Background: an optimization exercise with open tools, aiming at small area, a short achievable clock period and few clock cycles per item. Do not read the settings as production practice.
Function was checked by simulation only, so behaviour that the tests miss may differ from the original.
The series may have gaps, and a smaller design here may also do less where the tests do not look.

--- design/flow/design.v ---
`timescale 1ns / 1ps
module mac_core;
endmodule
`timescale 1ns / 1ps
module mac_string #(
    parameter int BITS = 8,
    parameter WIDTH = 4
)(
    input logic [WIDTH*BITS-1:0] element_i,
    input logic [WIDTH*BITS-1:0] element_j,
    output logic [2*BITS-1:0] res
);
logic signed [2*BITS-1:0] prod [WIDTH];
logic signed [BITS-1:0] ei [WIDTH];
logic signed [BITS-1:0] ej [WIDTH];
always_comb begin
    res = '0;
    for (int k = 0; k < WIDTH; k++) begin
        ei[k] = element_i[k*BITS +: BITS];
        ej[k] = element_j[k*BITS +: BITS];
        prod[k] = ei[k] * ej[k];
        res = res + prod[k];
    end
end
endmodule
`timescale 1ns / 1ps
module matrix_mul #(
    parameter BITS = 8,
    parameter WIDTH = 4,
    parameter HEIGHT_A = 4,
    parameter WIDTH_B = 4
)(
    input logic clk,
    input logic reset,
    input logic start,
    input logic [HEIGHT_A*WIDTH*BITS-1:0] i_array_a,
    input logic [WIDTH*WIDTH_B*BITS-1:0] i_array_b,
    output logic [HEIGHT_A*WIDTH_B*2*BITS-1:0] o_array_res,
    output logic done
);
logic [HEIGHT_A*WIDTH_B*2*BITS-1:0] res_d;
genvar i, j;
generate
    for (i = 0; i < HEIGHT_A; i++) begin : row
        for (j = 0; j < WIDTH_B; j++) begin : col
            mac_string #(.BITS(BITS), .WIDTH(WIDTH)) dot (
                .element_i(i_array_a[i*WIDTH*BITS +: WIDTH*BITS]),
                .element_j({i_array_b[(3*WIDTH_B+j)*BITS +: BITS], i_array_b[(2*WIDTH_B+j)*BITS +: BITS],
                            i_array_b[(1*WIDTH_B+j)*BITS +: BITS], i_array_b[(0*WIDTH_B+j)*BITS +: BITS]}),
                .res(res_d[(i*WIDTH_B+j)*2*BITS +: 2*BITS])
            );
        end
    end
endgenerate
always_ff @(posedge clk) begin
    if (start) o_array_res <= res_d;
end
always_ff @(posedge clk or negedge reset) begin
    if (!reset) done <= 1'b0;
    else if (start) done <= 1'b1;
end
endmodule
--- design/flow/run.sh ---
#!/bin/bash
# synth_recipe.tcl (not shown) runs the flow's synth.tcl, then flattens the netlist and writes it again
# the make line also repeats each setting of config.mk as NAME=value (left out here)
make -C /OpenROAD-flow-scripts/flow DESIGN_CONFIG=/design/flow/config.mk WORK_HOME=/design/flow/orfs CLKGATE_MAP_FILE= SYNTH_SCRIPT=/design/flow/synth_recipe.tcl finish
--- design/flow/config.mk ---
export PLATFORM = sky130hd
export DESIGN_NAME = matrix_mul
export DESIGN_NICKNAME = matrix_mul
export VERILOG_FILES = /design/flow/design.v
export SDC_FILE = /design/flow/constraint.sdc
export NUM_CORES = 4
export LEC_CHECK = 0
export CAP_MARGIN = 20
export CORE_MARGIN = 2
export CORE_UTILIZATION = 40
export SLEW_MARGIN = 20
--- design/flow/constraint.sdc ---
create_clock -name core_clock -period 8.0 [get_ports {clk}]
set_input_delay 1.6000 -clock core_clock [delete_from_list [all_inputs] [get_ports {clk}]]
set_output_delay 1.6000 -clock core_clock [all_outputs]
set_load 0.01 [all_outputs]
Fig. 1: run 1, layout detail
Window x 486 to 511, y 486 to 511 um. Cells in gray, sequential cells in the stronger gray; small squares are vias.
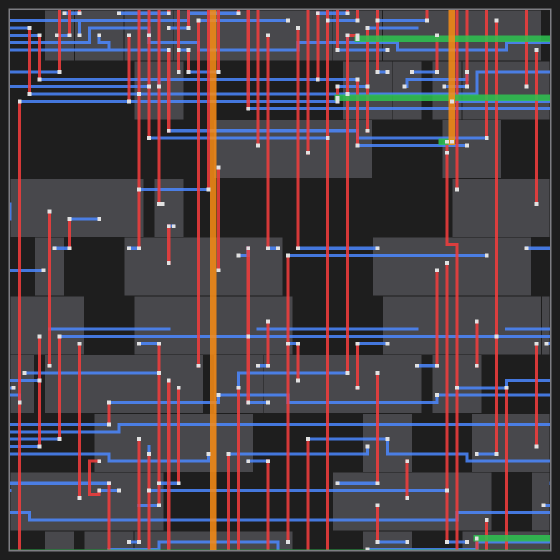
[red] met2
[green] met3
[blue] met1
[orange] met4
sequential cells in the window: 0
most frequent: fa_1 (15), inv_1 (7), and2_1 (6)
cells with their middle in the window: 31

Fig. 2: run 1, critical path on the layout
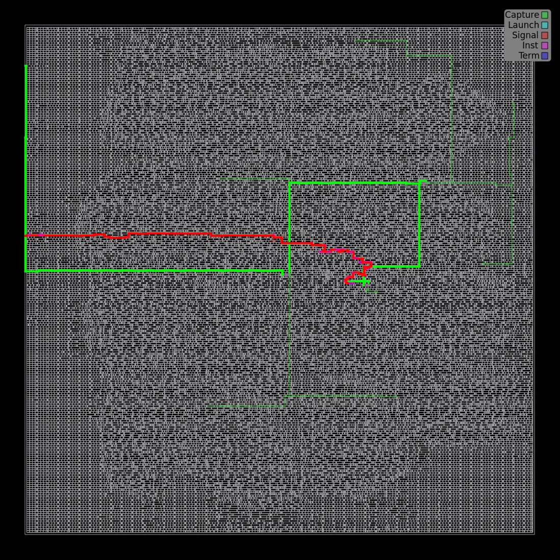
Non-Filler Instances: 25720
final worst slack: 0.1381 ns
min cycle time layout: 7.862 ns
Util after Layout: 0.4714

Fig. 3: run 1, routed metal, one color a layer
Only two layers are drawn.
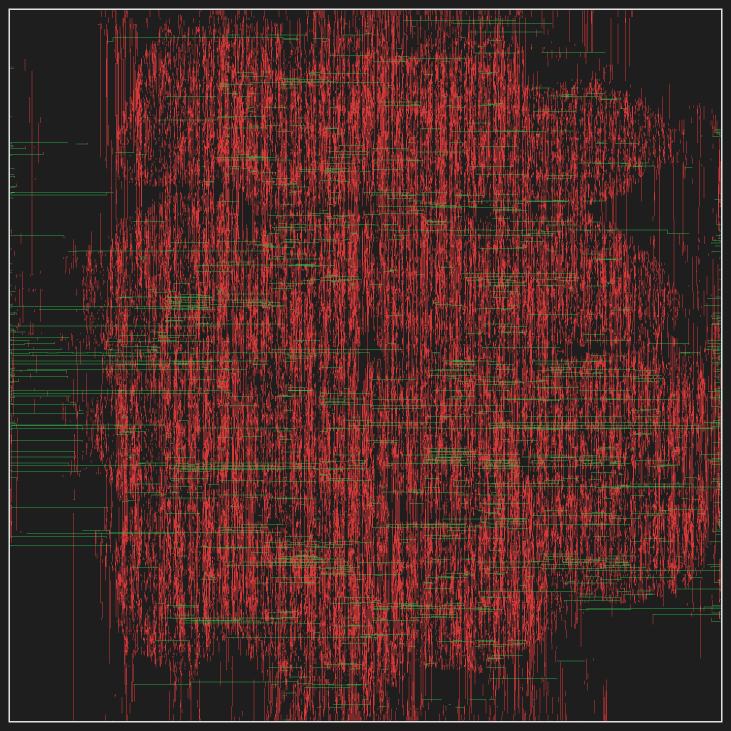
[red] met2 | wire length: 263 mm
[green] met3 | wire length: 28.0 mm
WL final: 537800 um
DR vias: 120900
WL/cell: 20.91 um
Total GRT Usage: 0.2544

==> notes.md, run 1 <==
- Core region area: 0.4342 mm^2
- Final Hold Viols: 0
- CTS Root Cell: clkbuf_16
- Max Clock Freq: 127.2 MHz
- Final hold slack: 0.4779 ns
- Port buffer count: 515
- Syn Nets: 24410
- Placed cell count: 25580
- Detailed Routing Iterations Pass 1: 6
- Number of flops mapped to enable cells by yosys: 256
- Register area share after synthesis: 0.04424
- Antenna violations before repair: 74
- Worst Setup Start Kind: input pin
- Max-slew violations: 0
- CTS Buf Count: 42
- Clk buf depth: 3
- Synthesized instance count: 17980
- Fin crit share: 0.9827
- Worst skew pair latency: 0.72 ns
- Grt met3 use: 0.03283
- CP endpoint kind: register
- FFs w/ async S/R, synth: 0.003891
- Post-route cell area: 0.2047 mm^2
- Leading cell types in the layout, fill and taps excluded: inv_1 (5463), fa_1 (4624), and2_1 (2344)
- Worst Path Arrival: 8.35 ns
- Crit path max fanout: 7
- Most used DFF post-synth: edfxtp_1
- Synth unique cells: 54
- Share of layout cells above drive strength 1: 0.1200
- Max-Cap Viols: 0
- CP cell instances: clkdlybuf4s50_1 > buf_12 > clkinvlp_4 > buf_4 > nor2_1 > fa_1 > fa_2 > fa_1 > inv_1 > fa_1 > fa_1 > inv_1 > fa_1 > fa_1 > inv_1 > fa_1 > inv_1 > ha_1 > and3_1 > a221o_1 > a21bo_2 > a21o_1 > a21oi_1 > xnor2_1
- Outcome: no timing/DRC/antenna violations
- CP Buf/Inv Count: 8
- H-tree level count: 2
- Worst path required time: 8.49 ns
- Synth Register Bits: 257
- Rows: 242
- Die height: 664.2 um
- Largest net degree at the start of global routing: 90
- Largest stage delay, worst path: 0.51 ns
- GR Util met1: 0.3246
- Routed Antenna Nets: 0
- Initial core utilization: 0.4015
- Die Area: 0.4411 mm^2
- Most common cell after layout, fill and taps aside: inv_1
- Worst Tran Pin Value: 0.7973 ns
- GP Congestion: 0.9094
- RSZ-0062 raised after global routing: yes
- Pre-CTS setup slack: -0.7961 ns
- Nets: 26320
- Clk sinks: 257
- Hold buffer count at cts: 0
- Clock-pin slew on the worst setup and hold paths: 0.07 ns
- Total gr overflow: 0
- Syn_area_per_cell: 9.693 um^2
- Cell area after synthesis: 0.1743 mm^2
- Die X: 664.2 um
- # setup viols final: 0
- YS warnings: 5
- Number of global-route vias before repair: 136300
- TritonCTS clock tree: done
- Met2 Track Usage GR: 0.4326
- IO Pins: 516
- Iter 0 DRT Violations: 6225
- Worst hold path class: reg -> reg
- First-pass GRT wire length: 837300 um
- Slowest CP cell: clkdlybuf4s50_1
- Clock Skew: 0 ns
- Crit path kind: in -> reg
- Critical Path Most Common Cell: fa_1
- HPWL Detailed: 485400 um
- Slew headroom: 0.4685
- DRC: 0
- Layer with the highest usage: met2
- Placed Area: 0.2030 mm^2
- Cell family with most CP delay: adder cells
- Vias per std cell: 4.699
- P&R area growth vs syn: 17.42%
Testbench counts for the RTL of run 1, summed over its fixed seeds: cycles 2,000, items 2,000.
-- run 1: routing by layer --
layer,part of all wire,routed length [um]
met1,0.40,217000
met4,0.055,29840
met3,0.052,28040
met2,0.49,262800
met5,0.00032,174
-- run 1: stage by stage --
stage | TNS (ns)
2_1_floorplan | 0
3_3_place_gp | -41.86
3_5_place_dp | -45.56
4_1_cts | 0
5_1_grt | -0.1323
6_report | 0
-- run 1: path summary, 6_finish.rpt --
kind / slack, ns / to / depth (start not counted) / start
setup / recovery: 0.14 / o_array_res[95] / 24 / i_array_b[15]
max in group asynchronous: 6.89 / done / 1 / reset
hold reg to reg: 0.48 / done / 1 / done
setup reg to reg: 7.22 / done / 1 / done
min in group asynchronous: 1.01 / done / 1 / reset
hold / removal: 0.48 / done / 1 / done
-- run 1: synthesized netlist by cell type, types with 5 or more instances --
master    count  area (um^2)
inv_1      5467        20520
fa_1       4628        92650
and2_1     2345        14670
ha_1       1536        19220
nand2_1    1304         4895
clkbuf_1    764         2868
xnor2_1     569         4984
edfxtp_1    256         7687
nand2b_1    235         1470
nor2_1      186        698.2
nor2b_1     134        838.3
a21oi_1      98        490.5
xor2_1       98        858.3
o21ai_0      74        370.4
nor3_1       50        250.2
a21o_1       47        352.8
o21a_1       37        277.8
o21bai_1     27        202.7
nand3_1      21        105.1
o211ai_1     14        105.1
and3_1       10        62.56
a31oi_1       8        50.05
a41oi_1       8        70.07
or4_1         8        60.06
a31o_2        7        61.31
a21boi_0      5        37.54
a311oi_1      5        43.79
-- run 1: cell type report --
type / count / area [um^2]
Tap cell: 5734 / 7174
Clock buffer: 49 / 1099
Antenna cell: 66 / 165.2
Clock inverter: 25 / 259.0
Sequential cell: 257 / 7712
Fill cell: 41380 / 229500
Multi-Input combinational cell: 11490 / 143300
Inverter: 5468 / 20530
Timing Repair Buffer: 2630 / 24430
-- run 1: flip-flops by register name, indices dropped and copies added, names as in the netlist --
signal       count
done             1
o_array_res    256
-- run 1: repair_timing --
item                                    in CTS  in global routing
gates resized for setup                      1                 35
endpoints found under the setup margin       1                 22
pin swaps                                    0                  6
setup buffers                                0                  3
-- run 1: cells by family after synthesis --
family          Yosys count  synth area share
buf+inv                6234            0.1342
compound gates          358           0.01364
simple gates           4302            0.1326
mux                       2         0.0001148
flops                   257           0.04424
xor+xnor                667           0.03351
fa+ha+maj              6164            0.6417
==> run 2: a larger rewrite; changed files in full <==
==> design/flow/design.v <==
`timescale 1ns / 1ps
module fa (
    input logic a, b, c,
    output logic s, co
);
assign s = a ^ b ^ c;
assign co = (a & b) | (a & c) | (b & c);
endmodule
module ha (
    input logic a, b,
    output logic s, co
);
assign s = a ^ b;
assign co = a & b;
endmodule
module hb (
    input logic a, b,
    output logic s, co
);
fa add (.a(a), .b(b), .c(1'b1), .s(s), .co(co));
endmodule
module booth_enc (
    input logic [7:0] b,
    output logic [3:0] one,
    output logic [3:0] two,
    output logic [3:0] neg
);
logic [8:0] bx;
assign bx = {b, 1'b0};
genvar r;
generate
    for (r = 0; r < 4; r++) begin : digit
        assign one[r] = bx[2*r+1] ^ bx[2*r];
        assign two[r] = (bx[2*r+2] & ~bx[2*r+1] & ~bx[2*r]) | (~bx[2*r+2] & bx[2*r+1] & bx[2*r]);
        assign neg[r] = bx[2*r+2] & ~(bx[2*r+1] & bx[2*r]);
    end
endgenerate
endmodule
`timescale 1ns / 1ps
module dot4 (
    input logic [7:0] a0, a1, a2, a3,
    input logic [3:0] one0, one1, one2, one3,
    input logic [3:0] two0, two1, two2, two3,
    input logic [3:0] neg0, neg1, neg2, neg3,
    output logic [15:0] row0,
    output logic [15:0] row1
);
logic p1;
logic p2;
logic p3;
logic p4;
logic p5;
logic p6;
logic p7;
logic p8;
logic p9;
logic p10;
logic p11;
logic p12;
logic p13;
logic p14;
logic p15;
logic p16;
logic p17;
logic p18;
logic p19;
logic p20;
logic p21;
logic p22;
logic p23;
logic p24;
logic p25;
logic p26;
logic p27;
logic p28;
logic p29;
logic p30;
logic p31;
logic p32;
logic p33;
logic p34;
logic p35;
logic p36;
logic p37;
logic p38;
logic p39;
logic p40;
logic p41;
logic p42;
logic p43;
logic p44;
logic p45;
logic p46;
logic p47;
logic p48;
logic p49;
logic p50;
logic p51;
logic p52;
logic p53;
logic p54;
logic p55;
logic p56;
logic p57;
logic p58;
logic p59;
logic p60;
logic p61;
logic p62;
logic p63;
logic p64;
logic p65;
logic p66;
logic p67;
logic p68;
logic p69;
logic p70;
logic p71;
logic p72;
logic p73;
logic p74;
logic p75;
logic p76;
logic p77;
logic p78;
logic p79;
logic p80;
logic p81;
logic p82;
logic p83;
logic p84;
logic p85;
logic p86;
logic p87;
logic p88;
logic p89;
logic p90;
logic p91;
logic p92;
logic p93;
logic p94;
logic p95;
logic p96;
logic p97;
logic p98;
logic p99;
logic p100;
logic p101;
logic p102;
logic p103;
logic p104;
logic p105;
logic p106;
logic p107;
logic p108;
logic p109;
logic p110;
logic p111;
logic p112;
logic p113;
logic p114;
logic p115;
logic p116;
logic p117;
logic p118;
logic p119;
logic p121;
logic p122;
logic p123;
logic p124;
logic p125;
logic p126;
logic p127;
logic p128;
logic p129;
logic p130;
logic p131;
logic p132;
logic p133;
logic p134;
logic p135;
logic p136;
logic p137;
logic p138;
logic p139;
logic p140;
logic p141;
logic p142;
logic p143;
logic p144;
logic p145;
logic p146;
logic p147;
logic p148;
logic p149;
logic p150;
logic p151;
logic p152;
logic p153;
logic p154;
logic p155;
logic p156;
logic p157;
logic p158;
logic s159;
logic c160;
logic s161;
logic c162;
logic s163;
logic c164;
logic s165;
logic c166;
logic s167;
logic c168;
logic s169;
logic c170;
logic s171;
logic c172;
logic s173;
logic c174;
logic s175;
logic c176;
logic s177;
logic c178;
logic s179;
logic c180;
logic s181;
logic c182;
logic s183;
logic c184;
logic s185;
logic c186;
logic s187;
logic c188;
logic s189;
logic c190;
logic s191;
logic c192;
logic s193;
logic c194;
logic s195;
logic c196;
logic s197;
logic c198;
logic s199;
logic c200;
logic s201;
logic c202;
logic s203;
logic c204;
logic s205;
logic c206;
logic s207;
logic c208;
logic s209;
logic c210;
logic s211;
logic c212;
logic s213;
logic c214;
logic s215;
logic c216;
logic s217;
logic c218;
logic s219;
logic c220;
logic s221;
logic c222;
logic s223;
logic c224;
logic s225;
logic c226;
logic s227;
logic c228;
logic s229;
logic c230;
logic s231;
logic c232;
logic s233;
logic c234;
logic s235;
logic c236;
logic s237;
logic c238;
logic s239;
logic c240;
logic s241;
logic c242;
logic s243;
logic c244;
logic s245;
logic c246;
logic s247;
logic c248;
logic s249;
logic c250;
logic s251;
logic c252;
logic s253;
logic c254;
logic s255;
logic c256;
logic s257;
logic c258;
logic s259;
logic c260;
logic s261;
logic c262;
logic s263;
logic c264;
logic s265;
logic c266;
logic s267;
logic c268;
logic s269;
logic c270;
logic s271;
logic c272;
logic s273;
logic c274;
logic s275;
logic c276;
logic s277;
logic c278;
logic s279;
logic c280;
logic s281;
logic c282;
logic s283;
logic c284;
logic s285;
logic c286;
logic s287;
logic c288;
logic s289;
logic c290;
logic s291;
logic c292;
logic s293;
logic c294;
logic s295;
logic c296;
logic s297;
logic c298;
logic s299;
logic c300;
logic s301;
logic c302;
logic s303;
logic c304;
logic s305;
logic c306;
logic s307;
logic c308;
logic s309;
logic c310;
logic s311;
logic c312;
logic s313;
logic c314;
logic s315;
logic c316;
logic s317;
logic c318;
logic s319;
logic c320;
logic s321;
logic c322;
logic s323;
logic c324;
logic s325;
logic c326;
logic s327;
logic c328;
logic s329;
logic c330;
logic s331;
logic c332;
logic s333;
logic c334;
logic s335;
logic c336;
logic s337;
logic c338;
logic s339;
logic c340;
logic s341;
logic c342;
logic s343;
logic c344;
logic s345;
logic c346;
logic s347;
logic c348;
logic s349;
logic c350;
logic s351;
logic c352;
logic s353;
logic c354;
logic s355;
logic c356;
logic s357;
logic c358;
logic s359;
logic c360;
logic s361;
logic c362;
logic s363;
logic c364;
logic s365;
logic c366;
logic s367;
logic c368;
logic s369;
logic c370;
logic s371;
logic c372;
logic s373;
logic c374;
logic s375;
logic c376;
logic s377;
logic c378;
logic s379;
logic c380;
logic s381;
logic c382;
logic s383;
logic c384;
logic s385;
logic c386;
logic s387;
logic c388;
logic s389;
logic c390;
logic s391;
logic c392;
logic s393;
logic c394;
logic s395;
logic c396;
logic s397;
logic c398;
logic s399;
logic c400;
logic s401;
logic c402;
logic s403;
logic c404;
logic s405;
logic c406;
logic s407;
logic c408;
logic s409;
logic c410;
logic s411;
logic c412;
logic s413;
logic c414;
logic s415;
assign p1 = one0[0] & a0[0];
assign p2 = neg0[0] & ~(one0[0] & a0[0]);
assign p3 = ((one0[0] & a0[1]) | (two0[0] & a0[0])) ^ neg0[0];
assign p4 = ((one0[0] & a0[2]) | (two0[0] & a0[1])) ^ neg0[0];
assign p5 = ((one0[0] & a0[3]) | (two0[0] & a0[2])) ^ neg0[0];
assign p6 = ((one0[0] & a0[4]) | (two0[0] & a0[3])) ^ neg0[0];
assign p7 = ((one0[0] & a0[5]) | (two0[0] & a0[4])) ^ neg0[0];
assign p8 = ((one0[0] & a0[6]) | (two0[0] & a0[5])) ^ neg0[0];
assign p9 = ((one0[0] & a0[7]) | (two0[0] & a0[6])) ^ neg0[0];
assign p10 = ~(((one0[0] & a0[7]) | (two0[0] & a0[7])) ^ neg0[0]);
assign p11 = one0[1] & a0[0];
assign p12 = neg0[1] & ~(one0[1] & a0[0]);
assign p13 = ((one0[1] & a0[1]) | (two0[1] & a0[0])) ^ neg0[1];
assign p14 = ((one0[1] & a0[2]) | (two0[1] & a0[1])) ^ neg0[1];
assign p15 = ((one0[1] & a0[3]) | (two0[1] & a0[2])) ^ neg0[1];
assign p16 = ((one0[1] & a0[4]) | (two0[1] & a0[3])) ^ neg0[1];
assign p17 = ((one0[1] & a0[5]) | (two0[1] & a0[4])) ^ neg0[1];
assign p18 = ((one0[1] & a0[6]) | (two0[1] & a0[5])) ^ neg0[1];
assign p19 = ((one0[1] & a0[7]) | (two0[1] & a0[6])) ^ neg0[1];
assign p20 = ~(((one0[1] & a0[7]) | (two0[1] & a0[7])) ^ neg0[1]);
assign p21 = one0[2] & a0[0];
assign p22 = neg0[2] & ~(one0[2] & a0[0]);
assign p23 = ((one0[2] & a0[1]) | (two0[2] & a0[0])) ^ neg0[2];
assign p24 = ((one0[2] & a0[2]) | (two0[2] & a0[1])) ^ neg0[2];
assign p25 = ((one0[2] & a0[3]) | (two0[2] & a0[2])) ^ neg0[2];
assign p26 = ((one0[2] & a0[4]) | (two0[2] & a0[3])) ^ neg0[2];
assign p27 = ((one0[2] & a0[5]) | (two0[2] & a0[4])) ^ neg0[2];
assign p28 = ((one0[2] & a0[6]) | (two0[2] & a0[5])) ^ neg0[2];
assign p29 = ((one0[2] & a0[7]) | (two0[2] & a0[6])) ^ neg0[2];
assign p30 = ~(((one0[2] & a0[7]) | (two0[2] & a0[7])) ^ neg0[2]);
assign p31 = one0[3] & a0[0];
assign p32 = neg0[3] & ~(one0[3] & a0[0]);
assign p33 = ((one0[3] & a0[1]) | (two0[3] & a0[0])) ^ neg0[3];
assign p34 = ((one0[3] & a0[2]) | (two0[3] & a0[1])) ^ neg0[3];
assign p35 = ((one0[3] & a0[3]) | (two0[3] & a0[2])) ^ neg0[3];
assign p36 = ((one0[3] & a0[4]) | (two0[3] & a0[3])) ^ neg0[3];
assign p37 = ((one0[3] & a0[5]) | (two0[3] & a0[4])) ^ neg0[3];
assign p38 = ((one0[3] & a0[6]) | (two0[3] & a0[5])) ^ neg0[3];
assign p39 = ((one0[3] & a0[7]) | (two0[3] & a0[6])) ^ neg0[3];
assign p40 = ~(((one0[3] & a0[7]) | (two0[3] & a0[7])) ^ neg0[3]);
assign p41 = one1[0] & a1[0];
assign p42 = neg1[0] & ~(one1[0] & a1[0]);
assign p43 = ((one1[0] & a1[1]) | (two1[0] & a1[0])) ^ neg1[0];
assign p44 = ((one1[0] & a1[2]) | (two1[0] & a1[1])) ^ neg1[0];
assign p45 = ((one1[0] & a1[3]) | (two1[0] & a1[2])) ^ neg1[0];
assign p46 = ((one1[0] & a1[4]) | (two1[0] & a1[3])) ^ neg1[0];
assign p47 = ((one1[0] & a1[5]) | (two1[0] & a1[4])) ^ neg1[0];
assign p48 = ((one1[0] & a1[6]) | (two1[0] & a1[5])) ^ neg1[0];
assign p49 = ((one1[0] & a1[7]) | (two1[0] & a1[6])) ^ neg1[0];
assign p50 = ~(((one1[0] & a1[7]) | (two1[0] & a1[7])) ^ neg1[0]);
assign p51 = one1[1] & a1[0];
assign p52 = neg1[1] & ~(one1[1] & a1[0]);
assign p53 = ((one1[1] & a1[1]) | (two1[1] & a1[0])) ^ neg1[1];
assign p54 = ((one1[1] & a1[2]) | (two1[1] & a1[1])) ^ neg1[1];
assign p55 = ((one1[1] & a1[3]) | (two1[1] & a1[2])) ^ neg1[1];
assign p56 = ((one1[1] & a1[4]) | (two1[1] & a1[3])) ^ neg1[1];
assign p57 = ((one1[1] & a1[5]) | (two1[1] & a1[4])) ^ neg1[1];
assign p58 = ((one1[1] & a1[6]) | (two1[1] & a1[5])) ^ neg1[1];
assign p59 = ((one1[1] & a1[7]) | (two1[1] & a1[6])) ^ neg1[1];
assign p60 = ~(((one1[1] & a1[7]) | (two1[1] & a1[7])) ^ neg1[1]);
assign p61 = one1[2] & a1[0];
assign p62 = neg1[2] & ~(one1[2] & a1[0]);
assign p63 = ((one1[2] & a1[1]) | (two1[2] & a1[0])) ^ neg1[2];
assign p64 = ((one1[2] & a1[2]) | (two1[2] & a1[1])) ^ neg1[2];
assign p65 = ((one1[2] & a1[3]) | (two1[2] & a1[2])) ^ neg1[2];
assign p66 = ((one1[2] & a1[4]) | (two1[2] & a1[3])) ^ neg1[2];
assign p67 = ((one1[2] & a1[5]) | (two1[2] & a1[4])) ^ neg1[2];
assign p68 = ((one1[2] & a1[6]) | (two1[2] & a1[5])) ^ neg1[2];
assign p69 = ((one1[2] & a1[7]) | (two1[2] & a1[6])) ^ neg1[2];
assign p70 = ~(((one1[2] & a1[7]) | (two1[2] & a1[7])) ^ neg1[2]);
assign p71 = one1[3] & a1[0];
assign p72 = neg1[3] & ~(one1[3] & a1[0]);
assign p73 = ((one1[3] & a1[1]) | (two1[3] & a1[0])) ^ neg1[3];
assign p74 = ((one1[3] & a1[2]) | (two1[3] & a1[1])) ^ neg1[3];
assign p75 = ((one1[3] & a1[3]) | (two1[3] & a1[2])) ^ neg1[3];
assign p76 = ((one1[3] & a1[4]) | (two1[3] & a1[3])) ^ neg1[3];
assign p77 = ((one1[3] & a1[5]) | (two1[3] & a1[4])) ^ neg1[3];
assign p78 = ((one1[3] & a1[6]) | (two1[3] & a1[5])) ^ neg1[3];
assign p79 = ((one1[3] & a1[7]) | (two1[3] & a1[6])) ^ neg1[3];
assign p80 = ~(((one1[3] & a1[7]) | (two1[3] & a1[7])) ^ neg1[3]);
assign p81 = one2[0] & a2[0];
assign p82 = neg2[0] & ~(one2[0] & a2[0]);
assign p83 = ((one2[0] & a2[1]) | (two2[0] & a2[0])) ^ neg2[0];
assign p84 = ((one2[0] & a2[2]) | (two2[0] & a2[1])) ^ neg2[0];
assign p85 = ((one2[0] & a2[3]) | (two2[0] & a2[2])) ^ neg2[0];
assign p86 = ((one2[0] & a2[4]) | (two2[0] & a2[3])) ^ neg2[0];
assign p87 = ((one2[0] & a2[5]) | (two2[0] & a2[4])) ^ neg2[0];
assign p88 = ((one2[0] & a2[6]) | (two2[0] & a2[5])) ^ neg2[0];
assign p89 = ((one2[0] & a2[7]) | (two2[0] & a2[6])) ^ neg2[0];
assign p90 = ~(((one2[0] & a2[7]) | (two2[0] & a2[7])) ^ neg2[0]);
assign p91 = one2[1] & a2[0];
assign p92 = neg2[1] & ~(one2[1] & a2[0]);
assign p93 = ((one2[1] & a2[1]) | (two2[1] & a2[0])) ^ neg2[1];
assign p94 = ((one2[1] & a2[2]) | (two2[1] & a2[1])) ^ neg2[1];
assign p95 = ((one2[1] & a2[3]) | (two2[1] & a2[2])) ^ neg2[1];
assign p96 = ((one2[1] & a2[4]) | (two2[1] & a2[3])) ^ neg2[1];
assign p97 = ((one2[1] & a2[5]) | (two2[1] & a2[4])) ^ neg2[1];
assign p98 = ((one2[1] & a2[6]) | (two2[1] & a2[5])) ^ neg2[1];
assign p99 = ((one2[1] & a2[7]) | (two2[1] & a2[6])) ^ neg2[1];
assign p100 = ~(((one2[1] & a2[7]) | (two2[1] & a2[7])) ^ neg2[1]);
assign p101 = one2[2] & a2[0];
assign p102 = neg2[2] & ~(one2[2] & a2[0]);
assign p103 = ((one2[2] & a2[1]) | (two2[2] & a2[0])) ^ neg2[2];
assign p104 = ((one2[2] & a2[2]) | (two2[2] & a2[1])) ^ neg2[2];
assign p105 = ((one2[2] & a2[3]) | (two2[2] & a2[2])) ^ neg2[2];
assign p106 = ((one2[2] & a2[4]) | (two2[2] & a2[3])) ^ neg2[2];
assign p107 = ((one2[2] & a2[5]) | (two2[2] & a2[4])) ^ neg2[2];
assign p108 = ((one2[2] & a2[6]) | (two2[2] & a2[5])) ^ neg2[2];
assign p109 = ((one2[2] & a2[7]) | (two2[2] & a2[6])) ^ neg2[2];
assign p110 = ~(((one2[2] & a2[7]) | (two2[2] & a2[7])) ^ neg2[2]);
assign p111 = ((one2[3] & a2[0])) ^ neg2[3];
assign p112 = ((one2[3] & a2[1]) | (two2[3] & a2[0])) ^ neg2[3];
assign p113 = ((one2[3] & a2[2]) | (two2[3] & a2[1])) ^ neg2[3];
assign p114 = ((one2[3] & a2[3]) | (two2[3] & a2[2])) ^ neg2[3];
assign p115 = ((one2[3] & a2[4]) | (two2[3] & a2[3])) ^ neg2[3];
assign p116 = ((one2[3] & a2[5]) | (two2[3] & a2[4])) ^ neg2[3];
assign p117 = ((one2[3] & a2[6]) | (two2[3] & a2[5])) ^ neg2[3];
assign p118 = ((one2[3] & a2[7]) | (two2[3] & a2[6])) ^ neg2[3];
assign p119 = ~(((one2[3] & a2[7]) | (two2[3] & a2[7])) ^ neg2[3]);
assign row1[0] = one3[0] & a3[0];
assign p121 = neg3[0] & ~(one3[0] & a3[0]);
assign p122 = ((one3[0] & a3[1]) | (two3[0] & a3[0])) ^ neg3[0];
assign p123 = ((one3[0] & a3[2]) | (two3[0] & a3[1])) ^ neg3[0];
assign p124 = ((one3[0] & a3[3]) | (two3[0] & a3[2])) ^ neg3[0];
assign p125 = ((one3[0] & a3[4]) | (two3[0] & a3[3])) ^ neg3[0];
assign p126 = ((one3[0] & a3[5]) | (two3[0] & a3[4])) ^ neg3[0];
assign p127 = ((one3[0] & a3[6]) | (two3[0] & a3[5])) ^ neg3[0];
assign p128 = ((one3[0] & a3[7]) | (two3[0] & a3[6])) ^ neg3[0];
assign p129 = ~(((one3[0] & a3[7]) | (two3[0] & a3[7])) ^ neg3[0]);
assign p130 = one3[1] & a3[0];
assign p131 = neg3[1] & ~(one3[1] & a3[0]);
assign p132 = ((one3[1] & a3[1]) | (two3[1] & a3[0])) ^ neg3[1];
assign p133 = ((one3[1] & a3[2]) | (two3[1] & a3[1])) ^ neg3[1];
assign p134 = ((one3[1] & a3[3]) | (two3[1] & a3[2])) ^ neg3[1];
assign p135 = ((one3[1] & a3[4]) | (two3[1] & a3[3])) ^ neg3[1];
assign p136 = ((one3[1] & a3[5]) | (two3[1] & a3[4])) ^ neg3[1];
assign p137 = ((one3[1] & a3[6]) | (two3[1] & a3[5])) ^ neg3[1];
assign p138 = ((one3[1] & a3[7]) | (two3[1] & a3[6])) ^ neg3[1];
assign p139 = ~(((one3[1] & a3[7]) | (two3[1] & a3[7])) ^ neg3[1]);
assign p140 = one3[2] & a3[0];
assign p141 = neg3[2] & ~(one3[2] & a3[0]);
assign p142 = ((one3[2] & a3[1]) | (two3[2] & a3[0])) ^ neg3[2];
assign p143 = ((one3[2] & a3[2]) | (two3[2] & a3[1])) ^ neg3[2];
assign p144 = ((one3[2] & a3[3]) | (two3[2] & a3[2])) ^ neg3[2];
assign p145 = ((one3[2] & a3[4]) | (two3[2] & a3[3])) ^ neg3[2];
assign p146 = ((one3[2] & a3[5]) | (two3[2] & a3[4])) ^ neg3[2];
assign p147 = ((one3[2] & a3[6]) | (two3[2] & a3[5])) ^ neg3[2];
assign p148 = ((one3[2] & a3[7]) | (two3[2] & a3[6])) ^ neg3[2];
assign p149 = ~(((one3[2] & a3[7]) | (two3[2] & a3[7])) ^ neg3[2]);
assign p150 = ((one3[3] & a3[0])) ^ neg3[3];
assign p151 = ((one3[3] & a3[1]) | (two3[3] & a3[0])) ^ neg3[3];
assign p152 = ((one3[3] & a3[2]) | (two3[3] & a3[1])) ^ neg3[3];
assign p153 = ((one3[3] & a3[3]) | (two3[3] & a3[2])) ^ neg3[3];
assign p154 = ((one3[3] & a3[4]) | (two3[3] & a3[3])) ^ neg3[3];
assign p155 = ((one3[3] & a3[5]) | (two3[3] & a3[4])) ^ neg3[3];
assign p156 = ((one3[3] & a3[6]) | (two3[3] & a3[5])) ^ neg3[3];
assign p157 = ((one3[3] & a3[7]) | (two3[3] & a3[6])) ^ neg3[3];
assign p158 = ~(((one3[3] & a3[7]) | (two3[3] & a3[7])) ^ neg3[3]);
fa u160 (.a(p7), .b(p15), .c(p22), .s(s159), .co(c160));
ha u162 (.a(p23), .b(p47), .s(s161), .co(c162));
fa u164 (.a(p8), .b(p16), .c(p24), .s(s163), .co(c164));
fa u166 (.a(p31), .b(p48), .c(p56), .s(s165), .co(c166));
fa u168 (.a(p64), .b(p71), .c(p88), .s(s167), .co(c168));
ha u170 (.a(p96), .b(p104), .s(s169), .co(c170));
fa u172 (.a(p9), .b(p17), .c(p25), .s(s171), .co(c172));
fa u174 (.a(p32), .b(p33), .c(p49), .s(s173), .co(c174));
fa u176 (.a(p57), .b(p65), .c(p72), .s(s175), .co(c176));
fa u178 (.a(p73), .b(p89), .c(p97), .s(s177), .co(c178));
ha u180 (.a(p105), .b(p112), .s(s179), .co(c180));
fa u182 (.a(p10), .b(p18), .c(p26), .s(s181), .co(c182));
fa u184 (.a(p34), .b(p50), .c(p58), .s(s183), .co(c184));
fa u186 (.a(p66), .b(p74), .c(p90), .s(s185), .co(c186));
fa u188 (.a(p98), .b(p106), .c(p113), .s(s187), .co(c188));
fa u190 (.a(p19), .b(p27), .c(p35), .s(s189), .co(c190));
ha u192 (.a(p59), .b(p67), .s(s191), .co(c192));
fa u194 (.a(p20), .b(p28), .c(p36), .s(s193), .co(c194));
fa u196 (.a(p5), .b(p12), .c(p13), .s(s195), .co(c196));
ha u198 (.a(p45), .b(p52), .s(s197), .co(c198));
fa u200 (.a(p6), .b(p14), .c(p21), .s(s199), .co(c200));
fa u202 (.a(p46), .b(p54), .c(p61), .s(s201), .co(c202));
ha u204 (.a(p86), .b(p94), .s(s203), .co(c204));
fa u206 (.a(s159), .b(s161), .c(p55), .s(s205), .co(c206));
fa u208 (.a(p62), .b(p63), .c(p87), .s(s207), .co(c208));
fa u210 (.a(p95), .b(p102), .c(p103), .s(s209), .co(c210));
ha u212 (.a(p126), .b(p134), .s(s211), .co(c212));
fa u214 (.a(c160), .b(c162), .c(s163), .s(s213), .co(c214));
fa u216 (.a(s165), .b(s167), .c(s169), .s(s215), .co(c216));
fa u218 (.a(p111), .b(neg2[3]), .c(p127), .s(s217), .co(c218));
fa u220 (.a(p135), .b(p143), .c(p150), .s(s219), .co(c220));
fa u222 (.a(c164), .b(c166), .c(c168), .s(s221), .co(c222));
fa u224 (.a(c170), .b(s171), .c(s173), .s(s223), .co(c224));
fa u226 (.a(s175), .b(s177), .c(s179), .s(s225), .co(c226));
fa u228 (.a(p128), .b(p136), .c(p144), .s(s227), .co(c228));
fa u230 (.a(c172), .b(c174), .c(c176), .s(s229), .co(c230));
fa u232 (.a(c178), .b(c180), .c(s181), .s(s231), .co(c232));
fa u234 (.a(s183), .b(s185), .c(s187), .s(s233), .co(c234));
fa u236 (.a(p129), .b(p137), .c(p145), .s(s235), .co(c236));
fa u238 (.a(c182), .b(c184), .c(c186), .s(s237), .co(c238));
fa u240 (.a(c188), .b(s189), .c(s191), .s(s239), .co(c240));
fa u242 (.a(p75), .b(p99), .c(p107), .s(s241), .co(c242));
fa u244 (.a(p114), .b(p138), .c(p146), .s(s243), .co(c244));
fa u246 (.a(c190), .b(c192), .c(s193), .s(s245), .co(c246));
fa u248 (.a(p60), .b(p68), .c(p76), .s(s247), .co(c248));
fa u250 (.a(p100), .b(p108), .c(p115), .s(s249), .co(c250));
fa u252 (.a(p139), .b(p147), .c(p154), .s(s251), .co(c252));
fa u254 (.a(c194), .b(p29), .c(p37), .s(s253), .co(c254));
fa u256 (.a(p69), .b(p77), .c(p109), .s(s255), .co(c256));
ha u258 (.a(p116), .b(p148), .s(s257), .co(c258));
fa u260 (.a(p30), .b(p38), .c(p70), .s(s259), .co(c260));
fa u262 (.a(p2), .b(p3), .c(p42), .s(s261), .co(c262));
fa u264 (.a(p4), .b(p11), .c(p44), .s(s263), .co(c264));
ha u266 (.a(p51), .b(p84), .s(s265), .co(c266));
fa u268 (.a(s195), .b(s197), .c(p53), .s(s267), .co(c268));
fa u270 (.a(p85), .b(p92), .c(p93), .s(s269), .co(c270));
ha u272 (.a(p124), .b(p131), .s(s271), .co(c272));
fa u274 (.a(c196), .b(c198), .c(s199), .s(s273), .co(c274));
fa u276 (.a(s201), .b(s203), .c(p101), .s(s275), .co(c276));
fa u278 (.a(p125), .b(p133), .c(p140), .s(s277), .co(c278));
fa u280 (.a(c200), .b(c202), .c(c204), .s(s279), .co(c280));
fa u282 (.a(s205), .b(s207), .c(s209), .s(s281), .co(c282));
fa u284 (.a(s211), .b(p141), .c(p142), .s(s283), .co(c284));
fa u286 (.a(c206), .b(c208), .c(c210), .s(s285), .co(c286));
fa u288 (.a(c212), .b(s213), .c(s215), .s(s287), .co(c288));
fa u290 (.a(s217), .b(s219), .c(neg3[3]), .s(s289), .co(c290));
fa u292 (.a(c214), .b(c216), .c(c218), .s(s291), .co(c292));
fa u294 (.a(c220), .b(s221), .c(s223), .s(s293), .co(c294));
fa u296 (.a(s225), .b(s227), .c(p151), .s(s295), .co(c296));
fa u298 (.a(c222), .b(c224), .c(c226), .s(s297), .co(c298));
fa u300 (.a(c228), .b(s229), .c(s231), .s(s299), .co(c300));
fa u302 (.a(s233), .b(s235), .c(p152), .s(s301), .co(c302));
fa u304 (.a(c230), .b(c232), .c(c234), .s(s303), .co(c304));
fa u306 (.a(c236), .b(s237), .c(s239), .s(s305), .co(c306));
fa u308 (.a(s241), .b(s243), .c(p153), .s(s307), .co(c308));
fa u310 (.a(c238), .b(c240), .c(c242), .s(s309), .co(c310));
fa u312 (.a(c244), .b(s245), .c(s247), .s(s311), .co(c312));
hb u314 (.a(s249), .b(s251), .s(s313), .co(c314));
fa u316 (.a(c246), .b(c248), .c(c250), .s(s315), .co(c316));
fa u318 (.a(c252), .b(s253), .c(s255), .s(s317), .co(c318));
hb u320 (.a(s257), .b(p155), .s(s319), .co(c320));
fa u322 (.a(c254), .b(c256), .c(c258), .s(s321), .co(c322));
fa u324 (.a(s259), .b(p78), .c(p110), .s(s323), .co(c324));
fa u326 (.a(p117), .b(p149), .c(p156), .s(s325), .co(c326));
fa u328 (.a(c260), .b(p39), .c(p79), .s(s327), .co(c328));
ha u330 (.a(p118), .b(p157), .s(s329), .co(c330));
fa u332 (.a(s261), .b(p43), .c(p82), .s(s331), .co(c332));
fa u334 (.a(c262), .b(s263), .c(s265), .s(s333), .co(c334));
ha u336 (.a(p91), .b(p123), .s(s335), .co(c336));
fa u338 (.a(c264), .b(c266), .c(s267), .s(s337), .co(c338));
fa u340 (.a(s269), .b(s271), .c(p132), .s(s339), .co(c340));
fa u342 (.a(c268), .b(c270), .c(c272), .s(s341), .co(c342));
fa u344 (.a(s273), .b(s275), .c(s277), .s(s343), .co(c344));
fa u346 (.a(c274), .b(c276), .c(c278), .s(s345), .co(c346));
fa u348 (.a(s279), .b(s281), .c(s283), .s(s347), .co(c348));
fa u350 (.a(c280), .b(c282), .c(c284), .s(s349), .co(c350));
fa u352 (.a(s285), .b(s287), .c(s289), .s(s351), .co(c352));
fa u354 (.a(c286), .b(c288), .c(c290), .s(s353), .co(c354));
fa u356 (.a(s291), .b(s293), .c(s295), .s(s355), .co(c356));
fa u358 (.a(c292), .b(c294), .c(c296), .s(s357), .co(c358));
fa u360 (.a(s297), .b(s299), .c(s301), .s(s359), .co(c360));
fa u362 (.a(c298), .b(c300), .c(c302), .s(s361), .co(c362));
fa u364 (.a(s303), .b(s305), .c(s307), .s(s363), .co(c364));
fa u366 (.a(c304), .b(c306), .c(c308), .s(s365), .co(c366));
fa u368 (.a(s309), .b(s311), .c(s313), .s(s367), .co(c368));
fa u370 (.a(c310), .b(c312), .c(c314), .s(s369), .co(c370));
fa u372 (.a(s315), .b(s317), .c(s319), .s(s371), .co(c372));
fa u374 (.a(c316), .b(c318), .c(c320), .s(s373), .co(c374));
fa u376 (.a(s321), .b(s323), .c(s325), .s(s375), .co(c376));
fa u378 (.a(c322), .b(c324), .c(c326), .s(s377), .co(c378));
hb u380 (.a(s327), .b(s329), .s(s379), .co(c380));
fa u382 (.a(c328), .b(c330), .c(p40), .s(s381), .co(c382));
fa u384 (.a(p80), .b(p119), .c(p158), .s(s383), .co(c384));
ha u386 (.a(p1), .b(p41), .s(s385), .co(c386));
fa u388 (.a(s331), .b(p83), .c(p121), .s(s387), .co(c388));
fa u390 (.a(c332), .b(s333), .c(s335), .s(s389), .co(c390));
fa u392 (.a(c334), .b(c336), .c(s337), .s(s391), .co(c392));
fa u394 (.a(c338), .b(c340), .c(s341), .s(s393), .co(c394));
fa u396 (.a(c342), .b(c344), .c(s345), .s(s395), .co(c396));
fa u398 (.a(c346), .b(c348), .c(s349), .s(s397), .co(c398));
fa u400 (.a(c350), .b(c352), .c(s353), .s(s399), .co(c400));
fa u402 (.a(c354), .b(c356), .c(s357), .s(s401), .co(c402));
fa u404 (.a(c358), .b(c360), .c(s361), .s(s403), .co(c404));
fa u406 (.a(c362), .b(c364), .c(s365), .s(s405), .co(c406));
fa u408 (.a(c366), .b(c368), .c(s369), .s(s407), .co(c408));
fa u410 (.a(c370), .b(c372), .c(s373), .s(s409), .co(c410));
fa u412 (.a(c374), .b(c376), .c(s377), .s(s411), .co(c412));
fa u414 (.a(c378), .b(c380), .c(s381), .s(s413), .co(c414));
assign s415 = c382 ^ c384;
ha u417 (.a(s385), .b(p81), .s(row0[0]), .co(row0[1]));
fa u419 (.a(c386), .b(s387), .c(p122), .s(row1[1]), .co(row0[2]));
fa u421 (.a(c388), .b(s389), .c(p130), .s(row1[2]), .co(row0[3]));
fa u423 (.a(c390), .b(s391), .c(s339), .s(row1[3]), .co(row0[4]));
fa u425 (.a(c392), .b(s393), .c(s343), .s(row1[4]), .co(row0[5]));
fa u427 (.a(c394), .b(s395), .c(s347), .s(row1[5]), .co(row0[6]));
fa u429 (.a(c396), .b(s397), .c(s351), .s(row1[6]), .co(row0[7]));
fa u431 (.a(c398), .b(s399), .c(s355), .s(row1[7]), .co(row0[8]));
fa u433 (.a(c400), .b(s401), .c(s359), .s(row1[8]), .co(row0[9]));
fa u435 (.a(c402), .b(s403), .c(s363), .s(row1[9]), .co(row0[10]));
fa u437 (.a(c404), .b(s405), .c(s367), .s(row1[10]), .co(row0[11]));
fa u439 (.a(c406), .b(s407), .c(s371), .s(row1[11]), .co(row0[12]));
fa u441 (.a(c408), .b(s409), .c(s375), .s(row1[12]), .co(row0[13]));
fa u443 (.a(c410), .b(s411), .c(s379), .s(row1[13]), .co(row0[14]));
fa u445 (.a(c412), .b(s413), .c(s383), .s(row1[14]), .co(row0[15]));
assign row1[15] = c414 ^ s415 ^ 1'b1;
endmodule
`timescale 1ns / 1ps
module matrix_mul #(
    parameter BITS = 8,  
    parameter WIDTH = 4,  
    parameter HEIGHT_A = 4,  
    parameter WIDTH_B = 4  
)(
    input logic clk,  
    input logic reset,  
    input logic start,  
    input logic [HEIGHT_A*WIDTH*BITS-1:0] i_array_a,  
    input logic [WIDTH*WIDTH_B*BITS-1:0] i_array_b,  
    output logic [HEIGHT_A*WIDTH_B*2*BITS-1:0] o_array_res,  
    output logic done  
);
logic [HEIGHT_A*WIDTH_B*2*BITS-1:0] row0, row1, res;
logic [3:0] one [WIDTH*WIDTH_B];
logic [3:0] two [WIDTH*WIDTH_B];
logic [3:0] neg [WIDTH*WIDTH_B];
genvar e;
generate
    for (e = 0; e < WIDTH*WIDTH_B; e++) begin : enc
        booth_enc be (.b(i_array_b[e*BITS +: BITS]), .one(one[e]), .two(two[e]), .neg(neg[e]));
    end
endgenerate
genvar i, j;
generate
    for (i = 0; i < HEIGHT_A; i++) begin : row
        for (j = 0; j < WIDTH_B; j++) begin : col
            localparam int R = i*WIDTH_B + j;
            dot4 dot (
                .a0(i_array_a[(i*WIDTH+0)*BITS +: BITS]),
                .a1(i_array_a[(i*WIDTH+1)*BITS +: BITS]),
                .a2(i_array_a[(i*WIDTH+2)*BITS +: BITS]),
                .a3(i_array_a[(i*WIDTH+3)*BITS +: BITS]),
                .one0(one[0*WIDTH_B+j]), .two0(two[0*WIDTH_B+j]), .neg0(neg[0*WIDTH_B+j]),
                .one1(one[1*WIDTH_B+j]), .two1(two[1*WIDTH_B+j]), .neg1(neg[1*WIDTH_B+j]),
                .one2(one[2*WIDTH_B+j]), .two2(two[2*WIDTH_B+j]), .neg2(neg[2*WIDTH_B+j]),
                .one3(one[3*WIDTH_B+j]), .two3(two[3*WIDTH_B+j]), .neg3(neg[3*WIDTH_B+j]),
                .row0(row0[R*2*BITS +: 2*BITS]),
                .row1(row1[R*2*BITS +: 2*BITS])
            );
            assign res[R*2*BITS +: 2*BITS] = row0_q[R*2*BITS +: 2*BITS] + row1_q[R*2*BITS +: 2*BITS];
        end
    end
endgenerate
logic [HEIGHT_A*WIDTH_B*2*BITS-1:0] row0_q, row1_q;
always_ff @(posedge clk) begin
    if (start) begin
        row0_q <= row0;
        row1_q <= row1;
    end
end
assign o_array_res = res;
always_ff @(posedge clk or negedge reset) begin
    if (!reset) done <= 1'b0;
    else if (start) done <= 1'b1;
end
endmodule
==> design/flow/config.mk <==
export PLATFORM = sky130hd
export DESIGN_NAME = matrix_mul
export DESIGN_NICKNAME = matrix_mul
export VERILOG_FILES = /design/flow/design.v
export SDC_FILE = /design/flow/constraint.sdc
export NUM_CORES = 4
export LEC_CHECK = 0
export CAP_MARGIN = 20
export CORE_MARGIN = 2
export CORE_UTILIZATION = 40
export SLEW_MARGIN = 20
export SYNTH_HIERARCHICAL = 1
Fig. 4: run 2, critical path on the layout
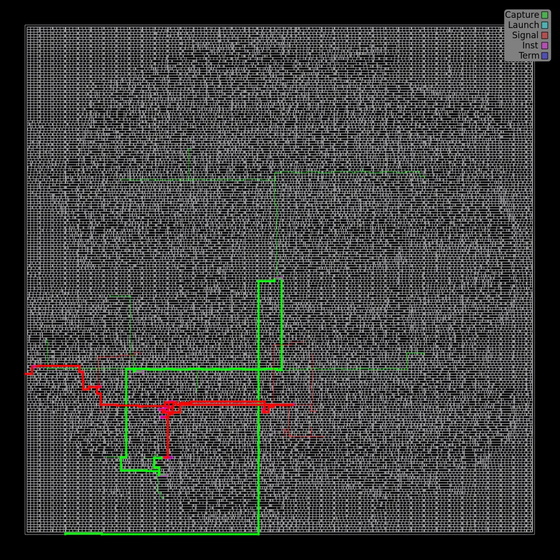
final worst slack: 1.564 ns
Non-Filler Instances: 14090
Util after Layout: 0.4228
min cycle time layout: 6.436 ns

==> notes.md, run 2 <==
- Outcome: no timing/DRC/antenna violations
- Fin crit share: 0.8045
- Layout fillers: 27820
- Leading cell types in the layout, fill and taps excluded: fa_1 (2080), xnor2_1 (1997), a22oi_1 (1747)
- Max-Cap Viols: 0
- CTS Buf Count: 74
- Most numerous cell in the Yosys netlist: fa_1
- FFs w/ async S/R, synth: 0.001949
- Most used DFF post-synth: edfxtp_1
- Synth top area share: 0.3505
- Placed cell count: 13930
- Synth Register Bits: 513
- H-tree level count: 3
- # setup viols final: 0
- Worst Path Arrival: 6.90 ns
- Worst path required time: 8.46 ns
- Hold buffer count at cts: 0
- Syn_area_per_cell: 11.65 um^2
- Clock-pin slew on the worst setup and hold paths: 0.06 ns
- Iter 0 DRT Violations: 12060
- Total negative setup slack: 0 ns
- Worst Setup Start Kind: input pin
- Register area: 0.01540 mm^2
- Commonest cells post-synth: fa_1 (2080), xnor2_1 (1997), a22oi_1 (1747)
- Die X: 549.0 um
- Syn Nets: 13050
- IO Pins: 516
- P&R area growth vs syn: 5.447%
- GP Congestion: 0.9617
- Clk sinks: 513
- Worst hold path class: reg -> reg
- Die height: 549.0 um
- Cell type with the largest total area after synthesis: fa_1
- Port buffer count: 515
- Synthesized instance count: 10200
- Crit path max fanout: 9
- First-pass GRT wire length: 700000 um
- Multi-input gate area: 0.09315 mm^2
- Top post-synthesis cells by area: fa_1 (35%), xnor2_1 (15%), edfxtp_1 (13%), a22oi_1 (11%), buf_6 (7.3%)
- Cts repair resizes: 0
- Max-slew violations: 0
- Crit path kind: in -> reg
- Worst skew pair latency: 0.72 ns
- Placed Area: 0.1226 mm^2
- Most common cell after layout, fill and taps aside: fa_1
- Clk buf depth: 3
- Number of flops mapped to enable cells by yosys: 512
- Detailed Routing Iterations Pass 1: 9
- Max Clock Freq: 155.4 MHz
- Initial core utilization: 0.4009
- Setup Buffers After CTS: 0
- Number of global-route vias before repair: 97550
- HPWL Detailed: 341500 um
- Share of layout cells above drive strength 1: 0.08530
- DR vias: 90680
- R2r setup slk: 7.22 ns
- CP endpoint kind: register
- DRC: 0
- YS warnings: 10
- Antenna violations before repair: 44
- Vias per std cell: 6.437
- TritonCTS clock tree: done
- Synth unique cells: 70
- Post-route cell area: 0.1253 mm^2
- Clock Skew: 0 ns
- Slew headroom: 0.1413
- Final hold slack: 0.4769 ns
- CTS Root Cell: clkbuf_16
- Total gr overflow: 0
- Die Area: 0.3014 mm^2
- RSZ-0062 raised after global routing: no
- Pre-CTS setup slack: 1.088 ns
- Rows: 200
- Worst Tran Pin Value: 1.284 ns
- Nets: 12920
- Routed Antenna Nets: 0
- Cell area after synthesis: 0.1188 mm^2
- Largest net degree at the start of global routing: 125
- Register area share after synthesis: 0.1296
- Largest registers: row0_q: 256 flops, row1_q: 256 flops, done: 1 flops
- Final Hold Viols: 0
- Core region area: 0.2963 mm^2
Testbench counts for the RTL of run 2, summed over its fixed seeds: cycles 2,000, items 2,000.
Fig. 5: run 2, routed metal, one color a layer
Only two layers are drawn.
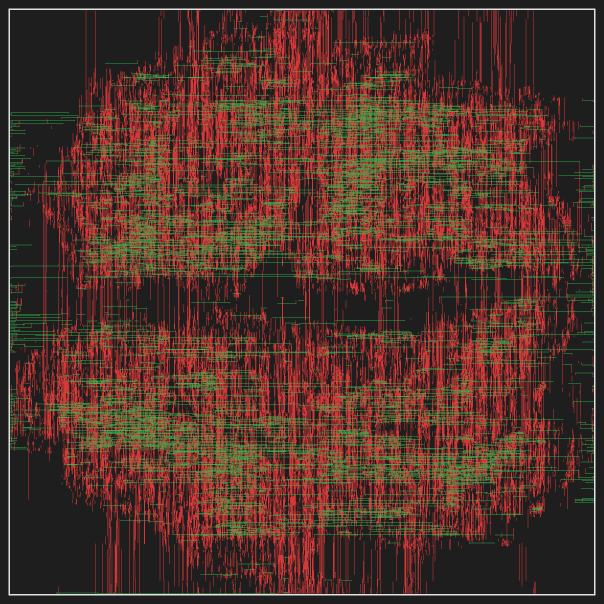
[red] met2 | wire length: 211 mm
[green] met3 | wire length: 61.4 mm
WL/cell: 34.94 um
WL final: 492200 um
Total GRT Usage: 0.3224

## run 2: cell families (layout without fill, tap and decap cells)
kind of cell	Yosys count	after routing	synth area share
other	48	67	0.001517
flip-flops	513	513	0.1296
buffers and inverters	1217	1150	0.09204
AND/OR/NAND/NOR	887	887	0.04232
adder cells (fa/ha/maj)	2592	2592	0.4044
XOR/XNOR	2341	2341	0.1726
AO/OA/AOI/OAI	2598	2598	0.1574
## run 2: layout make-up
class | instances | area share
tap | 3939 | 0.03934
sequential | 513 | 0.1229
timing repair buffer | 985 | 0.07258
clock buffer | 82 | 0.01587
inverter | 32 | 0.0009589
clock inverter | 51 | 0.004305
antenna | 19 | 0.0003796
multi-input combinational | 8466 | 0.7436
## run 2: worst max-delay path, stage by stage
cell             delay [ns]
clkdlybuf4s50_1        0.65
ha_1                   1.06
buf_4                  0.37
nand2_1                0.09
xnor2_1                0.60
fa_1                   0.54
fa_1                   0.52
fa_1                   0.41
fa_1                   0.51
fa_1                   0.52
## run 2: modules after synthesis, one instance, submodules excluded
module | flops+latches | cell area (um^2) | cells inside | times used
booth_enc | 0 | 135.1 | 18 | 16
ha | 0 | 12.51 | 1 | 224
matrix_mul | 513 | 25360 | 1780 | 1
fa | 0 | 20.02 | 1 | 2064
hb | 0 | 3.754 | 1 | 48
dot4 | 0 | 2935 | 362 | 16
## run 2: final timing paths
kind / cells after the start / from / to
worst max-delay path: 10 / i_array_b[85] / row1_q[167]
worst min-delay path: 1 / done / done
worst max register to register: 1 / done / done
worst min register to register: 1 / done / done
max in group asynchronous: 1 / reset / done
min in group asynchronous: 1 / reset / done
## run 2: layer usage
metal  global-route usage  share of wire  vias to the layer above
li1                     -              -                    34950
met3               0.1076           0.12                     1784
met2               0.4783           0.43                     7220
met1               0.4030           0.37                    46680
met4               0.2039          0.076                       46
met5             0.002691        0.00072                        -
==> run 3: changes to the inputs <==
--- a/design/flow/config.mk
+++ b/design/flow/config.mk
@@ -9,3 +9,4 @@
 export CORE_MARGIN = 2
-export CORE_UTILIZATION = 40
+export CORE_UTILIZATION = 60
+export SETUP_SLACK_MARGIN = 2.5
 export SLEW_MARGIN = 20
Fig. 6: run 3, floorplan with the power grid
The bar under the picture is 100 um long. Pins as bars on the die edge. Tap cells in gray.
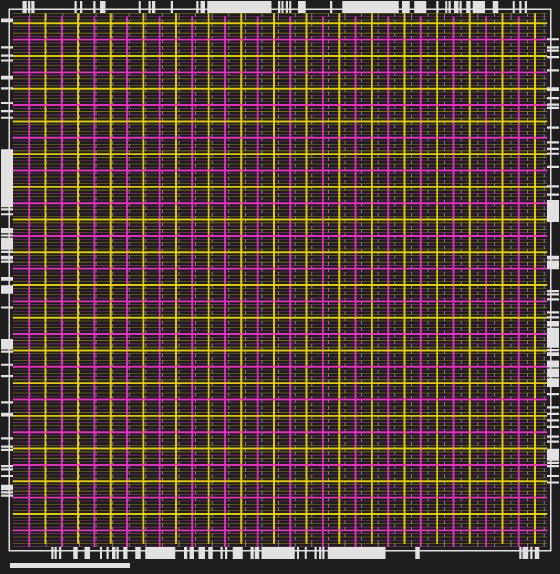
[yellow] VDD
[magenta] VSS
signal pins: 516
met5 straps: 32

==> notes.md, run 3 <==
- Post-route cell area: 0.1318 mm^2
- Slew headroom: 0.1772
- Most used DFF post-synth: edfxtp_1
- Commonest cells post-synth: fa_1 (2080), xnor2_1 (1997), a22oi_1 (1747)
- Clk buf depth: 3
- Outcome: no timing/DRC/antenna violations
- Placed cell count: 12640
- Synth Register Bits: 513
- Most common cell after layout, fill and taps aside: fa_1
- GP Congestion: 0.9974
- RSZ-0062 raised after global routing: yes
- # setup viols final: 0
- First-pass GRT wire length: 730500 um
- Worst Setup Start Kind: input pin
- Total GRT Usage: 0.5080
- Worst hold path class: reg -> reg
- Vias per std cell: 7.420
- WL final: 527000 um
- P&R area growth vs syn: 10.96%
- Max Clock Freq: 180.6 MHz
- Top post-synthesis cells by area: fa_1 (35%), xnor2_1 (15%), edfxtp_1 (13%), a22oi_1 (11%), buf_6 (7.3%)
- Crit path kind: in -> reg
- Fin crit share: 0.6921
- Min cycle time layout: 5.536 ns
- Worst skew pair latency: 0.74 ns
- TritonCTS clock tree: done
- Total gr overflow: 0
- Cell type with the largest total area after synthesis: fa_1
- Clock-pin slew on the worst setup and hold paths: 0.06 ns
- WL/cell: 39.86 um
- Crit path max fanout: 12
- Share of layout cells above drive strength 1: 0.1468
- Largest net degree at the start of global routing: 140
- R2r setup slk: 7.22 ns
- Non-Filler Instances: 13220
- Core region area: 0.1970 mm^2
- CTS Buf Count: 73
- CP endpoint kind: register
- Syn_area_per_cell: 11.65 um^2
- H-tree level count: 3
- Max-slew violations: 0
- Clk sinks: 513
- Final Hold Viols: 0
- Cell area after synthesis: 0.1188 mm^2
- Nets: 13350
- Antenna violations before repair: 37
- Hold buffer count at cts: 0
- Syn Nets: 13050
- Leading cell types in the layout, fill and taps excluded: fa_1 (1989), xnor2_1 (1976), a22oi_1 (1744)
- Initial core utilization: 0.6030
- Total negative setup slack: 0 ns
- Largest registers: row0_q: 256 flops, row1_q: 256 flops, done: 1 flops
- Placed Area: 0.1210 mm^2
- Layout fillers: 15140
- Detailed Routing Iterations Pass 1: 14
- Clock Skew: 0 ns
- Routed Antenna Nets: 0
- IO Pins: 516
- Number of flops mapped to enable cells by yosys: 512
- HPWL Detailed: 326100 um
- Register area share after synthesis: 0.1296
- Synth top area share: 0.3505
- Max-Cap Viols: 0
- Worst path required time: 8.50 ns
- Die height: 449.0 um
- Synth unique cells: 70
- Number of global-route vias before repair: 100800
- Die Area: 0.2016 mm^2
- Iter 0 DRT Violations: 16370
- YS warnings: 10
- DR vias: 98110
- Worst Tran Pin Value: 1.234 ns
- Most numerous cell in the Yosys netlist: fa_1
- DRC: 0
- Worst Path Arrival: 6.03 ns
- Rows: 163
- CTS Root Cell: clkbuf_16
- Synthesized instance count: 10200
- FFs w/ async S/R, synth: 0.001949
- Port buffer count: 515
- Die X: 449.0 um
Fig. 7: run 3, local utilization
The die is cut into 22 by 22 equal tiles; white is low, dark blue is high, 0 to 100% covered.
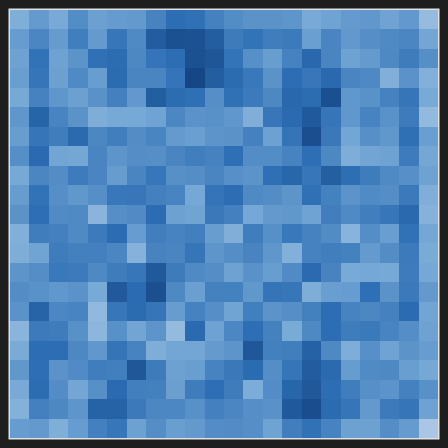
fullest tile: 91%
mean over tiles: 64%
tiles over 75% full: 13%

-- run 3: cell counts after synthesis --
Identical to the previous run, type by type.
-- run 3: per-layer routing --
metal,GRT usage,vias to the layer above,share of wire
li1,-,35890,-
met1,0.6258,49220,0.34
met2,0.6829,9943,0.39
met3,0.2383,2997,0.16
met4,0.3916,59,0.10
met5,0.02083,-,0.0021
-- run 3: critical path, cell delays in order --
cell     delay, ns
buf_2         0.49
buf_4         0.45
a22oi_1       0.19
xnor2_2       0.32
fa_1          0.51
fa_1          0.56
fa_2          0.39
fa_1          0.49
fa_1          0.55
fa_1          0.42
-- run 3: worst paths after layout --
path / from / to / cells after the start
worst max-delay path: i_array_a[113] / row1_q[217] / 10
worst min-delay path: done / done / 1
worst max register to register: done / done / 1
worst min register to register: done / done / 1
max in group asynchronous: reset / done / 1
min in group asynchronous: reset / done / 1
-- run 3: cell type report --
| cell class | count | area (um^2) | share of cell area |
|---|---|---|---|
| clock inverters | 36 | 321.6 | 0.002439 |
| diodes | 31 | 77.57 | 0.0005885 |
| multi-input cells | 8468 | 94770 | 0.7190 |
| inverters | 32 | 120.1 | 0.0009112 |
| flip-flops and latches | 513 | 15400 | 0.1168 |
| repair buffers | 1412 | 15890 | 0.1205 |
| well taps | 2640 | 3303 | 0.02506 |
| clock buffers | 91 | 1937 | 0.01469 |
-- run 3: kinds of logic after synthesis --
group	count (synthesis)	share of synthesized area
adders and majority gates	2592	0.4044
AOI/OAI and AO/OA	2598	0.1574
xor gates and xnor gates	2341	0.1726
other	48	0.001517
DFF	513	0.1296
buffers and inverters	1217	0.09204
and+or+nand+nor	887	0.04232
-- run 3: repair_timing --
action                                 4_1_cts  5_1_grt
pin swaps                                  102      239
setup endpoints to repair                  378      305
endpoints found under the hold margin        0        0
setup buffers                              295       79
cloned                                      44       11
resized for setup                          451      374
-- run 3: stage by stage --
step           setup WS, ns    util  hold slack (ns)
2_1_floorplan         2.504       -           0.5121
3_3_place_gp         0.9612  0.6143           0.4513
3_5_place_dp         0.9401  0.6143           0.4618
4_1_cts               2.492  0.6579           0.4732
5_1_grt               2.431  0.6688           0.5044
6_report              2.464  0.6691           0.4745
-- run 3: Yosys stat by module, one instance, submodules excluded --
module | flops+latches | area (um^2)
hb | 0 | 3.754
ha | 0 | 12.51
matrix_mul | 513 | 25360
booth_enc | 0 | 135.1
fa | 0 | 20.02
dot4 | 0 | 2935
==> run 4: changes to the inputs <==
--- a/design/flow/design.v
+++ b/design/flow/design.v
@@ -38,2 +38,87 @@
 endmodule
+module cpa16 (
+    input logic [15:0] a,
+    input logic [15:0] b,
+    output logic [15:0] s
+);
+logic [15:0] p, g;
+assign p = a ^ b;
+assign g = a & b;
+logic g0_1;
+assign g0_1 = g[1] | (p[1] & g[0]);
+logic g0_3;
+assign g0_3 = g[3] | (p[3] & g[2]);
+logic p0_3;
+assign p0_3 = p[3] & p[2];
+logic g0_5;
+assign g0_5 = g[5] | (p[5] & g[4]);
+logic p0_5;
+assign p0_5 = p[5] & p[4];
+logic g0_7;
+assign g0_7 = g[7] | (p[7] & g[6]);
+logic p0_7;
+assign p0_7 = p[7] & p[6];
+logic g0_9;
+assign g0_9 = g[9] | (p[9] & g[8]);
+logic p0_9;
+assign p0_9 = p[9] & p[8];
+logic g0_11;
+assign g0_11 = g[11] | (p[11] & g[10]);
+logic p0_11;
+assign p0_11 = p[11] & p[10];
+logic g0_13;
+assign g0_13 = g[13] | (p[13] & g[12]);
+logic p0_13;
+assign p0_13 = p[13] & p[12];
+logic g1_3;
+assign g1_3 = g0_3 | (p0_3 & g0_1);
+logic g1_7;
+assign g1_7 = g0_7 | (p0_7 & g0_5);
+logic p1_7;
+assign p1_7 = p0_7 & p0_5;
+logic g1_11;
+assign g1_11 = g0_11 | (p0_11 & g0_9);
+logic p1_11;
+assign p1_11 = p0_11 & p0_9;
+logic g2_7;
+assign g2_7 = g1_7 | (p1_7 & g1_3);
+logic g5_11;
+assign g5_11 = g1_11 | (p1_11 & g2_7);
+logic g6_5;
+assign g6_5 = g0_5 | (p0_5 & g1_3);
+logic g6_9;
+assign g6_9 = g0_9 | (p0_9 & g2_7);
+logic g6_13;
+assign g6_13 = g0_13 | (p0_13 & g5_11);
+logic g7_2;
+assign g7_2 = g[2] | (p[2] & g0_1);
+logic g7_4;
+assign g7_4 = g[4] | (p[4] & g1_3);
+logic g7_6;
+assign g7_6 = g[6] | (p[6] & g6_5);
+logic g7_8;
+assign g7_8 = g[8] | (p[8] & g2_7);
+logic g7_10;
+assign g7_10 = g[10] | (p[10] & g6_9);
+logic g7_12;
+assign g7_12 = g[12] | (p[12] & g5_11);
+logic g7_14;
+assign g7_14 = g[14] | (p[14] & g6_13);
+assign s[0] = p[0];
+assign s[1] = p[1] ^ g[0];
+assign s[2] = p[2] ^ g0_1;
+assign s[3] = p[3] ^ g7_2;
+assign s[4] = p[4] ^ g1_3;
+assign s[5] = p[5] ^ g7_4;
+assign s[6] = p[6] ^ g6_5;
+assign s[7] = p[7] ^ g7_6;
+assign s[8] = p[8] ^ g2_7;
+assign s[9] = p[9] ^ g7_8;
+assign s[10] = p[10] ^ g6_9;
+assign s[11] = p[11] ^ g7_10;
+assign s[12] = p[12] ^ g5_11;
+assign s[13] = p[13] ^ g7_12;
+assign s[14] = p[14] ^ g6_13;
+assign s[15] = p[15] ^ g7_14;
+endmodule
 `timescale 1ns / 1ps
@@ -44,4 +129,3 @@
     input logic [3:0] neg0, neg1, neg2, neg3,
-    output logic [15:0] row0,
-    output logic [15:0] row1
+    output logic [31:0] cs
 );
@@ -580,3 +664,3 @@
 assign p119 = ~(((one2[3] & a2[7]) | (two2[3] & a2[7])) ^ neg2[3]);
-assign row1[0] = one3[0] & a3[0];
+assign cs[1] = one3[0] & a3[0];
 assign p121 = neg3[0] & ~(one3[0] & a3[0]);
@@ -748,18 +832,27 @@
 assign s415 = c382 ^ c384;
-ha u417 (.a(s385), .b(p81), .s(row0[0]), .co(row0[1]));
-fa u419 (.a(c386), .b(s387), .c(p122), .s(row1[1]), .co(row0[2]));
-fa u421 (.a(c388), .b(s389), .c(p130), .s(row1[2]), .co(row0[3]));
-fa u423 (.a(c390), .b(s391), .c(s339), .s(row1[3]), .co(row0[4]));
-fa u425 (.a(c392), .b(s393), .c(s343), .s(row1[4]), .co(row0[5]));
-fa u427 (.a(c394), .b(s395), .c(s347), .s(row1[5]), .co(row0[6]));
-fa u429 (.a(c396), .b(s397), .c(s351), .s(row1[6]), .co(row0[7]));
-fa u431 (.a(c398), .b(s399), .c(s355), .s(row1[7]), .co(row0[8]));
-fa u433 (.a(c400), .b(s401), .c(s359), .s(row1[8]), .co(row0[9]));
-fa u435 (.a(c402), .b(s403), .c(s363), .s(row1[9]), .co(row0[10]));
-fa u437 (.a(c404), .b(s405), .c(s367), .s(row1[10]), .co(row0[11]));
-fa u439 (.a(c406), .b(s407), .c(s371), .s(row1[11]), .co(row0[12]));
-fa u441 (.a(c408), .b(s409), .c(s375), .s(row1[12]), .co(row0[13]));
-fa u443 (.a(c410), .b(s411), .c(s379), .s(row1[13]), .co(row0[14]));
-fa u445 (.a(c412), .b(s413), .c(s383), .s(row1[14]), .co(row0[15]));
-assign row1[15] = c414 ^ s415 ^ 1'b1;
+ha u417 (.a(s385), .b(p81), .s(cs[0]), .co(cs[2]));
+fa u419 (.a(c386), .b(s387), .c(p122), .s(cs[3]), .co(cs[4]));
+fa u421 (.a(c388), .b(s389), .c(p130), .s(cs[5]), .co(cs[6]));
+fa u423 (.a(c390), .b(s391), .c(s339), .s(cs[7]), .co(cs[8]));
+fa u425 (.a(c392), .b(s393), .c(s343), .s(cs[9]), .co(cs[10]));
+fa u427 (.a(c394), .b(s395), .c(s347), .s(cs[11]), .co(cs[12]));
+fa u429 (.a(c396), .b(s397), .c(s351), .s(cs[13]), .co(cs[14]));
+fa u431 (.a(c398), .b(s399), .c(s355), .s(cs[15]), .co(cs[16]));
+fa u433 (.a(c400), .b(s401), .c(s359), .s(cs[17]), .co(cs[18]));
+fa u435 (.a(c402), .b(s403), .c(s363), .s(cs[19]), .co(cs[20]));
+fa u437 (.a(c404), .b(s405), .c(s367), .s(cs[21]), .co(cs[22]));
+fa u439 (.a(c406), .b(s407), .c(s371), .s(cs[23]), .co(cs[24]));
+fa u441 (.a(c408), .b(s409), .c(s375), .s(cs[25]), .co(cs[26]));
+fa u443 (.a(c410), .b(s411), .c(s379), .s(cs[27]), .co(cs[28]));
+fa u445 (.a(c412), .b(s413), .c(s383), .s(cs[29]), .co(cs[30]));
+assign cs[31] = c414 ^ s415 ^ 1'b1;
+endmodule
+module dot4_fin (
+    input logic [31:0] cs,
+    output logic [15:0] res
+);
+logic [15:0] row0, row1;
+assign row0 = {cs[30], cs[28], cs[26], cs[24], cs[22], cs[20], cs[18], cs[16], cs[14], cs[12], cs[10], cs[8], cs[6], cs[4], cs[2], cs[0]};
+assign row1 = {cs[31], cs[29], cs[27], cs[25], cs[23], cs[21], cs[19], cs[17], cs[15], cs[13], cs[11], cs[9], cs[7], cs[5], cs[3], cs[1]};
+cpa16 add (.a(row0), .b(row1), .s(res));
 endmodule
@@ -780,3 +873,3 @@
 );
-logic [HEIGHT_A*WIDTH_B*2*BITS-1:0] row0, row1, res;
+localparam int NCS = 32;  
 logic [3:0] one [WIDTH*WIDTH_B];
@@ -790,2 +883,3 @@
 endgenerate
+logic [HEIGHT_A*WIDTH_B*NCS-1:0] cs, cs_q;
 genvar i, j;
@@ -804,6 +898,5 @@
                 .one3(one[3*WIDTH_B+j]), .two3(two[3*WIDTH_B+j]), .neg3(neg[3*WIDTH_B+j]),
-                .row0(row0[R*2*BITS +: 2*BITS]),
-                .row1(row1[R*2*BITS +: 2*BITS])
+                .cs(cs[R*NCS +: NCS])
             );
-            assign res[R*2*BITS +: 2*BITS] = row0_q[R*2*BITS +: 2*BITS] + row1_q[R*2*BITS +: 2*BITS];
+            dot4_fin fin (.cs(cs_q[R*NCS +: NCS]), .res(o_array_res[R*2*BITS +: 2*BITS]));
         end
@@ -811,10 +904,5 @@
 endgenerate
-logic [HEIGHT_A*WIDTH_B*2*BITS-1:0] row0_q, row1_q;
 always_ff @(posedge clk) begin
-    if (start) begin
-        row0_q <= row0;
-        row1_q <= row1;
-    end
+    if (start) cs_q <= cs;
 end
-assign o_array_res = res;
 always_ff @(posedge clk or negedge reset) begin
--- a/design/flow/config.mk
+++ b/design/flow/config.mk
@@ -9,3 +9,3 @@
 export CORE_MARGIN = 2
-export CORE_UTILIZATION = 60
+export CORE_UTILIZATION = 55
 export SETUP_SLACK_MARGIN = 2.5
Fig. 8: run 4, critical path on the layout
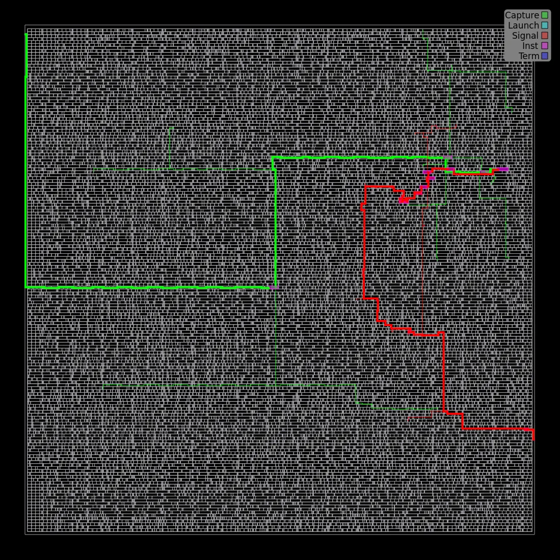
final worst slack: 2.433 ns
Util after Layout: 0.6075

==> notes.md, run 4 <==
- GP Congestion: 0.9575
- Fin crit share: 0.6958
- Total gr overflow: 0
- WL/cell: 34.92 um
- FFs w/ async S/R, synth: 0.001949
- # setup viols final: 0
- IO Pins: 516
- H-tree level count: 3
- CP cell instances: dlygate4sd2_1 > buf_4 > a22oi_1 > xnor2_1 > ha_1 > fa_1 > fa_1 > fa_1 > fa_1 > fa_1
- Die X: 468.6 um
- Largest stage delay, worst path: 0.96 ns
- Clock Skew: 0 ns
- Worst skew pair latency: 0.75 ns
- Critical Path Most Common Cell: fa_1
- Min-delay src: done
- DR vias: 90170
- Clk buf depth: 3
- Max-Cap Viols: 0
- Clock-pin slew on the worst setup and hold paths: 0.06 ns
- Final Hold Viols: 0
- Max-slew violations: 0
- Clk sinks: 513
- Crit path kind: in -> reg
- Syn Nets: 12980
- Total negative setup slack: 0 ns
- Iter 0 DRT Violations: 13120
- Most numerous cell in the Yosys netlist: fa_1
- Min cycle time layout: 5.567 ns
- Hold-critical path depth: 1
- Total GRT Usage: 0.4123
- Die height: 468.6 um
- Commonest cells post-synth: fa_1 (2192), xnor2_1 (1920), a22oi_1 (1744)
- Routed Antenna Nets: 0
- Worst flop-to-flop path startpoint: done
- First-pass GRT wire length: 655400 um
- Synth Register Bits: 513
- HPWL Detailed: 307900 um
- Core region area: 0.2146 mm^2
- CTS Root Cell: clkbuf_16
- TritonCTS clock tree: done
- DRC: 0
- Crit path max fanout: 12
- R2r setup slk: 7.29 ns
- WL final: 461000 um
- Synth unique cells: 34
- Worst Tran Pin Value: 1.212 ns
- Rows: 170
- CP endpoint kind: register
- Hold EP: done
- Multi-input gate area: 0.09371 mm^2
- Initial core utilization: 0.5531
- Register area share after synthesis: 0.1297
- Number of global-route vias before repair: 95840
- YS warnings: 10
- Most flop-heavy register: cs_q
- FF-to-FF path depth: 1
- Hold buffer count at cts: 0
- P&R area growth vs syn: 9.838%
- Most common cell after layout, fill and taps aside: fa_1
- Worst Setup Start Kind: input pin
- Worst Path Arrival: 6.04 ns
- Top post-synthesis cells by area: fa_1 (37%), xnor2_1 (14%), edfxtp_1 (13%), a22oi_1 (11%), buf_6 (7.3%)
- Nets: 13190
- Die Area: 0.2196 mm^2
- Register area: 0.01540 mm^2
- Layout fillers: 17360
- Number of flops mapped to enable cells by yosys: 512
- Slew headroom: 0.1922
- Largest registers: cs_q: 512 flops, done: 1 flops
- Outcome: no timing/DRC/antenna violations
- Largest register FFs: 512
- Synthesized instance count: 10050
- Share of layout cells above drive strength 1: 0.1404
- Syn_area_per_cell: 11.81 um^2
- Final hold slack: 0.4628 ns
- Detailed Routing Iterations Pass 1: 7
- Worst path required time: 8.47 ns
- Cell type with the largest total area after synthesis: fa_1
- Worst hold path class: reg -> reg
- Cell area after synthesis: 0.1187 mm^2
- Slowest CP cell: dlygate4sd2_1
- Largest net degree at the start of global routing: 129
- Vias per std cell: 6.831
- Synth top area share: 0.3697
- RSZ-0062 raised after global routing: yes
- Port buffer count: 515
- CTS Buf Count: 75
- Most used DFF post-synth: edfxtp_1
- Critical R2R Capture: done
- Leading cell types in the layout, fill and taps excluded: fa_1 (2108), xnor2_1 (1901), a22oi_1 (1742)
- Antenna violations before repair: 54
- Max Clock Freq: 179.6 MHz
Testbench counts for the RTL of run 4, summed over its fixed seeds: cycles 2,000, items 2,000.
Fig. 9: run 4, floorplan with the power grid
The bar under the picture is 100 um long. Pins as bars on the die edge. Tap cells in gray.
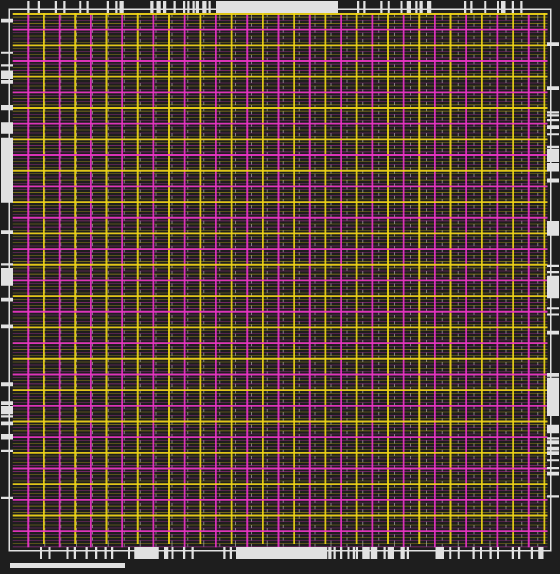
[yellow] VDD
[magenta] VSS
met4 straps: 34
rows: 170

[run 4: changes by cell type in the layout (fill, tap and decap cells not counted), sizes merged, moves of 64 or more]
cell,previous run,this run
buf,924,812
a21o,84,16
nand2b,54,128
inv,35,231
a21oi,176,112
fa,2080,2192
xnor2,1997,1920
[run 4: final cells by class]
class                      instances  area share
inverter                         224    0.006449
tap                             2838     0.02723
clock inverter                    42    0.003426
sequential                       513      0.1181
timing repair buffer            1311      0.1098
clock buffer                      94     0.01541
multi-input combinational       8131      0.7187
antenna                           47   0.0009021
[run 4: worst max-delay path: cells and delay by family]
family / cells / cell delay [ns]
adder cells (fa/ha/maj): 6 / 2.74
XOR/XNOR: 1 / 0.16
AO/OA/AOI/OAI: 1 / 0.14
buffers and inverters: 2 / 1.36
[run 4: worst max path at each step]
stage / start / end / slack (ns) / cells past startpoint
3_3_place_gp: i_array_b[6] / cs_q[147] / 0.80 / 12
6_report: i_array_a[79] / cs_q[311] / 2.43 / 10
4_1_cts: i_array_b[66] / cs_q[147] / 2.50 / 12
5_1_grt: i_array_b[62] / cs_q[243] / 2.44 / 13
3_5_place_dp: i_array_b[22] / cs_q[339] / 0.94 / 12
2_1_floorplan: i_array_b[26] / cs_q[109] / 2.50 / 11
[run 4: logic make-up (layout without fill, tap and decap cells)]
family	Yosys count	count (layout)	synth area share
AOI/OAI and AO/OA	2352	2352	0.1450
xor gates and xnor gates	2240	2240	0.1653
other	48	95	0.001518
adders and majority gates	2672	2672	0.4203
buffers and inverters	1408	1671	0.09815
and+or+nand+nor	817	819	0.04002
DFF	513	513	0.1297
[run 4: per-layer routing]
| metal | global-route usage | share of wire | vias up |
|---|---|---|---|
| met3 | 0.1322 | 0.14 | 1644 |
| met1 | 0.5325 | 0.36 | 46580 |
| met4 | 0.2437 | 0.068 | 30 |
| met5 | 0 | 0.00057 | - |
| met2 | 0.6081 | 0.43 | 7325 |
| li1 | - | - | 34590 |
[run 4: metrics by stage]
step                utilization  std cells  setup slack (ns)  area, um^2
floorplan                     -      10050             2.504      119000
global placement         0.5638      12670            0.8025      121000
detailed placement       0.5638      12670            0.9390      121000
CTS                      0.5966      13050             2.502      128000
global route             0.6074      13190             2.435      130400
finish                   0.6075      13200             2.433      130400
[run 4: modules after synthesis (local to each module, per instance), excerpt]
module / cell area, um^2 / times used
ha: 12.51 / 224
hb: 3.754 / 48
dot4: 2935 / 16
cpa16: 616.8 / 16
matrix_mul: 15410 / 1
booth_enc: 135.1 / 16
fa: 20.02 / 2064
[run 4: repair_timing]
item                                   4_1_cts  5_1_grt
pin swaps                                   82      211
setup endpoints to repair                  348      279
endpoints found under the hold margin        0        0
gates cloned                                31       17
buffers inserted                           206       91
resized for setup                          340      373
==> run 5: changes to the inputs <==
--- a/design/flow/config.mk
+++ b/design/flow/config.mk
@@ -9,3 +9,3 @@
 export CORE_MARGIN = 2
-export CORE_UTILIZATION = 55
+export CORE_UTILIZATION = 40
 export SETUP_SLACK_MARGIN = 2.5
Fig. 10: run 5, routed metal, one color a layer
Only two layers are drawn.
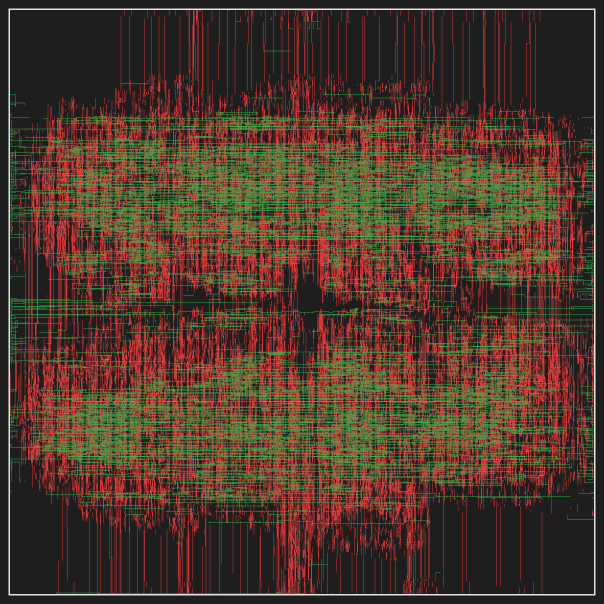
[green] met3 | wire length: 91.6 mm
[red] met2 | wire length: 213 mm
DR vias: 93840
WL/cell: 37.20 um
Total GRT Usage: 0.3384
WL final: 532000 um

==> notes.md, run 5 <==
- Outcome: no timing/DRC/antenna violations
- Synth unique cells: 34
- Hold buffer count at cts: 0
- CTS Buf Count: 75
- P&R area growth vs syn: 11.80%
- Min cycle time layout: 5.606 ns
- Die Area: 0.3011 mm^2
- Final Hold Viols: 0
- Slew headroom: 0.1807
- Cell type with the largest total area after synthesis: fa_1
- Max-Cap Viols: 0
- Worst hold path class: reg -> reg
- Vias per std cell: 6.562
- Worst path required time: 8.45 ns
- Synth Register Bits: 513
- CTS Root Cell: clkbuf_16
- Worst flop-to-flop path startpoint: done
- Max-slew violations: 0
- FFs w/ async S/R, synth: 0.001949
- Register area share after synthesis: 0.1297
- Simple-gate share of the synthesized area: 0.04002
- Largest family of logic cells by synthesized area: adder cells
- Fin crit share: 0.7008
- Grt met3 use: 0.1743
- Total gr overflow: 0
- Commonest cells post-synth: fa_1 (2192), xnor2_1 (1920), a22oi_1 (1744)
- Crit path max fanout: 7
- Worst Setup Start Kind: input pin
- Layer with the highest usage: met2
- Largest net degree at the start of global routing: 142
- H-tree level count: 3
- Most numerous cell in the Yosys netlist: fa_1
- Number of flops mapped to enable cells by yosys: 512
- Synthesized instance count: 10050
- Largest register FFs: 512
- Mux cell area share after synthesis: 0
- Nets: 13190
- Port buffer count: 515
- Leading cell types in the layout, fill and taps excluded: fa_1 (2069), xnor2_1 (1906), a22oi_1 (1744)
- Hold-critical path depth: 1
- Initial core utilization: 0.4010
- Xor/xnor share of the synthesized area: 0.1653
- # setup viols final: 0
- Clock Skew: 0 ns
- Worst skew pair latency: 0.72 ns
- YS warnings: 10
- Iter 0 DRT Violations: 14760
- Largest registers: cs_q: 512 flops, done: 1 flops
- R2r setup slk: 7.29 ns
- TritonCTS clock tree: done
- Syn Nets: 12980
- GP Congestion: 0.9451
- HPWL Detailed: 326200 um
- Number of global-route vias before repair: 98140
- CP cell instances: dlygate4sd2_1 > nand2b_4 > o22ai_4 > buf_4 > buf_12 > a22oi_1 > xnor2_1 > fa_1 > fa_2 > fa_1 > fa_2 > fa_1 > fa_1
- Syn_area_per_cell: 11.81 um^2
- Compound-Gate Fraction of Synth Area: 0.1450
- Rows: 200
- Adder-Cell Fraction of Synth Area: 0.4203
- Slowest CP cell: fa_1
- IO Pins: 516
- Antenna violations before repair: 75
- Post-route cell area: 0.1327 mm^2
- Crit path kind: in -> reg
- RSZ-0062 raised after global routing: yes
- Hold EP: done
- First-pass GRT wire length: 722400 um
- Most used DFF post-synth: edfxtp_1
- Worst Tran Pin Value: 1.227 ns
- Worst Path Arrival: 6.05 ns
- FF-to-FF path depth: 1
- Placed Area: 0.1224 mm^2
- Synth top area share: 0.3697
- Clock-pin slew on the worst setup and hold paths: 0.05 ns
- Largest stage delay, worst path: 0.65 ns
- Critical R2R Capture: done
- GR Util met1: 0.4118
- Most flop-heavy register: cs_q
- Routed Antenna Nets: 0
Fig. 11: run 5, floorplan with the power grid
The bar under the picture is 200 um long. Pins as bars on the die edge. Tap cells in gray.
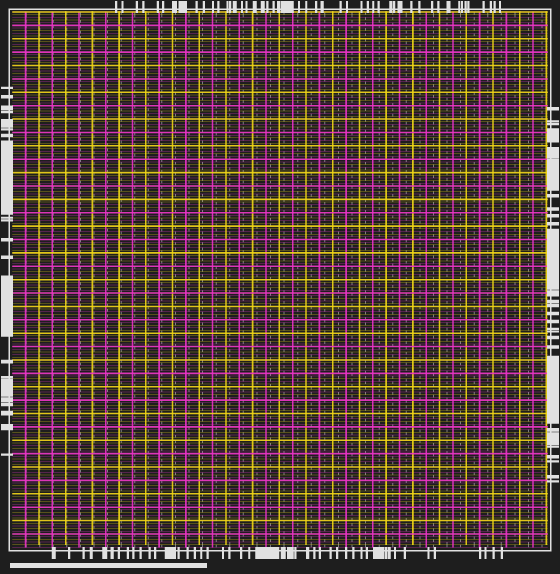
[magenta] VSS
[yellow] VDD
met4 straps: 40
rows: 200
signal pins: 516
core region area: 0.2960 mm^2
Die X: 548.8 um

-- run 5: cell counts after synthesis --
Identical to the previous run, type by type.
-- run 5: worst max-delay path, delay by kind of cell --
kind	cells	cell delay (ns)
simple gates	1	0.18
buf+inv	3	0.65
xor+xnor	1	0.20
fa+ha+maj	6	3.07
compound gates	2	0.34
-- run 5: cell type report --
cell class / instances / area [um^2]
clock buffer: 91 / 1989
clock inverter: 40 / 541.8
inverter: 224 / 840.8
multi-input combinational: 8129 / 93800
antenna: 52 / 130.1
tap: 3939 / 4928
fill: 27000 / 163300
timing repair buffer: 1312 / 15080
sequential: 513 / 15400
-- run 5: cells by family (layout without fill, tap and decap cells) --
kind of cell    after synthesis  in the layout
buf+inv                    1408           1667
fa+ha+maj                  2672           2672
flops                       513            513
compound gates             2352           2352
xor+xnor                   2240           2240
simple gates                817            817
other cells                  48            100
-- run 5: layer usage --
| layer | routed length (um) | part of all wire |
|---|---|---|
| met2 | 212600 | 0.40 |
| met4 | 38950 | 0.073 |
| met5 | 2682 | 0.0050 |
| met1 | 186100 | 0.35 |
| met3 | 91620 | 0.17 |
-- run 5: per-stage QoR --
stage / cells / setup slack, ns / hold slack (ns)
after global routing: 14260 / 2.386 / 0.4776
after global placement: 13760 / 0.7355 / 0.4465
after detailed placement: 13760 / 1.077 / 0.4593
after CTS: 14140 / 2.402 / 0.4741
final: 14300 / 2.394 / 0.4682
after floorplan: 10050 / 2.504 / 0.5039
-- run 5: worst max path at each step --
stage	start	end	slack, ns	depth (start not counted)
floorplan	i_array_b[26]	cs_q[109]	2.50	11
global placement	i_array_b[22]	cs_q[211]	0.74	12
detailed placement	i_array_b[21]	cs_q[211]	1.08	11
CTS	cs_q[416]	o_array_res[217]	2.40	10
global route	i_array_b[26]	cs_q[501]	2.39	14
finish	i_array_b[90]	cs_q[499]	2.39	13
-- run 5: Yosys stat by module, one instance, submodules excluded, a selection --
module / copies in the design / cells
booth_enc: 16 / 18
cpa16: 16 / 70
dot4: 16 / 362
fa: 2064 / 1
ha: 224 / 1
hb: 48 / 1
matrix_mul: 1 / 514
-- run 5: what timing repair did --
action | CTS | global route
gates resized for setup | 350 | 420
buffers inserted | 201 | 92
pin swaps | 108 | 260
setup endpoints to repair | 327 | 300
gates cloned | 48 | 17
==> run 6: changes to the inputs <==
--- a/design/flow/config.mk
+++ b/design/flow/config.mk
@@ -9,4 +9,4 @@
 export CORE_MARGIN = 2
-export CORE_UTILIZATION = 40
-export SETUP_SLACK_MARGIN = 2.5
+export CORE_UTILIZATION = 55
+export SETUP_SLACK_MARGIN = 2.6
 export SLEW_MARGIN = 20
Fig. 12: run 6, layout detail
Window x 339 to 364, y 339 to 364 um. Cells in gray, sequential cells in the stronger gray; small squares are vias.
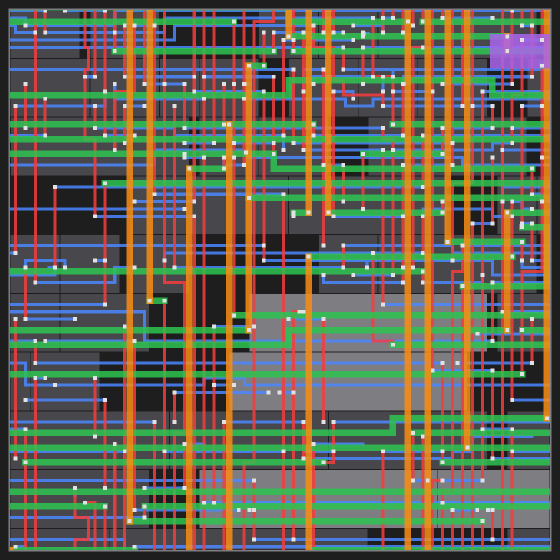
[orange] met4
[red] met2
[blue] met1
[green] met3
[purple] met5
most frequent: fa_1 (7), xnor2_1 (6), a22oi_1 (5)
netlist names of flops here include: cs_q (3)
cells with their middle in the window: 34
sequential cells in the window: 3

==> notes.md, run 6 <==
- IO Pins: 516
- Crit path kind: in -> reg
- DRC: 0
- HPWL Detailed: 329200 um
- Fin crit share: 0.6807
- Core region area: 0.2146 mm^2
- Synthesized instance count: 10050
- Worst Tran Pin Value: 1.245 ns
- Final Hold Viols: 0
- Most flop-heavy register: cs_q
- Synth unique cells: 34
- Largest registers: cs_q: 512 flops, done: 1 flops
- Layer with the highest usage: met2
- Clk sinks: 513
- Most used DFF post-synth: edfxtp_1
- Total GRT Usage: 0.4543
- Largest net degree at the start of global routing: 113
- First-pass GRT wire length: 703700 um
- Cell area after synthesis: 0.1187 mm^2
- Syn Nets: 12980
- Worst skew pair latency: 0.72 ns
- Port buffer count: 515
- Number of global-route vias before repair: 97680
- Hold buffer count at cts: 0
- GR Util met1: 0.5585
- Synth Register Bits: 513
- Cell type with the largest total area after synthesis: fa_1
- WL final: 512700 um
- Register area share after synthesis: 0.1297
- FFs w/ async S/R, synth: 0.001949
- Commonest cells post-synth: fa_1 (2192), xnor2_1 (1920), a22oi_1 (1744)
- WL/cell: 38.52 um
- Largest register FFs: 512
- Total negative setup slack: 0 ns
- Die height: 468.6 um
- CP endpoint kind: register
- P&R area growth vs syn: 11.31%
- Max Clock Freq: 183.6 MHz
- Syn_area_per_cell: 11.81 um^2
- Rows: 170
- Placed cell count: 12730
- Vias per std cell: 7.091
- Nets: 13300
- Most numerous cell in the Yosys netlist: fa_1
- Min cycle time layout: 5.446 ns
- Max-slew violations: 0
- Routed Antenna Nets: 0
- YS warnings: 10
- Share of layout cells above drive strength 1: 0.1908
- Met2 Track Usage GR: 0.6372
- DR vias: 94390
- Iter 0 DRT Violations: 14920
- Leading cell types in the layout, fill and taps excluded: xnor2_1 (1906), fa_1 (1784), a22oi_1 (1742)
- Synth top area share: 0.3697
- Clk buf depth: 3
- Die X: 468.6 um
- Clock-pin slew on the worst setup and hold paths: 0.06 ns
- Worst Path Arrival: 5.91 ns
- Detailed Routing Iterations Pass 1: 10
- Most common cell after layout, fill and taps aside: xnor2_1
- Clock Skew: 0 ns
- CTS Buf Count: 73
- Grt met3 use: 0.2018
- Slew headroom: 0.1697
- Crit path max fanout: 24
- Total gr overflow: 0
- CTS Root Cell: clkbuf_16
- Die Area: 0.2196 mm^2
- Antenna violations before repair: 55
- Worst Setup Start Kind: input pin
- Worst path required time: 8.47 ns
- Worst hold path class: reg -> reg
- Initial core utilization: 0.5531
- GP Congestion: 0.9948
- Top post-synthesis cells by area: fa_1 (37%), xnor2_1 (14%), edfxtp_1 (13%), a22oi_1 (11%), buf_6 (7.3%)
- Max-Cap Viols: 0
- Outcome: no timing/DRC/antenna violations
- # setup viols final: 0
- TritonCTS clock tree: done
- RSZ-0062 raised after global routing: yes
- H-tree level count: 3
- Number of flops mapped to enable cells by yosys: 512
- Non-Filler Instances: 13310
Fig. 13: run 6, local utilization
The die is cut into 23 by 23 equal tiles; white is low, dark blue is high, 0 to 100% covered.
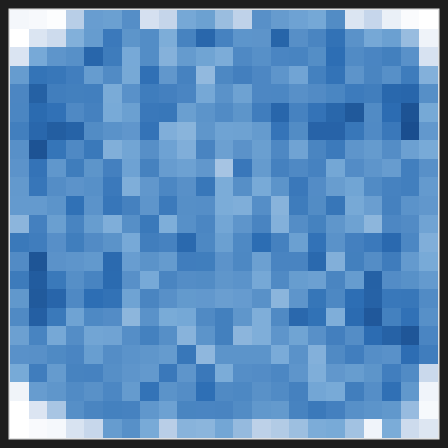
fullest tile: 88%
nearly empty tiles: 0.90%
mean over tiles: 59%
tiles over 75% full: 7.8%

-- run 6: cell families after synthesis --
kind of cell,synth area share
XOR/XNOR,0.1653
buffers and inverters,0.09815
adder cells (fa/ha/maj),0.4203
flip-flops,0.1297
AND/OR/NAND/NOR,0.04002
AO/OA/AOI/OAI,0.1450
other,0.001518
-- run 6: final timing paths --
kind,from,slack (ns),depth (start not counted),to
max,i_array_a[110],2.55,9,cs_q[495]
min reg2reg,done,0.46,1,done
min in group asynchronous,reset,1.02,1,done
min,done,0.46,1,done
max in group asynchronous,reset,6.88,1,done
max reg2reg,done,7.30,1,done
-- run 6: routing by layer --
layer,vias up,part of all wire
met5,-,0.00063
met3,2420,0.16
li1,34860,-
met1,48070,0.34
met2,9004,0.41
met4,34,0.092
-- run 6: through the flow --
step | cell area (um^2) | utilization | setup WS (ns) | hold WS (ns)
floorplan | 120400 | - | 2.538 | 0.5039
global route | 132000 | 0.6152 | 2.551 | 0.5040
finish | 132100 | 0.6157 | 2.554 | 0.4578
CTS | 130100 | 0.6060 | 2.562 | 0.4652
detailed placement | 122400 | 0.5704 | 0.9820 | 0.4531
global placement | 122400 | 0.5704 | 1.023 | 0.4475
-- run 6: Yosys stat by module (local to each module, per instance), a selection --
module | copies in the design | cells | flip-flops and latches
booth_enc | 16 | 18 | 0
cpa16 | 16 | 70 | 0
dot4 | 16 | 362 | 0
fa | 2064 | 1 | 0
ha | 224 | 1 | 0
hb | 48 | 1 | 0
matrix_mul | 1 | 514 | 513
-- run 6: layout make-up --
class                   instances  area (um^2)
diodes                         42        105.1
repair buffers               1424        15000
clock buffers                  95         2014
fillers                     17080        82490
inverters                     224        840.8
multi-input cells            8136        94790
well taps                    2838         3551
clock inverters                39        430.4
flip-flops and latches        513        15400
-- run 6: timing repair --
| item | in CTS | in global routing |
|---|---|---|
| setup endpoints to repair | 408 | 270 |
| pin swaps | 128 | 180 |
| cloned | 32 | 7 |
| buffers inserted | 267 | 98 |
| resized for setup | 340 | 315 |
-- run 6: worst max-delay path, stage by stage --
cell and delay, ns:
buf_2 0.88, a22oi_1 0.18, xnor2_1 0.22, fa_1 0.59, fa_1 0.49, fa_2 0.39
fa_1 0.47, fa_1 0.59, fa_1 0.45
==> run 7: changes to the inputs <==
--- a/design/flow/design.v
+++ b/design/flow/design.v
@@ -34,3 +34,3 @@
         assign two[r] = (bx[2*r+2] & ~bx[2*r+1] & ~bx[2*r]) | (~bx[2*r+2] & bx[2*r+1] & bx[2*r]);
-        assign neg[r] = bx[2*r+2] & ~(bx[2*r+1] & bx[2*r]);
+        assign neg[r] = bx[2*r+2];
     end
--- a/design/flow/config.mk
+++ b/design/flow/config.mk
@@ -10,3 +10,3 @@
 export CORE_UTILIZATION = 55
-export SETUP_SLACK_MARGIN = 2.6
+export SETUP_SLACK_MARGIN = 2.5
 export SLEW_MARGIN = 20
Fig. 14: run 7, floorplan with the power grid
The bar under the picture is 100 um long. Pins as bars on the die edge. Tap cells in gray.
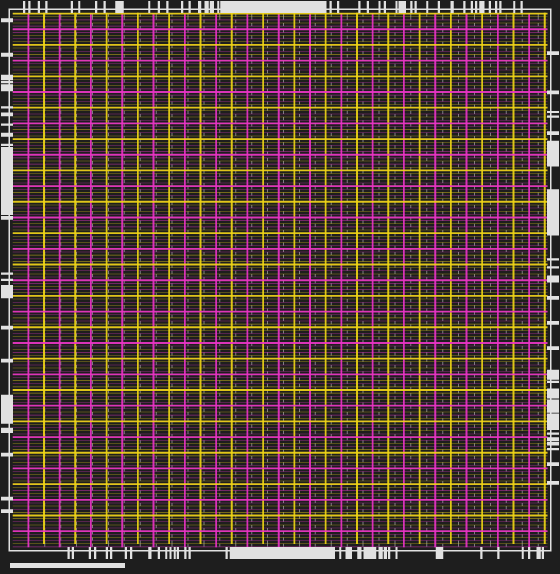
[yellow] VDD
[magenta] VSS
met4 straps: 34
signal pins: 516
tap cells: 2838

==> notes.md, run 7 <==
- Outcome: no timing/DRC/antenna violations
- CTS Root Cell: clkbuf_16
- IO Pins: 516
- WL final: 488100 um
- Die Area: 0.2192 mm^2
- Most common cell after layout, fill and taps aside: fa_1
- Max-slew violations: 0
- Antenna violations before repair: 44
- Initial core utilization: 0.5528
- Xor/xnor share of the synthesized area: 0.1691
- Worst Setup Start Kind: input pin
- Commonest cells post-synth: fa_1 (2192), xnor2_1 (1920), a22oi_1 (1744)
- FFs w/ async S/R, synth: 0.001949
- DRC: 0
- Nets: 13030
- Compound-Gate Fraction of Synth Area: 0.1442
- DR vias: 91740
- Iter 0 DRT Violations: 13660
- Syn_area_per_cell: 11.79 um^2
- Simple-gate share of the synthesized area: 0.03806
- Leading cell types in the layout, fill and taps excluded: fa_1 (2156), xnor2_1 (1903), a22oi_1 (1744)
- Routed Antenna Nets: 0
- Most used DFF post-synth: edfxtp_1
- Cell area after synthesis: 0.1185 mm^2
- Detailed Routing Iterations Pass 1: 11
- HPWL Detailed: 313100 um
- Synthesized instance count: 10050
- Synth top area share: 0.3702
- Worst Tran Pin Value: 1.306 ns
- YS warnings: 10
- Worst path required time: 8.48 ns
- Vias per std cell: 7.013
- RSZ-0062 raised after global routing: yes
- Max Clock Freq: 179.3 MHz
- Pre-CTS setup slack: 0.9599 ns
- Clk buf depth: 3
- Cell type with the largest total area after synthesis: fa_1
- Final Hold Viols: 0
- Mux cell area share after synthesis: 0
- Most flop-heavy register: cs_q
- Largest register FFs: 512
- CP endpoint kind: register
- Worst hold path class: reg -> reg
- Largest registers: cs_q: 512 flops, done: 1 flops
- Top post-synthesis cells by area: fa_1 (37%), xnor2_1 (14%), edfxtp_1 (13%), a22oi_1 (11%), buf_6 (7.3%)
- Worst skew pair latency: 0.75 ns
- Fin crit share: 0.6971
- Most numerous cell in the Yosys netlist: fa_1
- Register area share after synthesis: 0.1299
- Synth unique cells: 33
- Final worst slack: 2.423 ns
- Total GRT Usage: 0.4326
- H-tree level count: 3
- Clock Skew: 0 ns
- Layout fillers: 17600
- TritonCTS clock tree: done
- Number of flops mapped to enable cells by yosys: 512
- P&R area growth vs syn: 8.657%
- Worst Path Arrival: 6.06 ns
- GP Congestion: 0.9566
- Slew headroom: 0.1292
- Port buffer count: 515
- Die height: 468.2 um
- Max-Cap Viols: 0
- Clk sinks: 513
- Util after Layout: 0.6007
- Core region area: 0.2144 mm^2
- Adder-Cell Fraction of Synth Area: 0.4158
- Number of global-route vias before repair: 96270
- Clock-pin slew on the worst setup and hold paths: 0.06 ns
- Die X: 468.2 um
- CTS Buf Count: 76
- Synth Register Bits: 513
- Largest net degree at the start of global routing: 138
- Largest family of logic cells by synthesized area: adder cells
- Total negative setup slack: 0 ns
- Syn Nets: 12930
- Crit path max fanout: 25
- Total gr overflow: 0
- Crit path kind: in -> reg
- # setup viols final: 0
- WL/cell: 37.31 um
- Share of layout cells above drive strength 1: 0.1285
- Rows: 170
- First-pass GRT wire length: 680800 um
Testbench counts for the RTL of run 7, summed over its fixed seeds: cycles 2,000, items 2,000.
Fig. 15: run 7, critical path on the layout
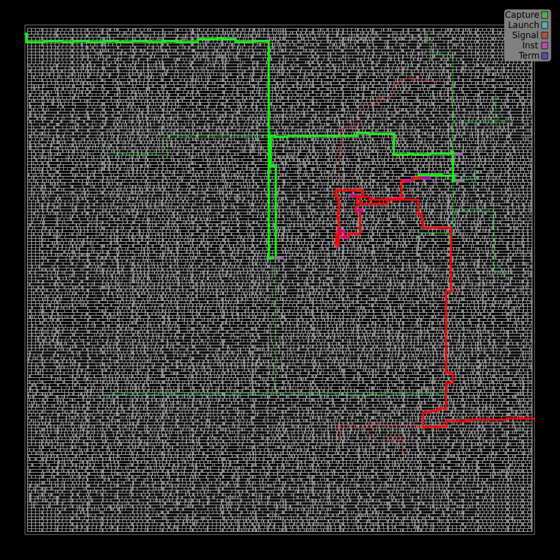
Non-Filler Instances: 13080
min cycle time layout: 5.577 ns

run 7: final timing paths:
| check | start | end | slack [ns] | cells after the start |
|---|---|---|---|---|
| setup / recovery | i_array_a[1] | cs_q[51] | 2.42 | 9 |
| hold / removal | done | done | 0.46 | 1 |
| setup reg to reg | done | done | 7.30 | 1 |
| hold reg to reg | done | done | 0.46 | 1 |
| max in group asynchronous | reset | done | 6.91 | 1 |
| min in group asynchronous | reset | done | 0.99 | 1 |
run 7: routing by layer:
layer,part of all wire,vias up,global-route usage,routed length (um)
met3,0.15,2136,0.1682,74500
met5,0.0010,-,0.001318,497
met4,0.083,26,0.2747,40470
met2,0.41,8282,0.6140,201000
met1,0.35,47050,0.5517,171700
li1,-,34250,-,-
run 7: layout make-up:
class                           instances  area, um^2  share of cell area
Antenna cell                           37       92.59           0.0007189
Clock buffer                           90        1997             0.01551
Clock inverter                         48       554.3            0.004304
Inverter                              224       840.8            0.006529
Multi-Input combinational cell       8082       92990              0.7221
Sequential cell                       513       15400              0.1196
Tap cell                             2838        3551             0.02757
Timing Repair Buffer                 1250       13360              0.1037
run 7: logic make-up (layout without fill, tap and decap cells):
| group | Yosys count | after routing |
|---|---|---|
| adders and majority gates | 2624 | 2624 |
| DFF | 513 | 513 |
| other | 48 | 85 |
| buffers and inverters | 1456 | 1612 |
| xor gates and xnor gates | 2288 | 2288 |
| AOI/OAI and AO/OA | 2352 | 2352 |
| and+or+nand+nor | 769 | 770 |
run 7: modules after synthesis (local to each module, per instance), a selection:
module,times used,cells inside,area [um^2],flip-flops and latches
matrix_mul,1,514,15410,513
dot4,16,362,2935,0
cpa16,16,70,616.8,0
booth_enc,16,18,123.9,0
fa,2064,1,20.02,0
ha,224,1,12.51,0
hb,48,1,3.754,0
run 7: stage by stage:
step	instances	area [um^2]	hold slack, ns
after global placement	12640	120600	0.4520
after detailed placement	12640	120600	0.4505
after floorplan	10050	118700	0.5039
after CTS	12930	126200	0.4662
after global routing	13070	128800	0.5033
final	13080	128800	0.4586
run 7: worst max-delay path: stages:
cell and delay [ns]:
buf_2 0.83, a22oi_1 0.26, xnor2_1 0.21, fa_1 0.54
fa_1 0.56, fa_1 0.47, fa_1 0.58, fa_1 0.48
fa_1 0.47
run 7: repair_timing:
action / 4_1_cts / 5_1_grt
gates resized for setup: 259 / 330
pin swaps: 64 / 153
endpoints found under the setup margin: 340 / 282
cloned: 28 / 25
hold buffers: 0 / 0
setup buffers: 118 / 95
==> run 8: changes to the inputs <==
--- a/design/flow/config.mk
+++ b/design/flow/config.mk
@@ -10,3 +10,3 @@
 export CORE_UTILIZATION = 55
-export SETUP_SLACK_MARGIN = 2.5
+export SETUP_SLACK_MARGIN = 2.65
 export SLEW_MARGIN = 20
Fig. 16: run 8, routed metal, one color a layer
Only two layers are drawn.
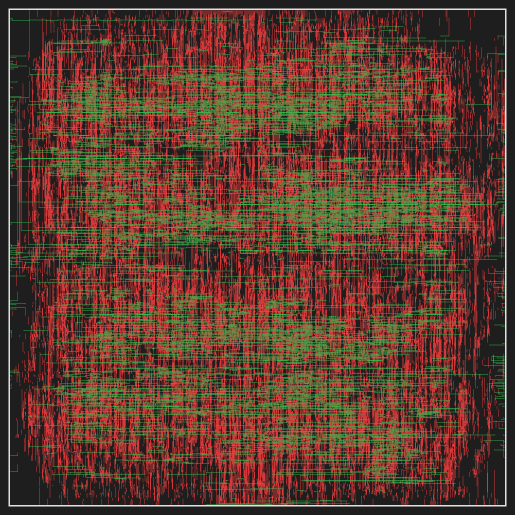
[red] met2 | wire length: 202 mm
[green] met3 | wire length: 72.4 mm
WL final: 483500 um
WL/cell: 36.60 um

==> notes.md, run 8 <==
- Outcome: no timing/DRC/antenna violations
- Min-delay src: done
- Synth top area share: 0.3702
- Register area share after synthesis: 0.1299
- Share of layout cells above drive strength 1: 0.1896
- Crit path kind: in -> reg
- Total gr overflow: 0
- Non-Filler Instances: 13210
- Layout fillers: 17010
- CP endpoint kind: register
- CP cell instances: dlymetal6s2s_1 > buf_12 > a22oi_1 > xnor2_1 > fa_1 > fa_1 > fa_2 > fa_2 > fa_1 > fa_1
- Hold-critical path depth: 1
- Max Clock Freq: 183.0 MHz
- Critical R2R Capture: done
- CTS Root Cell: clkbuf_16
- HPWL Detailed: 306400 um
- Most used DFF post-synth: edfxtp_1
- Slowest CP cell: dlymetal6s2s_1
- Crit path max fanout: 16
- Largest registers: cs_q: 512 flops, done: 1 flops
- Syn Nets: 12930
- Cell type with the largest total area after synthesis: fa_1
- Routed Antenna Nets: 0
- CP Buf/Inv Count: 2
- Worst Tran Pin Value: 1.311 ns
- IO Pins: 516
- Synthesized instance count: 10050
- Worst hold path class: reg -> reg
- Max-slew violations: 0
- Placed cell count: 12640
- Rows: 170
- Slew headroom: 0.1251
- Clk sinks: 513
- Max-Cap Viols: 0
- Worst flop-to-flop path startpoint: done
- FF-to-FF path depth: 1
- FFs w/ async S/R, synth: 0.001949
- Largest register FFs: 512
- Clk buf depth: 3
- Synth Register Bits: 513
- R2r setup slk: 7.30 ns
- Worst Setup Start Kind: input pin
- Nets: 13150
- Port buffer count: 515
- Worst skew pair latency: 0.75 ns
- P&R area growth vs syn: 12.16%
- Min cycle time layout: 5.465 ns
- Most flop-heavy register: cs_q
- Final Hold Viols: 0
- Antenna violations before repair: 58
- Worst Path Arrival: 5.94 ns
- Detailed Routing Iterations Pass 1: 9
- Clock-pin slew on the worst setup and hold paths: 0.05 ns
- Clock Skew: 0 ns
- Most numerous cell in the Yosys netlist: fa_1
- Leading cell types in the layout, fill and taps excluded: xnor2_1 (1896), fa_1 (1727), a22oi_1 (1688)
- Total negative setup slack: 0 ns
- Vias per std cell: 6.914
- Fin crit share: 0.6832
- RSZ-0062 raised after global routing: yes
- Largest net degree at the start of global routing: 136
- Number of flops mapped to enable cells by yosys: 512
- Largest stage delay, worst path: 0.64 ns
- Initial core utilization: 0.5528
- First-pass GRT wire length: 661600 um
Fig. 17: run 8, floorplan with the power grid
The bar under the picture is 100 um long. Pins as bars on the die edge. Tap cells in gray.
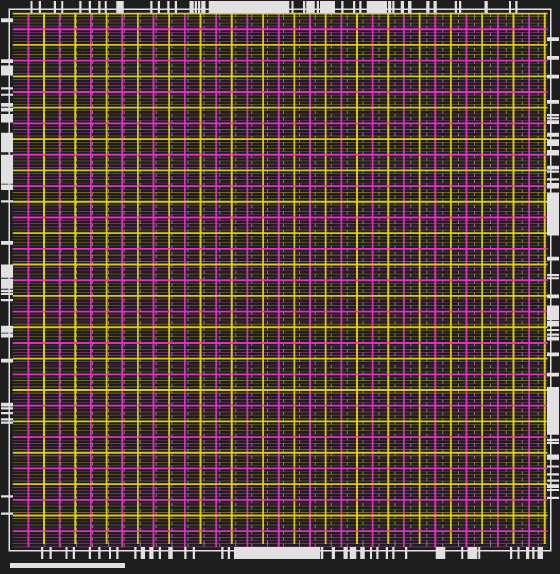
[yellow] VDD
[magenta] VSS
signal pins: 516
rows: 170
core region area: 0.2144 mm^2
die height: 468.2 um
Die X: 468.2 um

==> run 8: area by class of cell <==
cell class / count / area (um^2) / share of cell area
clock inverters: 45 / 465.4 / 0.003501
diodes: 50 / 125.1 / 0.0009412
clock buffers: 92 / 2004 / 0.01508
inverters: 224 / 843.3 / 0.006344
flip-flops and latches: 513 / 15400 / 0.1158
well taps: 2838 / 3551 / 0.02671
multi-input cells: 8090 / 94940 / 0.7142
repair buffers: 1358 / 15610 / 0.1174
==> run 8: what timing repair did <==
action	4_1_cts	5_1_grt
hold buffers	0	0
pin swaps	74	205
gates resized for setup	380	572
gates cloned	30	53
setup buffers	158	144
endpoints found under the setup margin	394	284
==> run 8: worst max-delay path by stage <==
| stage | slack (ns) | to | cells after the start | start |
|---|---|---|---|---|
| 3_5_place_dp | 1.15 | cs_q[371] | 11 | i_array_b[58] |
| 6_report | 2.53 | cs_q[15] | 10 | i_array_a[14] |
| 4_1_cts | 2.49 | o_array_res[9] | 10 | cs_q[0] |
| 2_1_floorplan | 2.55 | cs_q[247] | 11 | i_array_b[30] |
| 3_3_place_gp | 1.21 | cs_q[429] | 12 | i_array_b[11] |
| 5_1_grt | 2.56 | cs_q[15] | 10 | i_array_a[14] |
==> run 8: stage by stage <==
step / cell area (um^2) / utilization / hold WS (ns) / setup slack [ns]
after global routing: 132900 / 0.6199 / 0.4948 / 2.562
after CTS: 128500 / 0.5995 / 0.4651 / 2.494
after floorplan: 120600 / - / 0.5039 / 2.546
after detailed placement: 122100 / 0.5697 / 0.4575 / 1.149
final: 132900 / 0.6200 / 0.4674 / 2.535
after global placement: 122100 / 0.5697 / 0.4494 / 1.205
==> run 8: cells by family after synthesis <==
logic type | Yosys count | share of synthesized area
AO/OA/AOI/OAI | 2352 | 0.1442
AND/OR/NAND/NOR | 769 | 0.03806
XOR/XNOR | 2288 | 0.1691
flip-flops | 513 | 0.1299
adder cells (fa/ha/maj) | 2624 | 0.4158
other | 48 | 0.001520
buffers and inverters | 1456 | 0.1013
==> run 8: layer usage <==
metal  share of wire  global-route usage  vias up  routed length, um
met5         0.00069            0.002635        -                334
met1            0.36              0.5465    46990             174400
met2            0.42              0.5964     7917             201800
met3            0.15              0.1410     1901              72400
li1                -                   -    34510                  -
met4           0.071              0.2452       21              34540
==> run 8: Yosys stat by module, one instance, submodules excluded, a selection <==
| module | area, um^2 | cells |
|---|---|---|
| matrix_mul | 15410 | 514 |
| dot4 | 2935 | 362 |
| cpa16 | 616.8 | 70 |
| booth_enc | 123.9 | 18 |
| fa | 20.02 | 1 |
| ha | 12.51 | 1 |
| hb | 3.754 | 1 |
==> run 9: changes to the inputs <==
--- a/design/flow/config.mk
+++ b/design/flow/config.mk
@@ -7,7 +7,7 @@
 export LEC_CHECK = 0
-export CAP_MARGIN = 20
+export CAP_MARGIN = 10
 export CORE_MARGIN = 2
 export CORE_UTILIZATION = 55
-export SETUP_SLACK_MARGIN = 2.65
-export SLEW_MARGIN = 20
+export SETUP_SLACK_MARGIN = 2.5
+export SLEW_MARGIN = 10
 export SYNTH_HIERARCHICAL = 1
Fig. 18: run 9, routed metal, one color a layer
Only two layers are drawn.
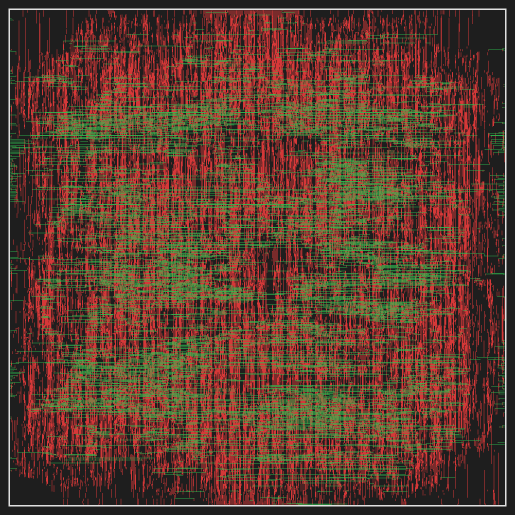
[red] met2 | wire length: 200 mm
[green] met3 | wire length: 72.7 mm
WL/cell: 37.04 um
Total GRT Usage: 0.4324
WL final: 484600 um
DR vias: 91300

==> notes.md, run 9 <==
- Cell family with most CP delay: adder cells
- H-tree level count: 3
- Worst hold path class: reg -> reg
- Slowest CP cell: fa_1
- Syn Nets: 12930
- GP Congestion: 0.9566
- TritonCTS clock tree: done
- Layout fillers: 17670
- Core region area: 0.2144 mm^2
- Crit path kind: in -> reg
- Share of layout cells above drive strength 1: 0.1282
- Worst path required time: 8.48 ns
- Synthesized instance count: 10050
- Worst Tran Pin Value: 1.308 ns
- Outcome: no timing/DRC/antenna violations
- CP Buf/Inv Count: 2
- Largest stage delay, worst path: 0.66 ns
- Routed Antenna Nets: 0
- Hold EP: done
- Min cycle time layout: 5.543 ns
- Critical Path Most Common Cell: fa_1
- RSZ-0062 raised after global routing: yes
- Pre-CTS setup slack: 0.9768 ns
- Hold-critical path depth: 1
- Critical R2R Capture: done
- Worst skew pair latency: 0.76 ns
- Port buffer count: 515
- Non-Filler Instances: 13080
- Worst Setup Start Kind: input pin
- Synth Register Bits: 513
- Final hold slack: 0.4613 ns
- Die height: 468.2 um
- Final Hold Viols: 0
- Clock-pin slew on the worst setup and hold paths: 0.06 ns
- Most common cell after layout, fill and taps aside: fa_1
- Levels on crit path: 10
- CTS Root Cell: clkbuf_16
- Largest register FFs: 512
- Syn_area_per_cell: 11.79 um^2
- Fin crit share: 0.6929
- Number of global-route vias before repair: 96640
- Detailed Routing Iterations Pass 1: 7
- Largest net degree at the start of global routing: 138
- Vias per std cell: 6.979
- First-pass GRT wire length: 680100 um
- Clk buf depth: 3
- Total gr overflow: 0
- Max-slew violations: 0
- HPWL Detailed: 312800 um
- Worst Path Arrival: 6.03 ns
- P&R area growth vs syn: 8.514%
- # setup viols final: 0
- CTS Buf Count: 76
- Crit path max fanout: 32
- Synth unique cells: 33
- IO Pins: 516
- Worst flop-to-flop path startpoint: done
- Die X: 468.2 um
- Total negative setup slack: 0 ns
- Placed cell count: 12640
- CP cell instances: clkdlybuf4s50_1 > buf_6 > a22oi_1 > xnor2_1 > fa_1 > fa_1 > fa_1 > fa_1 > fa_1 > fa_1
- Cell area after synthesis: 0.1185 mm^2
- Most flop-heavy register: cs_q
- Most numerous cell in the Yosys netlist: fa_1
- Commonest cells post-synth: fa_1 (2192), xnor2_1 (1920), a22oi_1 (1744)
- Most used DFF post-synth: edfxtp_1
- R2r setup slk: 7.29 ns
- FFs w/ async S/R, synth: 0.001949
- Number of flops mapped to enable cells by yosys: 512
- Largest registers: cs_q: 512 flops, done: 1 flops
- Top post-synthesis cells by area: fa_1 (37%), xnor2_1 (14%), edfxtp_1 (13%), a22oi_1 (11%), buf_6 (7.3%)
- Register area share after synthesis: 0.1299
- YS warnings: 10
- Synth top area share: 0.3702
- Register area: 0.01540 mm^2
- Min-delay src: done
- CP endpoint kind: register
- Initial core utilization: 0.5528
- Clock Skew: 0 ns
- Slew headroom: 0.1282
- Clk sinks: 513
- Leading cell types in the layout, fill and taps excluded: fa_1 (2160), xnor2_1 (1903), a22oi_1 (1743)
- Die Area: 0.2192 mm^2
- Max-Cap Viols: 0
- Cell type with the largest total area after synthesis: fa_1
- DRC: 0
- Antenna violations before repair: 51
- Rows: 170
- Max Clock Freq: 180.4 MHz
- Iter 0 DRT Violations: 13980
- Nets: 13030
- FF-to-FF path depth: 1
- Final worst slack: 2.457 ns
- Multi-input gate area: 0.09300 mm^2
Fig. 19: run 9, layout detail
Window x 339 to 364, y 339 to 364 um. Cells in gray, sequential cells in the stronger gray; small squares are vias.
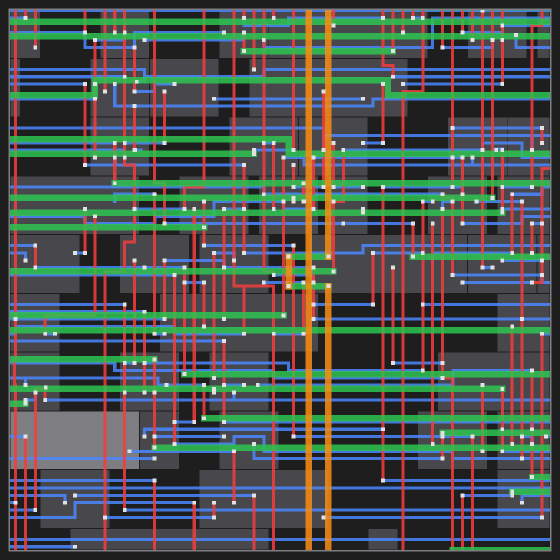
[red] met2
[green] met3
[orange] met4
[blue] met1
sequential cells in the window: 1
most frequent: xnor2_1 (12), a22oi_1 (10), fa_1 (6)
cells with their middle in the window: 38
netlist names of flops here include: cs_q (1)

-- run 9: modules after synthesis, one instance, submodules excluded, a selection --
module	cells inside	flops+latches	area, um^2	copies in the design
booth_enc	18	0	123.9	16
fa	1	0	20.02	2064
cpa16	70	0	616.8	16
matrix_mul	514	513	15410	1
ha	1	0	12.51	224
hb	1	0	3.754	48
dot4	362	0	2935	16
-- run 9: cell type report --
type,count,share of cell area
flip-flops and latches,513,0.1197
inverters,224,0.006537
diodes,36,0.0007004
multi-input cells,8083,0.7231
clock buffers,91,0.01556
well taps,2838,0.02761
clock inverters,47,0.003638
repair buffers,1250,0.1031
-- run 9: metrics by stage --
step	area, um^2	util
after floorplan	118700	-
after global placement	120600	0.5623
after detailed placement	120600	0.5624
after CTS	126400	0.5895
after global routing	128600	0.5997
final	128600	0.5999
-- run 9: worst max-delay path by stage --
stage                       start   endpoint  slack [ns]
global placement    i_array_b[38]  cs_q[145]        1.01
finish              i_array_a[18]   cs_q[53]        2.46
global route         i_array_b[5]  cs_q[143]        2.45
floorplan           i_array_b[26]  cs_q[109]        2.51
CTS                 i_array_b[14]  cs_q[179]        2.48
detailed placement  i_array_b[38]  cs_q[277]        0.98
-- run 9: cells by family (layout without fill, tap and decap cells) --
kind of cell    Yosys count  in the layout  share of synthesized area
compound gates         2352           2352                     0.1442
xor+xnor               2288           2289                     0.1691
fa+ha+maj              2624           2624                     0.4158
buf+inv                1456           1612                     0.1013
flops                   513            513                     0.1299
other cells              48             84                   0.001520
simple gates            769            770                    0.03806
-- run 9: repair_timing --
| action | in CTS | in global routing |
|---|---|---|
| setup endpoints to repair | 341 | 266 |
| gates cloned | 28 | 21 |
| pin swaps | 70 | 115 |
| gates resized for setup | 270 | 308 |
| hold buffers | 0 | 0 |
| setup buffers | 144 | 77 |
-- run 9: metal layers --
metal	track usage	vias up	wire length, um
met3	0.1679	2093	72740
met5	0.004392	-	240
met2	0.6150	8170	199900
met4	0.2785	26	39400
li1	-	34250	-
met1	0.5488	46760	172300
==> run 10: changes to the inputs <==
--- a/design/flow/config.mk
+++ b/design/flow/config.mk
@@ -9,3 +9,3 @@
 export CORE_MARGIN = 2
-export CORE_UTILIZATION = 55
+export CORE_UTILIZATION = 62
 export SETUP_SLACK_MARGIN = 2.5
Fig. 20: run 10, routed metal, one color a layer
Only two layers are drawn.
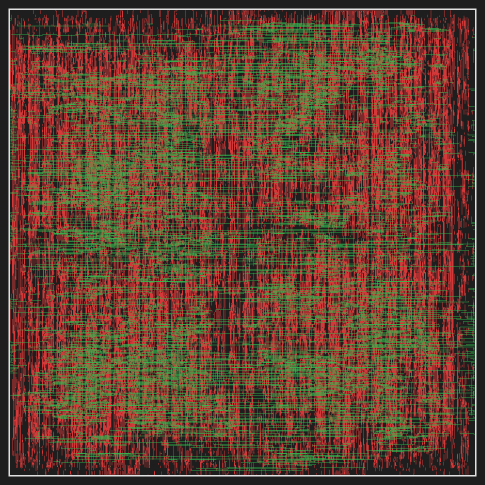
[green] met3 | wire length: 82.7 mm
[red] met2 | wire length: 200 mm

==> notes.md, run 10 <==
- Outcome: no timing/DRC/antenna violations
- DR vias: 91810
- CP endpoint kind: register
- Max-Cap Viols: 0
- CTS Root Cell: clkbuf_16
- Largest registers: cs_q: 512 flops, done: 1 flops
- Largest stage delay, worst path: 0.87 ns
- Share of layout cells above drive strength 1: 0.1263
- HPWL Detailed: 323900 um
- Commonest cells post-synth: fa_1 (2192), xnor2_1 (1920), a22oi_1 (1744)
- Worst Path Arrival: 6.03 ns
- YS warnings: 10
- First-pass GRT wire length: 687800 um
- Total GRT Usage: 0.5012
- Clock Skew: 0 ns
- Leading cell types in the layout, fill and taps excluded: fa_1 (2176), xnor2_1 (1906), a22oi_1 (1742)
- Min cycle time layout: 5.535 ns
- Die Area: 0.1947 mm^2
- Critical R2R Capture: done
- Number of global-route vias before repair: 96390
- WL/cell: 38.92 um
- Iter 0 DRT Violations: 14550
- Nets: 12990
- H-tree level count: 3
- Synth unique cells: 33
- R2r setup slk: 7.29 ns
- Most numerous cell in the Yosys netlist: fa_1
- Die X: 441.2 um
- FFs w/ async S/R, synth: 0.001949
- Worst Setup Start Kind: input pin
- Hold buffer count at cts: 0
- Clk sinks: 513
- Syn_area_per_cell: 11.79 um^2
- Synth top area share: 0.3702
- Most used DFF post-synth: edfxtp_1
- DRC: 0
- FF-to-FF path depth: 1
- Crit path kind: in -> reg
- Syn Nets: 12930
- Critical Path Most Common Cell: fa_1
- CTS Buf Count: 73
- RSZ-0062 raised after global routing: yes
- Most common cell after layout, fill and taps aside: fa_1
- Levels on crit path: 10
- Core region area: 0.1900 mm^2
- # setup viols final: 0
- Slowest CP cell: buf_2
- Routed Antenna Nets: 0
- Crit path max fanout: 19
- Fin crit share: 0.6919
- Cell area after synthesis: 0.1185 mm^2
- Worst hold path class: reg -> reg
- CP endpoint: cs_q[501]
- Max-slew violations: 0
- Die height: 441.2 um
- CP Buf/Inv Count: 2
- TritonCTS clock tree: done
- CP cell instances: buf_2 > buf_4 > a22oi_1 > xnor2_1 > fa_1 > fa_1 > fa_1 > fa_1 > fa_1 > fa_1
- Synthesized instance count: 10050
- Worst skew pair latency: 0.76 ns
- Max Clock Freq: 180.7 MHz
- Detailed Routing Iterations Pass 1: 7
- Cell family with most CP delay: adder cells
- Non-Filler Instances: 12700
- Register area share after synthesis: 0.1299
- Slew headroom: 0.1152
- CP startpoint: i_array_a[115]
- Worst path required time: 8.50 ns
- GP Congestion: 0.9909
- Port buffer count: 515
- Clk buf depth: 3
- Clock-pin slew on the worst setup and hold paths: 0.05 ns
- Top post-synthesis cells by area: fa_1 (37%), xnor2_1 (14%), edfxtp_1 (13%), a22oi_1 (11%), buf_6 (7.3%)
- IO Pins: 516
- Placed cell count: 12340
Fig. 21: run 10, layout detail
Window x 318 to 343, y 318 to 343 um. Cells in gray, sequential cells in the stronger gray; small squares are vias.
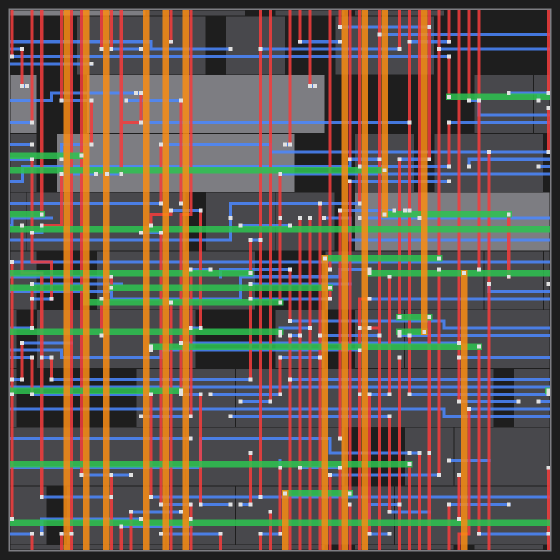
[orange] met4
[red] met2
[green] met3
[blue] met1
netlist names of flops here include: cs_q (3)
most frequent: fa_1 (8), buf_4 (4)
cells with their middle in the window: 31
sequential cells in the window: 3

## run 10: routing by layer
layer / wire length (um) / track usage / up-vias
li1: - / - / 34170
met3: 82670 / 0.2412 / 2486
met5: 409 / 0.0009775 / -
met1: 165000 / 0.6039 / 46480
met4: 45940 / 0.3710 / 36
met2: 200200 / 0.6945 / 8647
## run 10: worst min path at each step
| stage | to | cells after the start |
|---|---|---|
| floorplan | done | 1 |
| global placement | done | 1 |
| detailed placement | done | 1 |
| CTS | done | 1 |
| global route | done | 1 |
| finish | done | 1 |
## run 10: modules after synthesis, one instance, submodules excluded, a selection
| module | cells | times used | flops+latches | cell area [um^2] |
|---|---|---|---|---|
| hb | 1 | 48 | 0 | 3.754 |
| cpa16 | 70 | 16 | 0 | 616.8 |
| ha | 1 | 224 | 0 | 12.51 |
| booth_enc | 18 | 16 | 0 | 123.9 |
| matrix_mul | 514 | 1 | 513 | 15410 |
| dot4 | 362 | 16 | 0 | 2935 |
| fa | 1 | 2064 | 0 | 20.02 |
## run 10: area by class of cell
cell class              count  area, um^2  area share
diodes                     28       70.07   0.0005522
clock buffers              94        2063     0.01626
clock inverters            37       329.1    0.002593
inverters                 224       840.8    0.006626
multi-input cells        8085       92960      0.7326
flip-flops and latches    513       15400      0.1214
well taps                2511        3142     0.02476
repair buffers           1206       12090     0.09526
## run 10: timing repair
action / CTS / global route
pin swaps: 71 / 86
buffers inserted: 125 / 39
gates resized for setup: 259 / 222
cloned: 23 / 15
endpoints found under the setup margin: 349 / 256
## run 10: cell families after synthesis
group	synth area share
compound gates	0.1442
flops	0.1299
simple gates	0.03806
fa+ha+maj	0.4158
xor+xnor	0.1691
buf+inv	0.1013
other cells	0.001520
## run 10: stage by stage
stage	instance area [um^2]	util	worst slack (ns)	hold WS, ns
floorplan	118700	-	2.512	0.5039
global placement	120200	0.6328	0.7755	0.4483
detailed placement	120200	0.6328	0.7197	0.4747
CTS	125500	0.6603	2.502	0.4869
global route	126800	0.6676	2.475	0.5223
finish	126900	0.6679	2.465	0.4801

==> re-timing with driven ports <==
The flow's constraints put no driver on any port. The routed layouts listed below were extracted and timed again, unchanged, in two steps.
Step 1, drivers: a clkbuf_16 drives clk and a buf_2 each remaining input, both assumed.
Step 2, shift: input delay + t, output delay - t, t = (earliest + latest rising clock arrival at the registers) / 2. This alone moves slack from input paths to output paths.
a / b / c = ideal ports / drivers / drivers and shift; a / b = the first two.
run	shift t [ns]	slack for setup (ns)	worst hold slack (ns)	clock arrival spread, ns	worst slew at a driven data input, ns
run 1	0.838	0.138 / 0.169 / -0.669	0.478 / 0.478 / 0.478	0.050 / 0.050	0.35
run 2	0.841	1.564 / 1.486 / 0.791	0.477 / 0.477 / 0.477	0.051 / 0.051	0.11
run 3	0.851	2.464 / 2.385 / 1.534	0.475 / 0.475 / 0.475	0.053 / 0.054	0.32
run 4	0.830	2.433 / 2.482 / 1.665	0.463 / 0.463 / 0.463	0.041 / 0.041	0.16
run 5	0.821	2.394 / 2.381 / 1.647	0.468 / 0.468 / 0.468	0.058 / 0.059	0.15
run 6	0.842	2.554 / 2.540 / 1.781	0.458 / 0.458 / 0.458	0.042 / 0.042	0.11
run 7	0.847	2.423 / 2.404 / 1.558	0.459 / 0.459 / 0.459	0.035 / 0.036	0.29
run 8	0.847	2.535 / 2.584 / 1.738	0.467 / 0.467 / 0.467	0.052 / 0.052	0.25
run 9	0.847	2.457 / 2.387 / 1.540	0.461 / 0.461 / 0.461	0.063 / 0.063	0.29
run 10	0.870	2.465 / 2.452 / 1.664	0.480 / 0.480 / 0.480	0.065 / 0.066	0.10
With both steps, setup timing fails in run 1, where it was met with ideal ports. For run 3, which loses most, drivers alone change the setup slack by -0.079 ns; drivers and shift together by -0.930 ns.
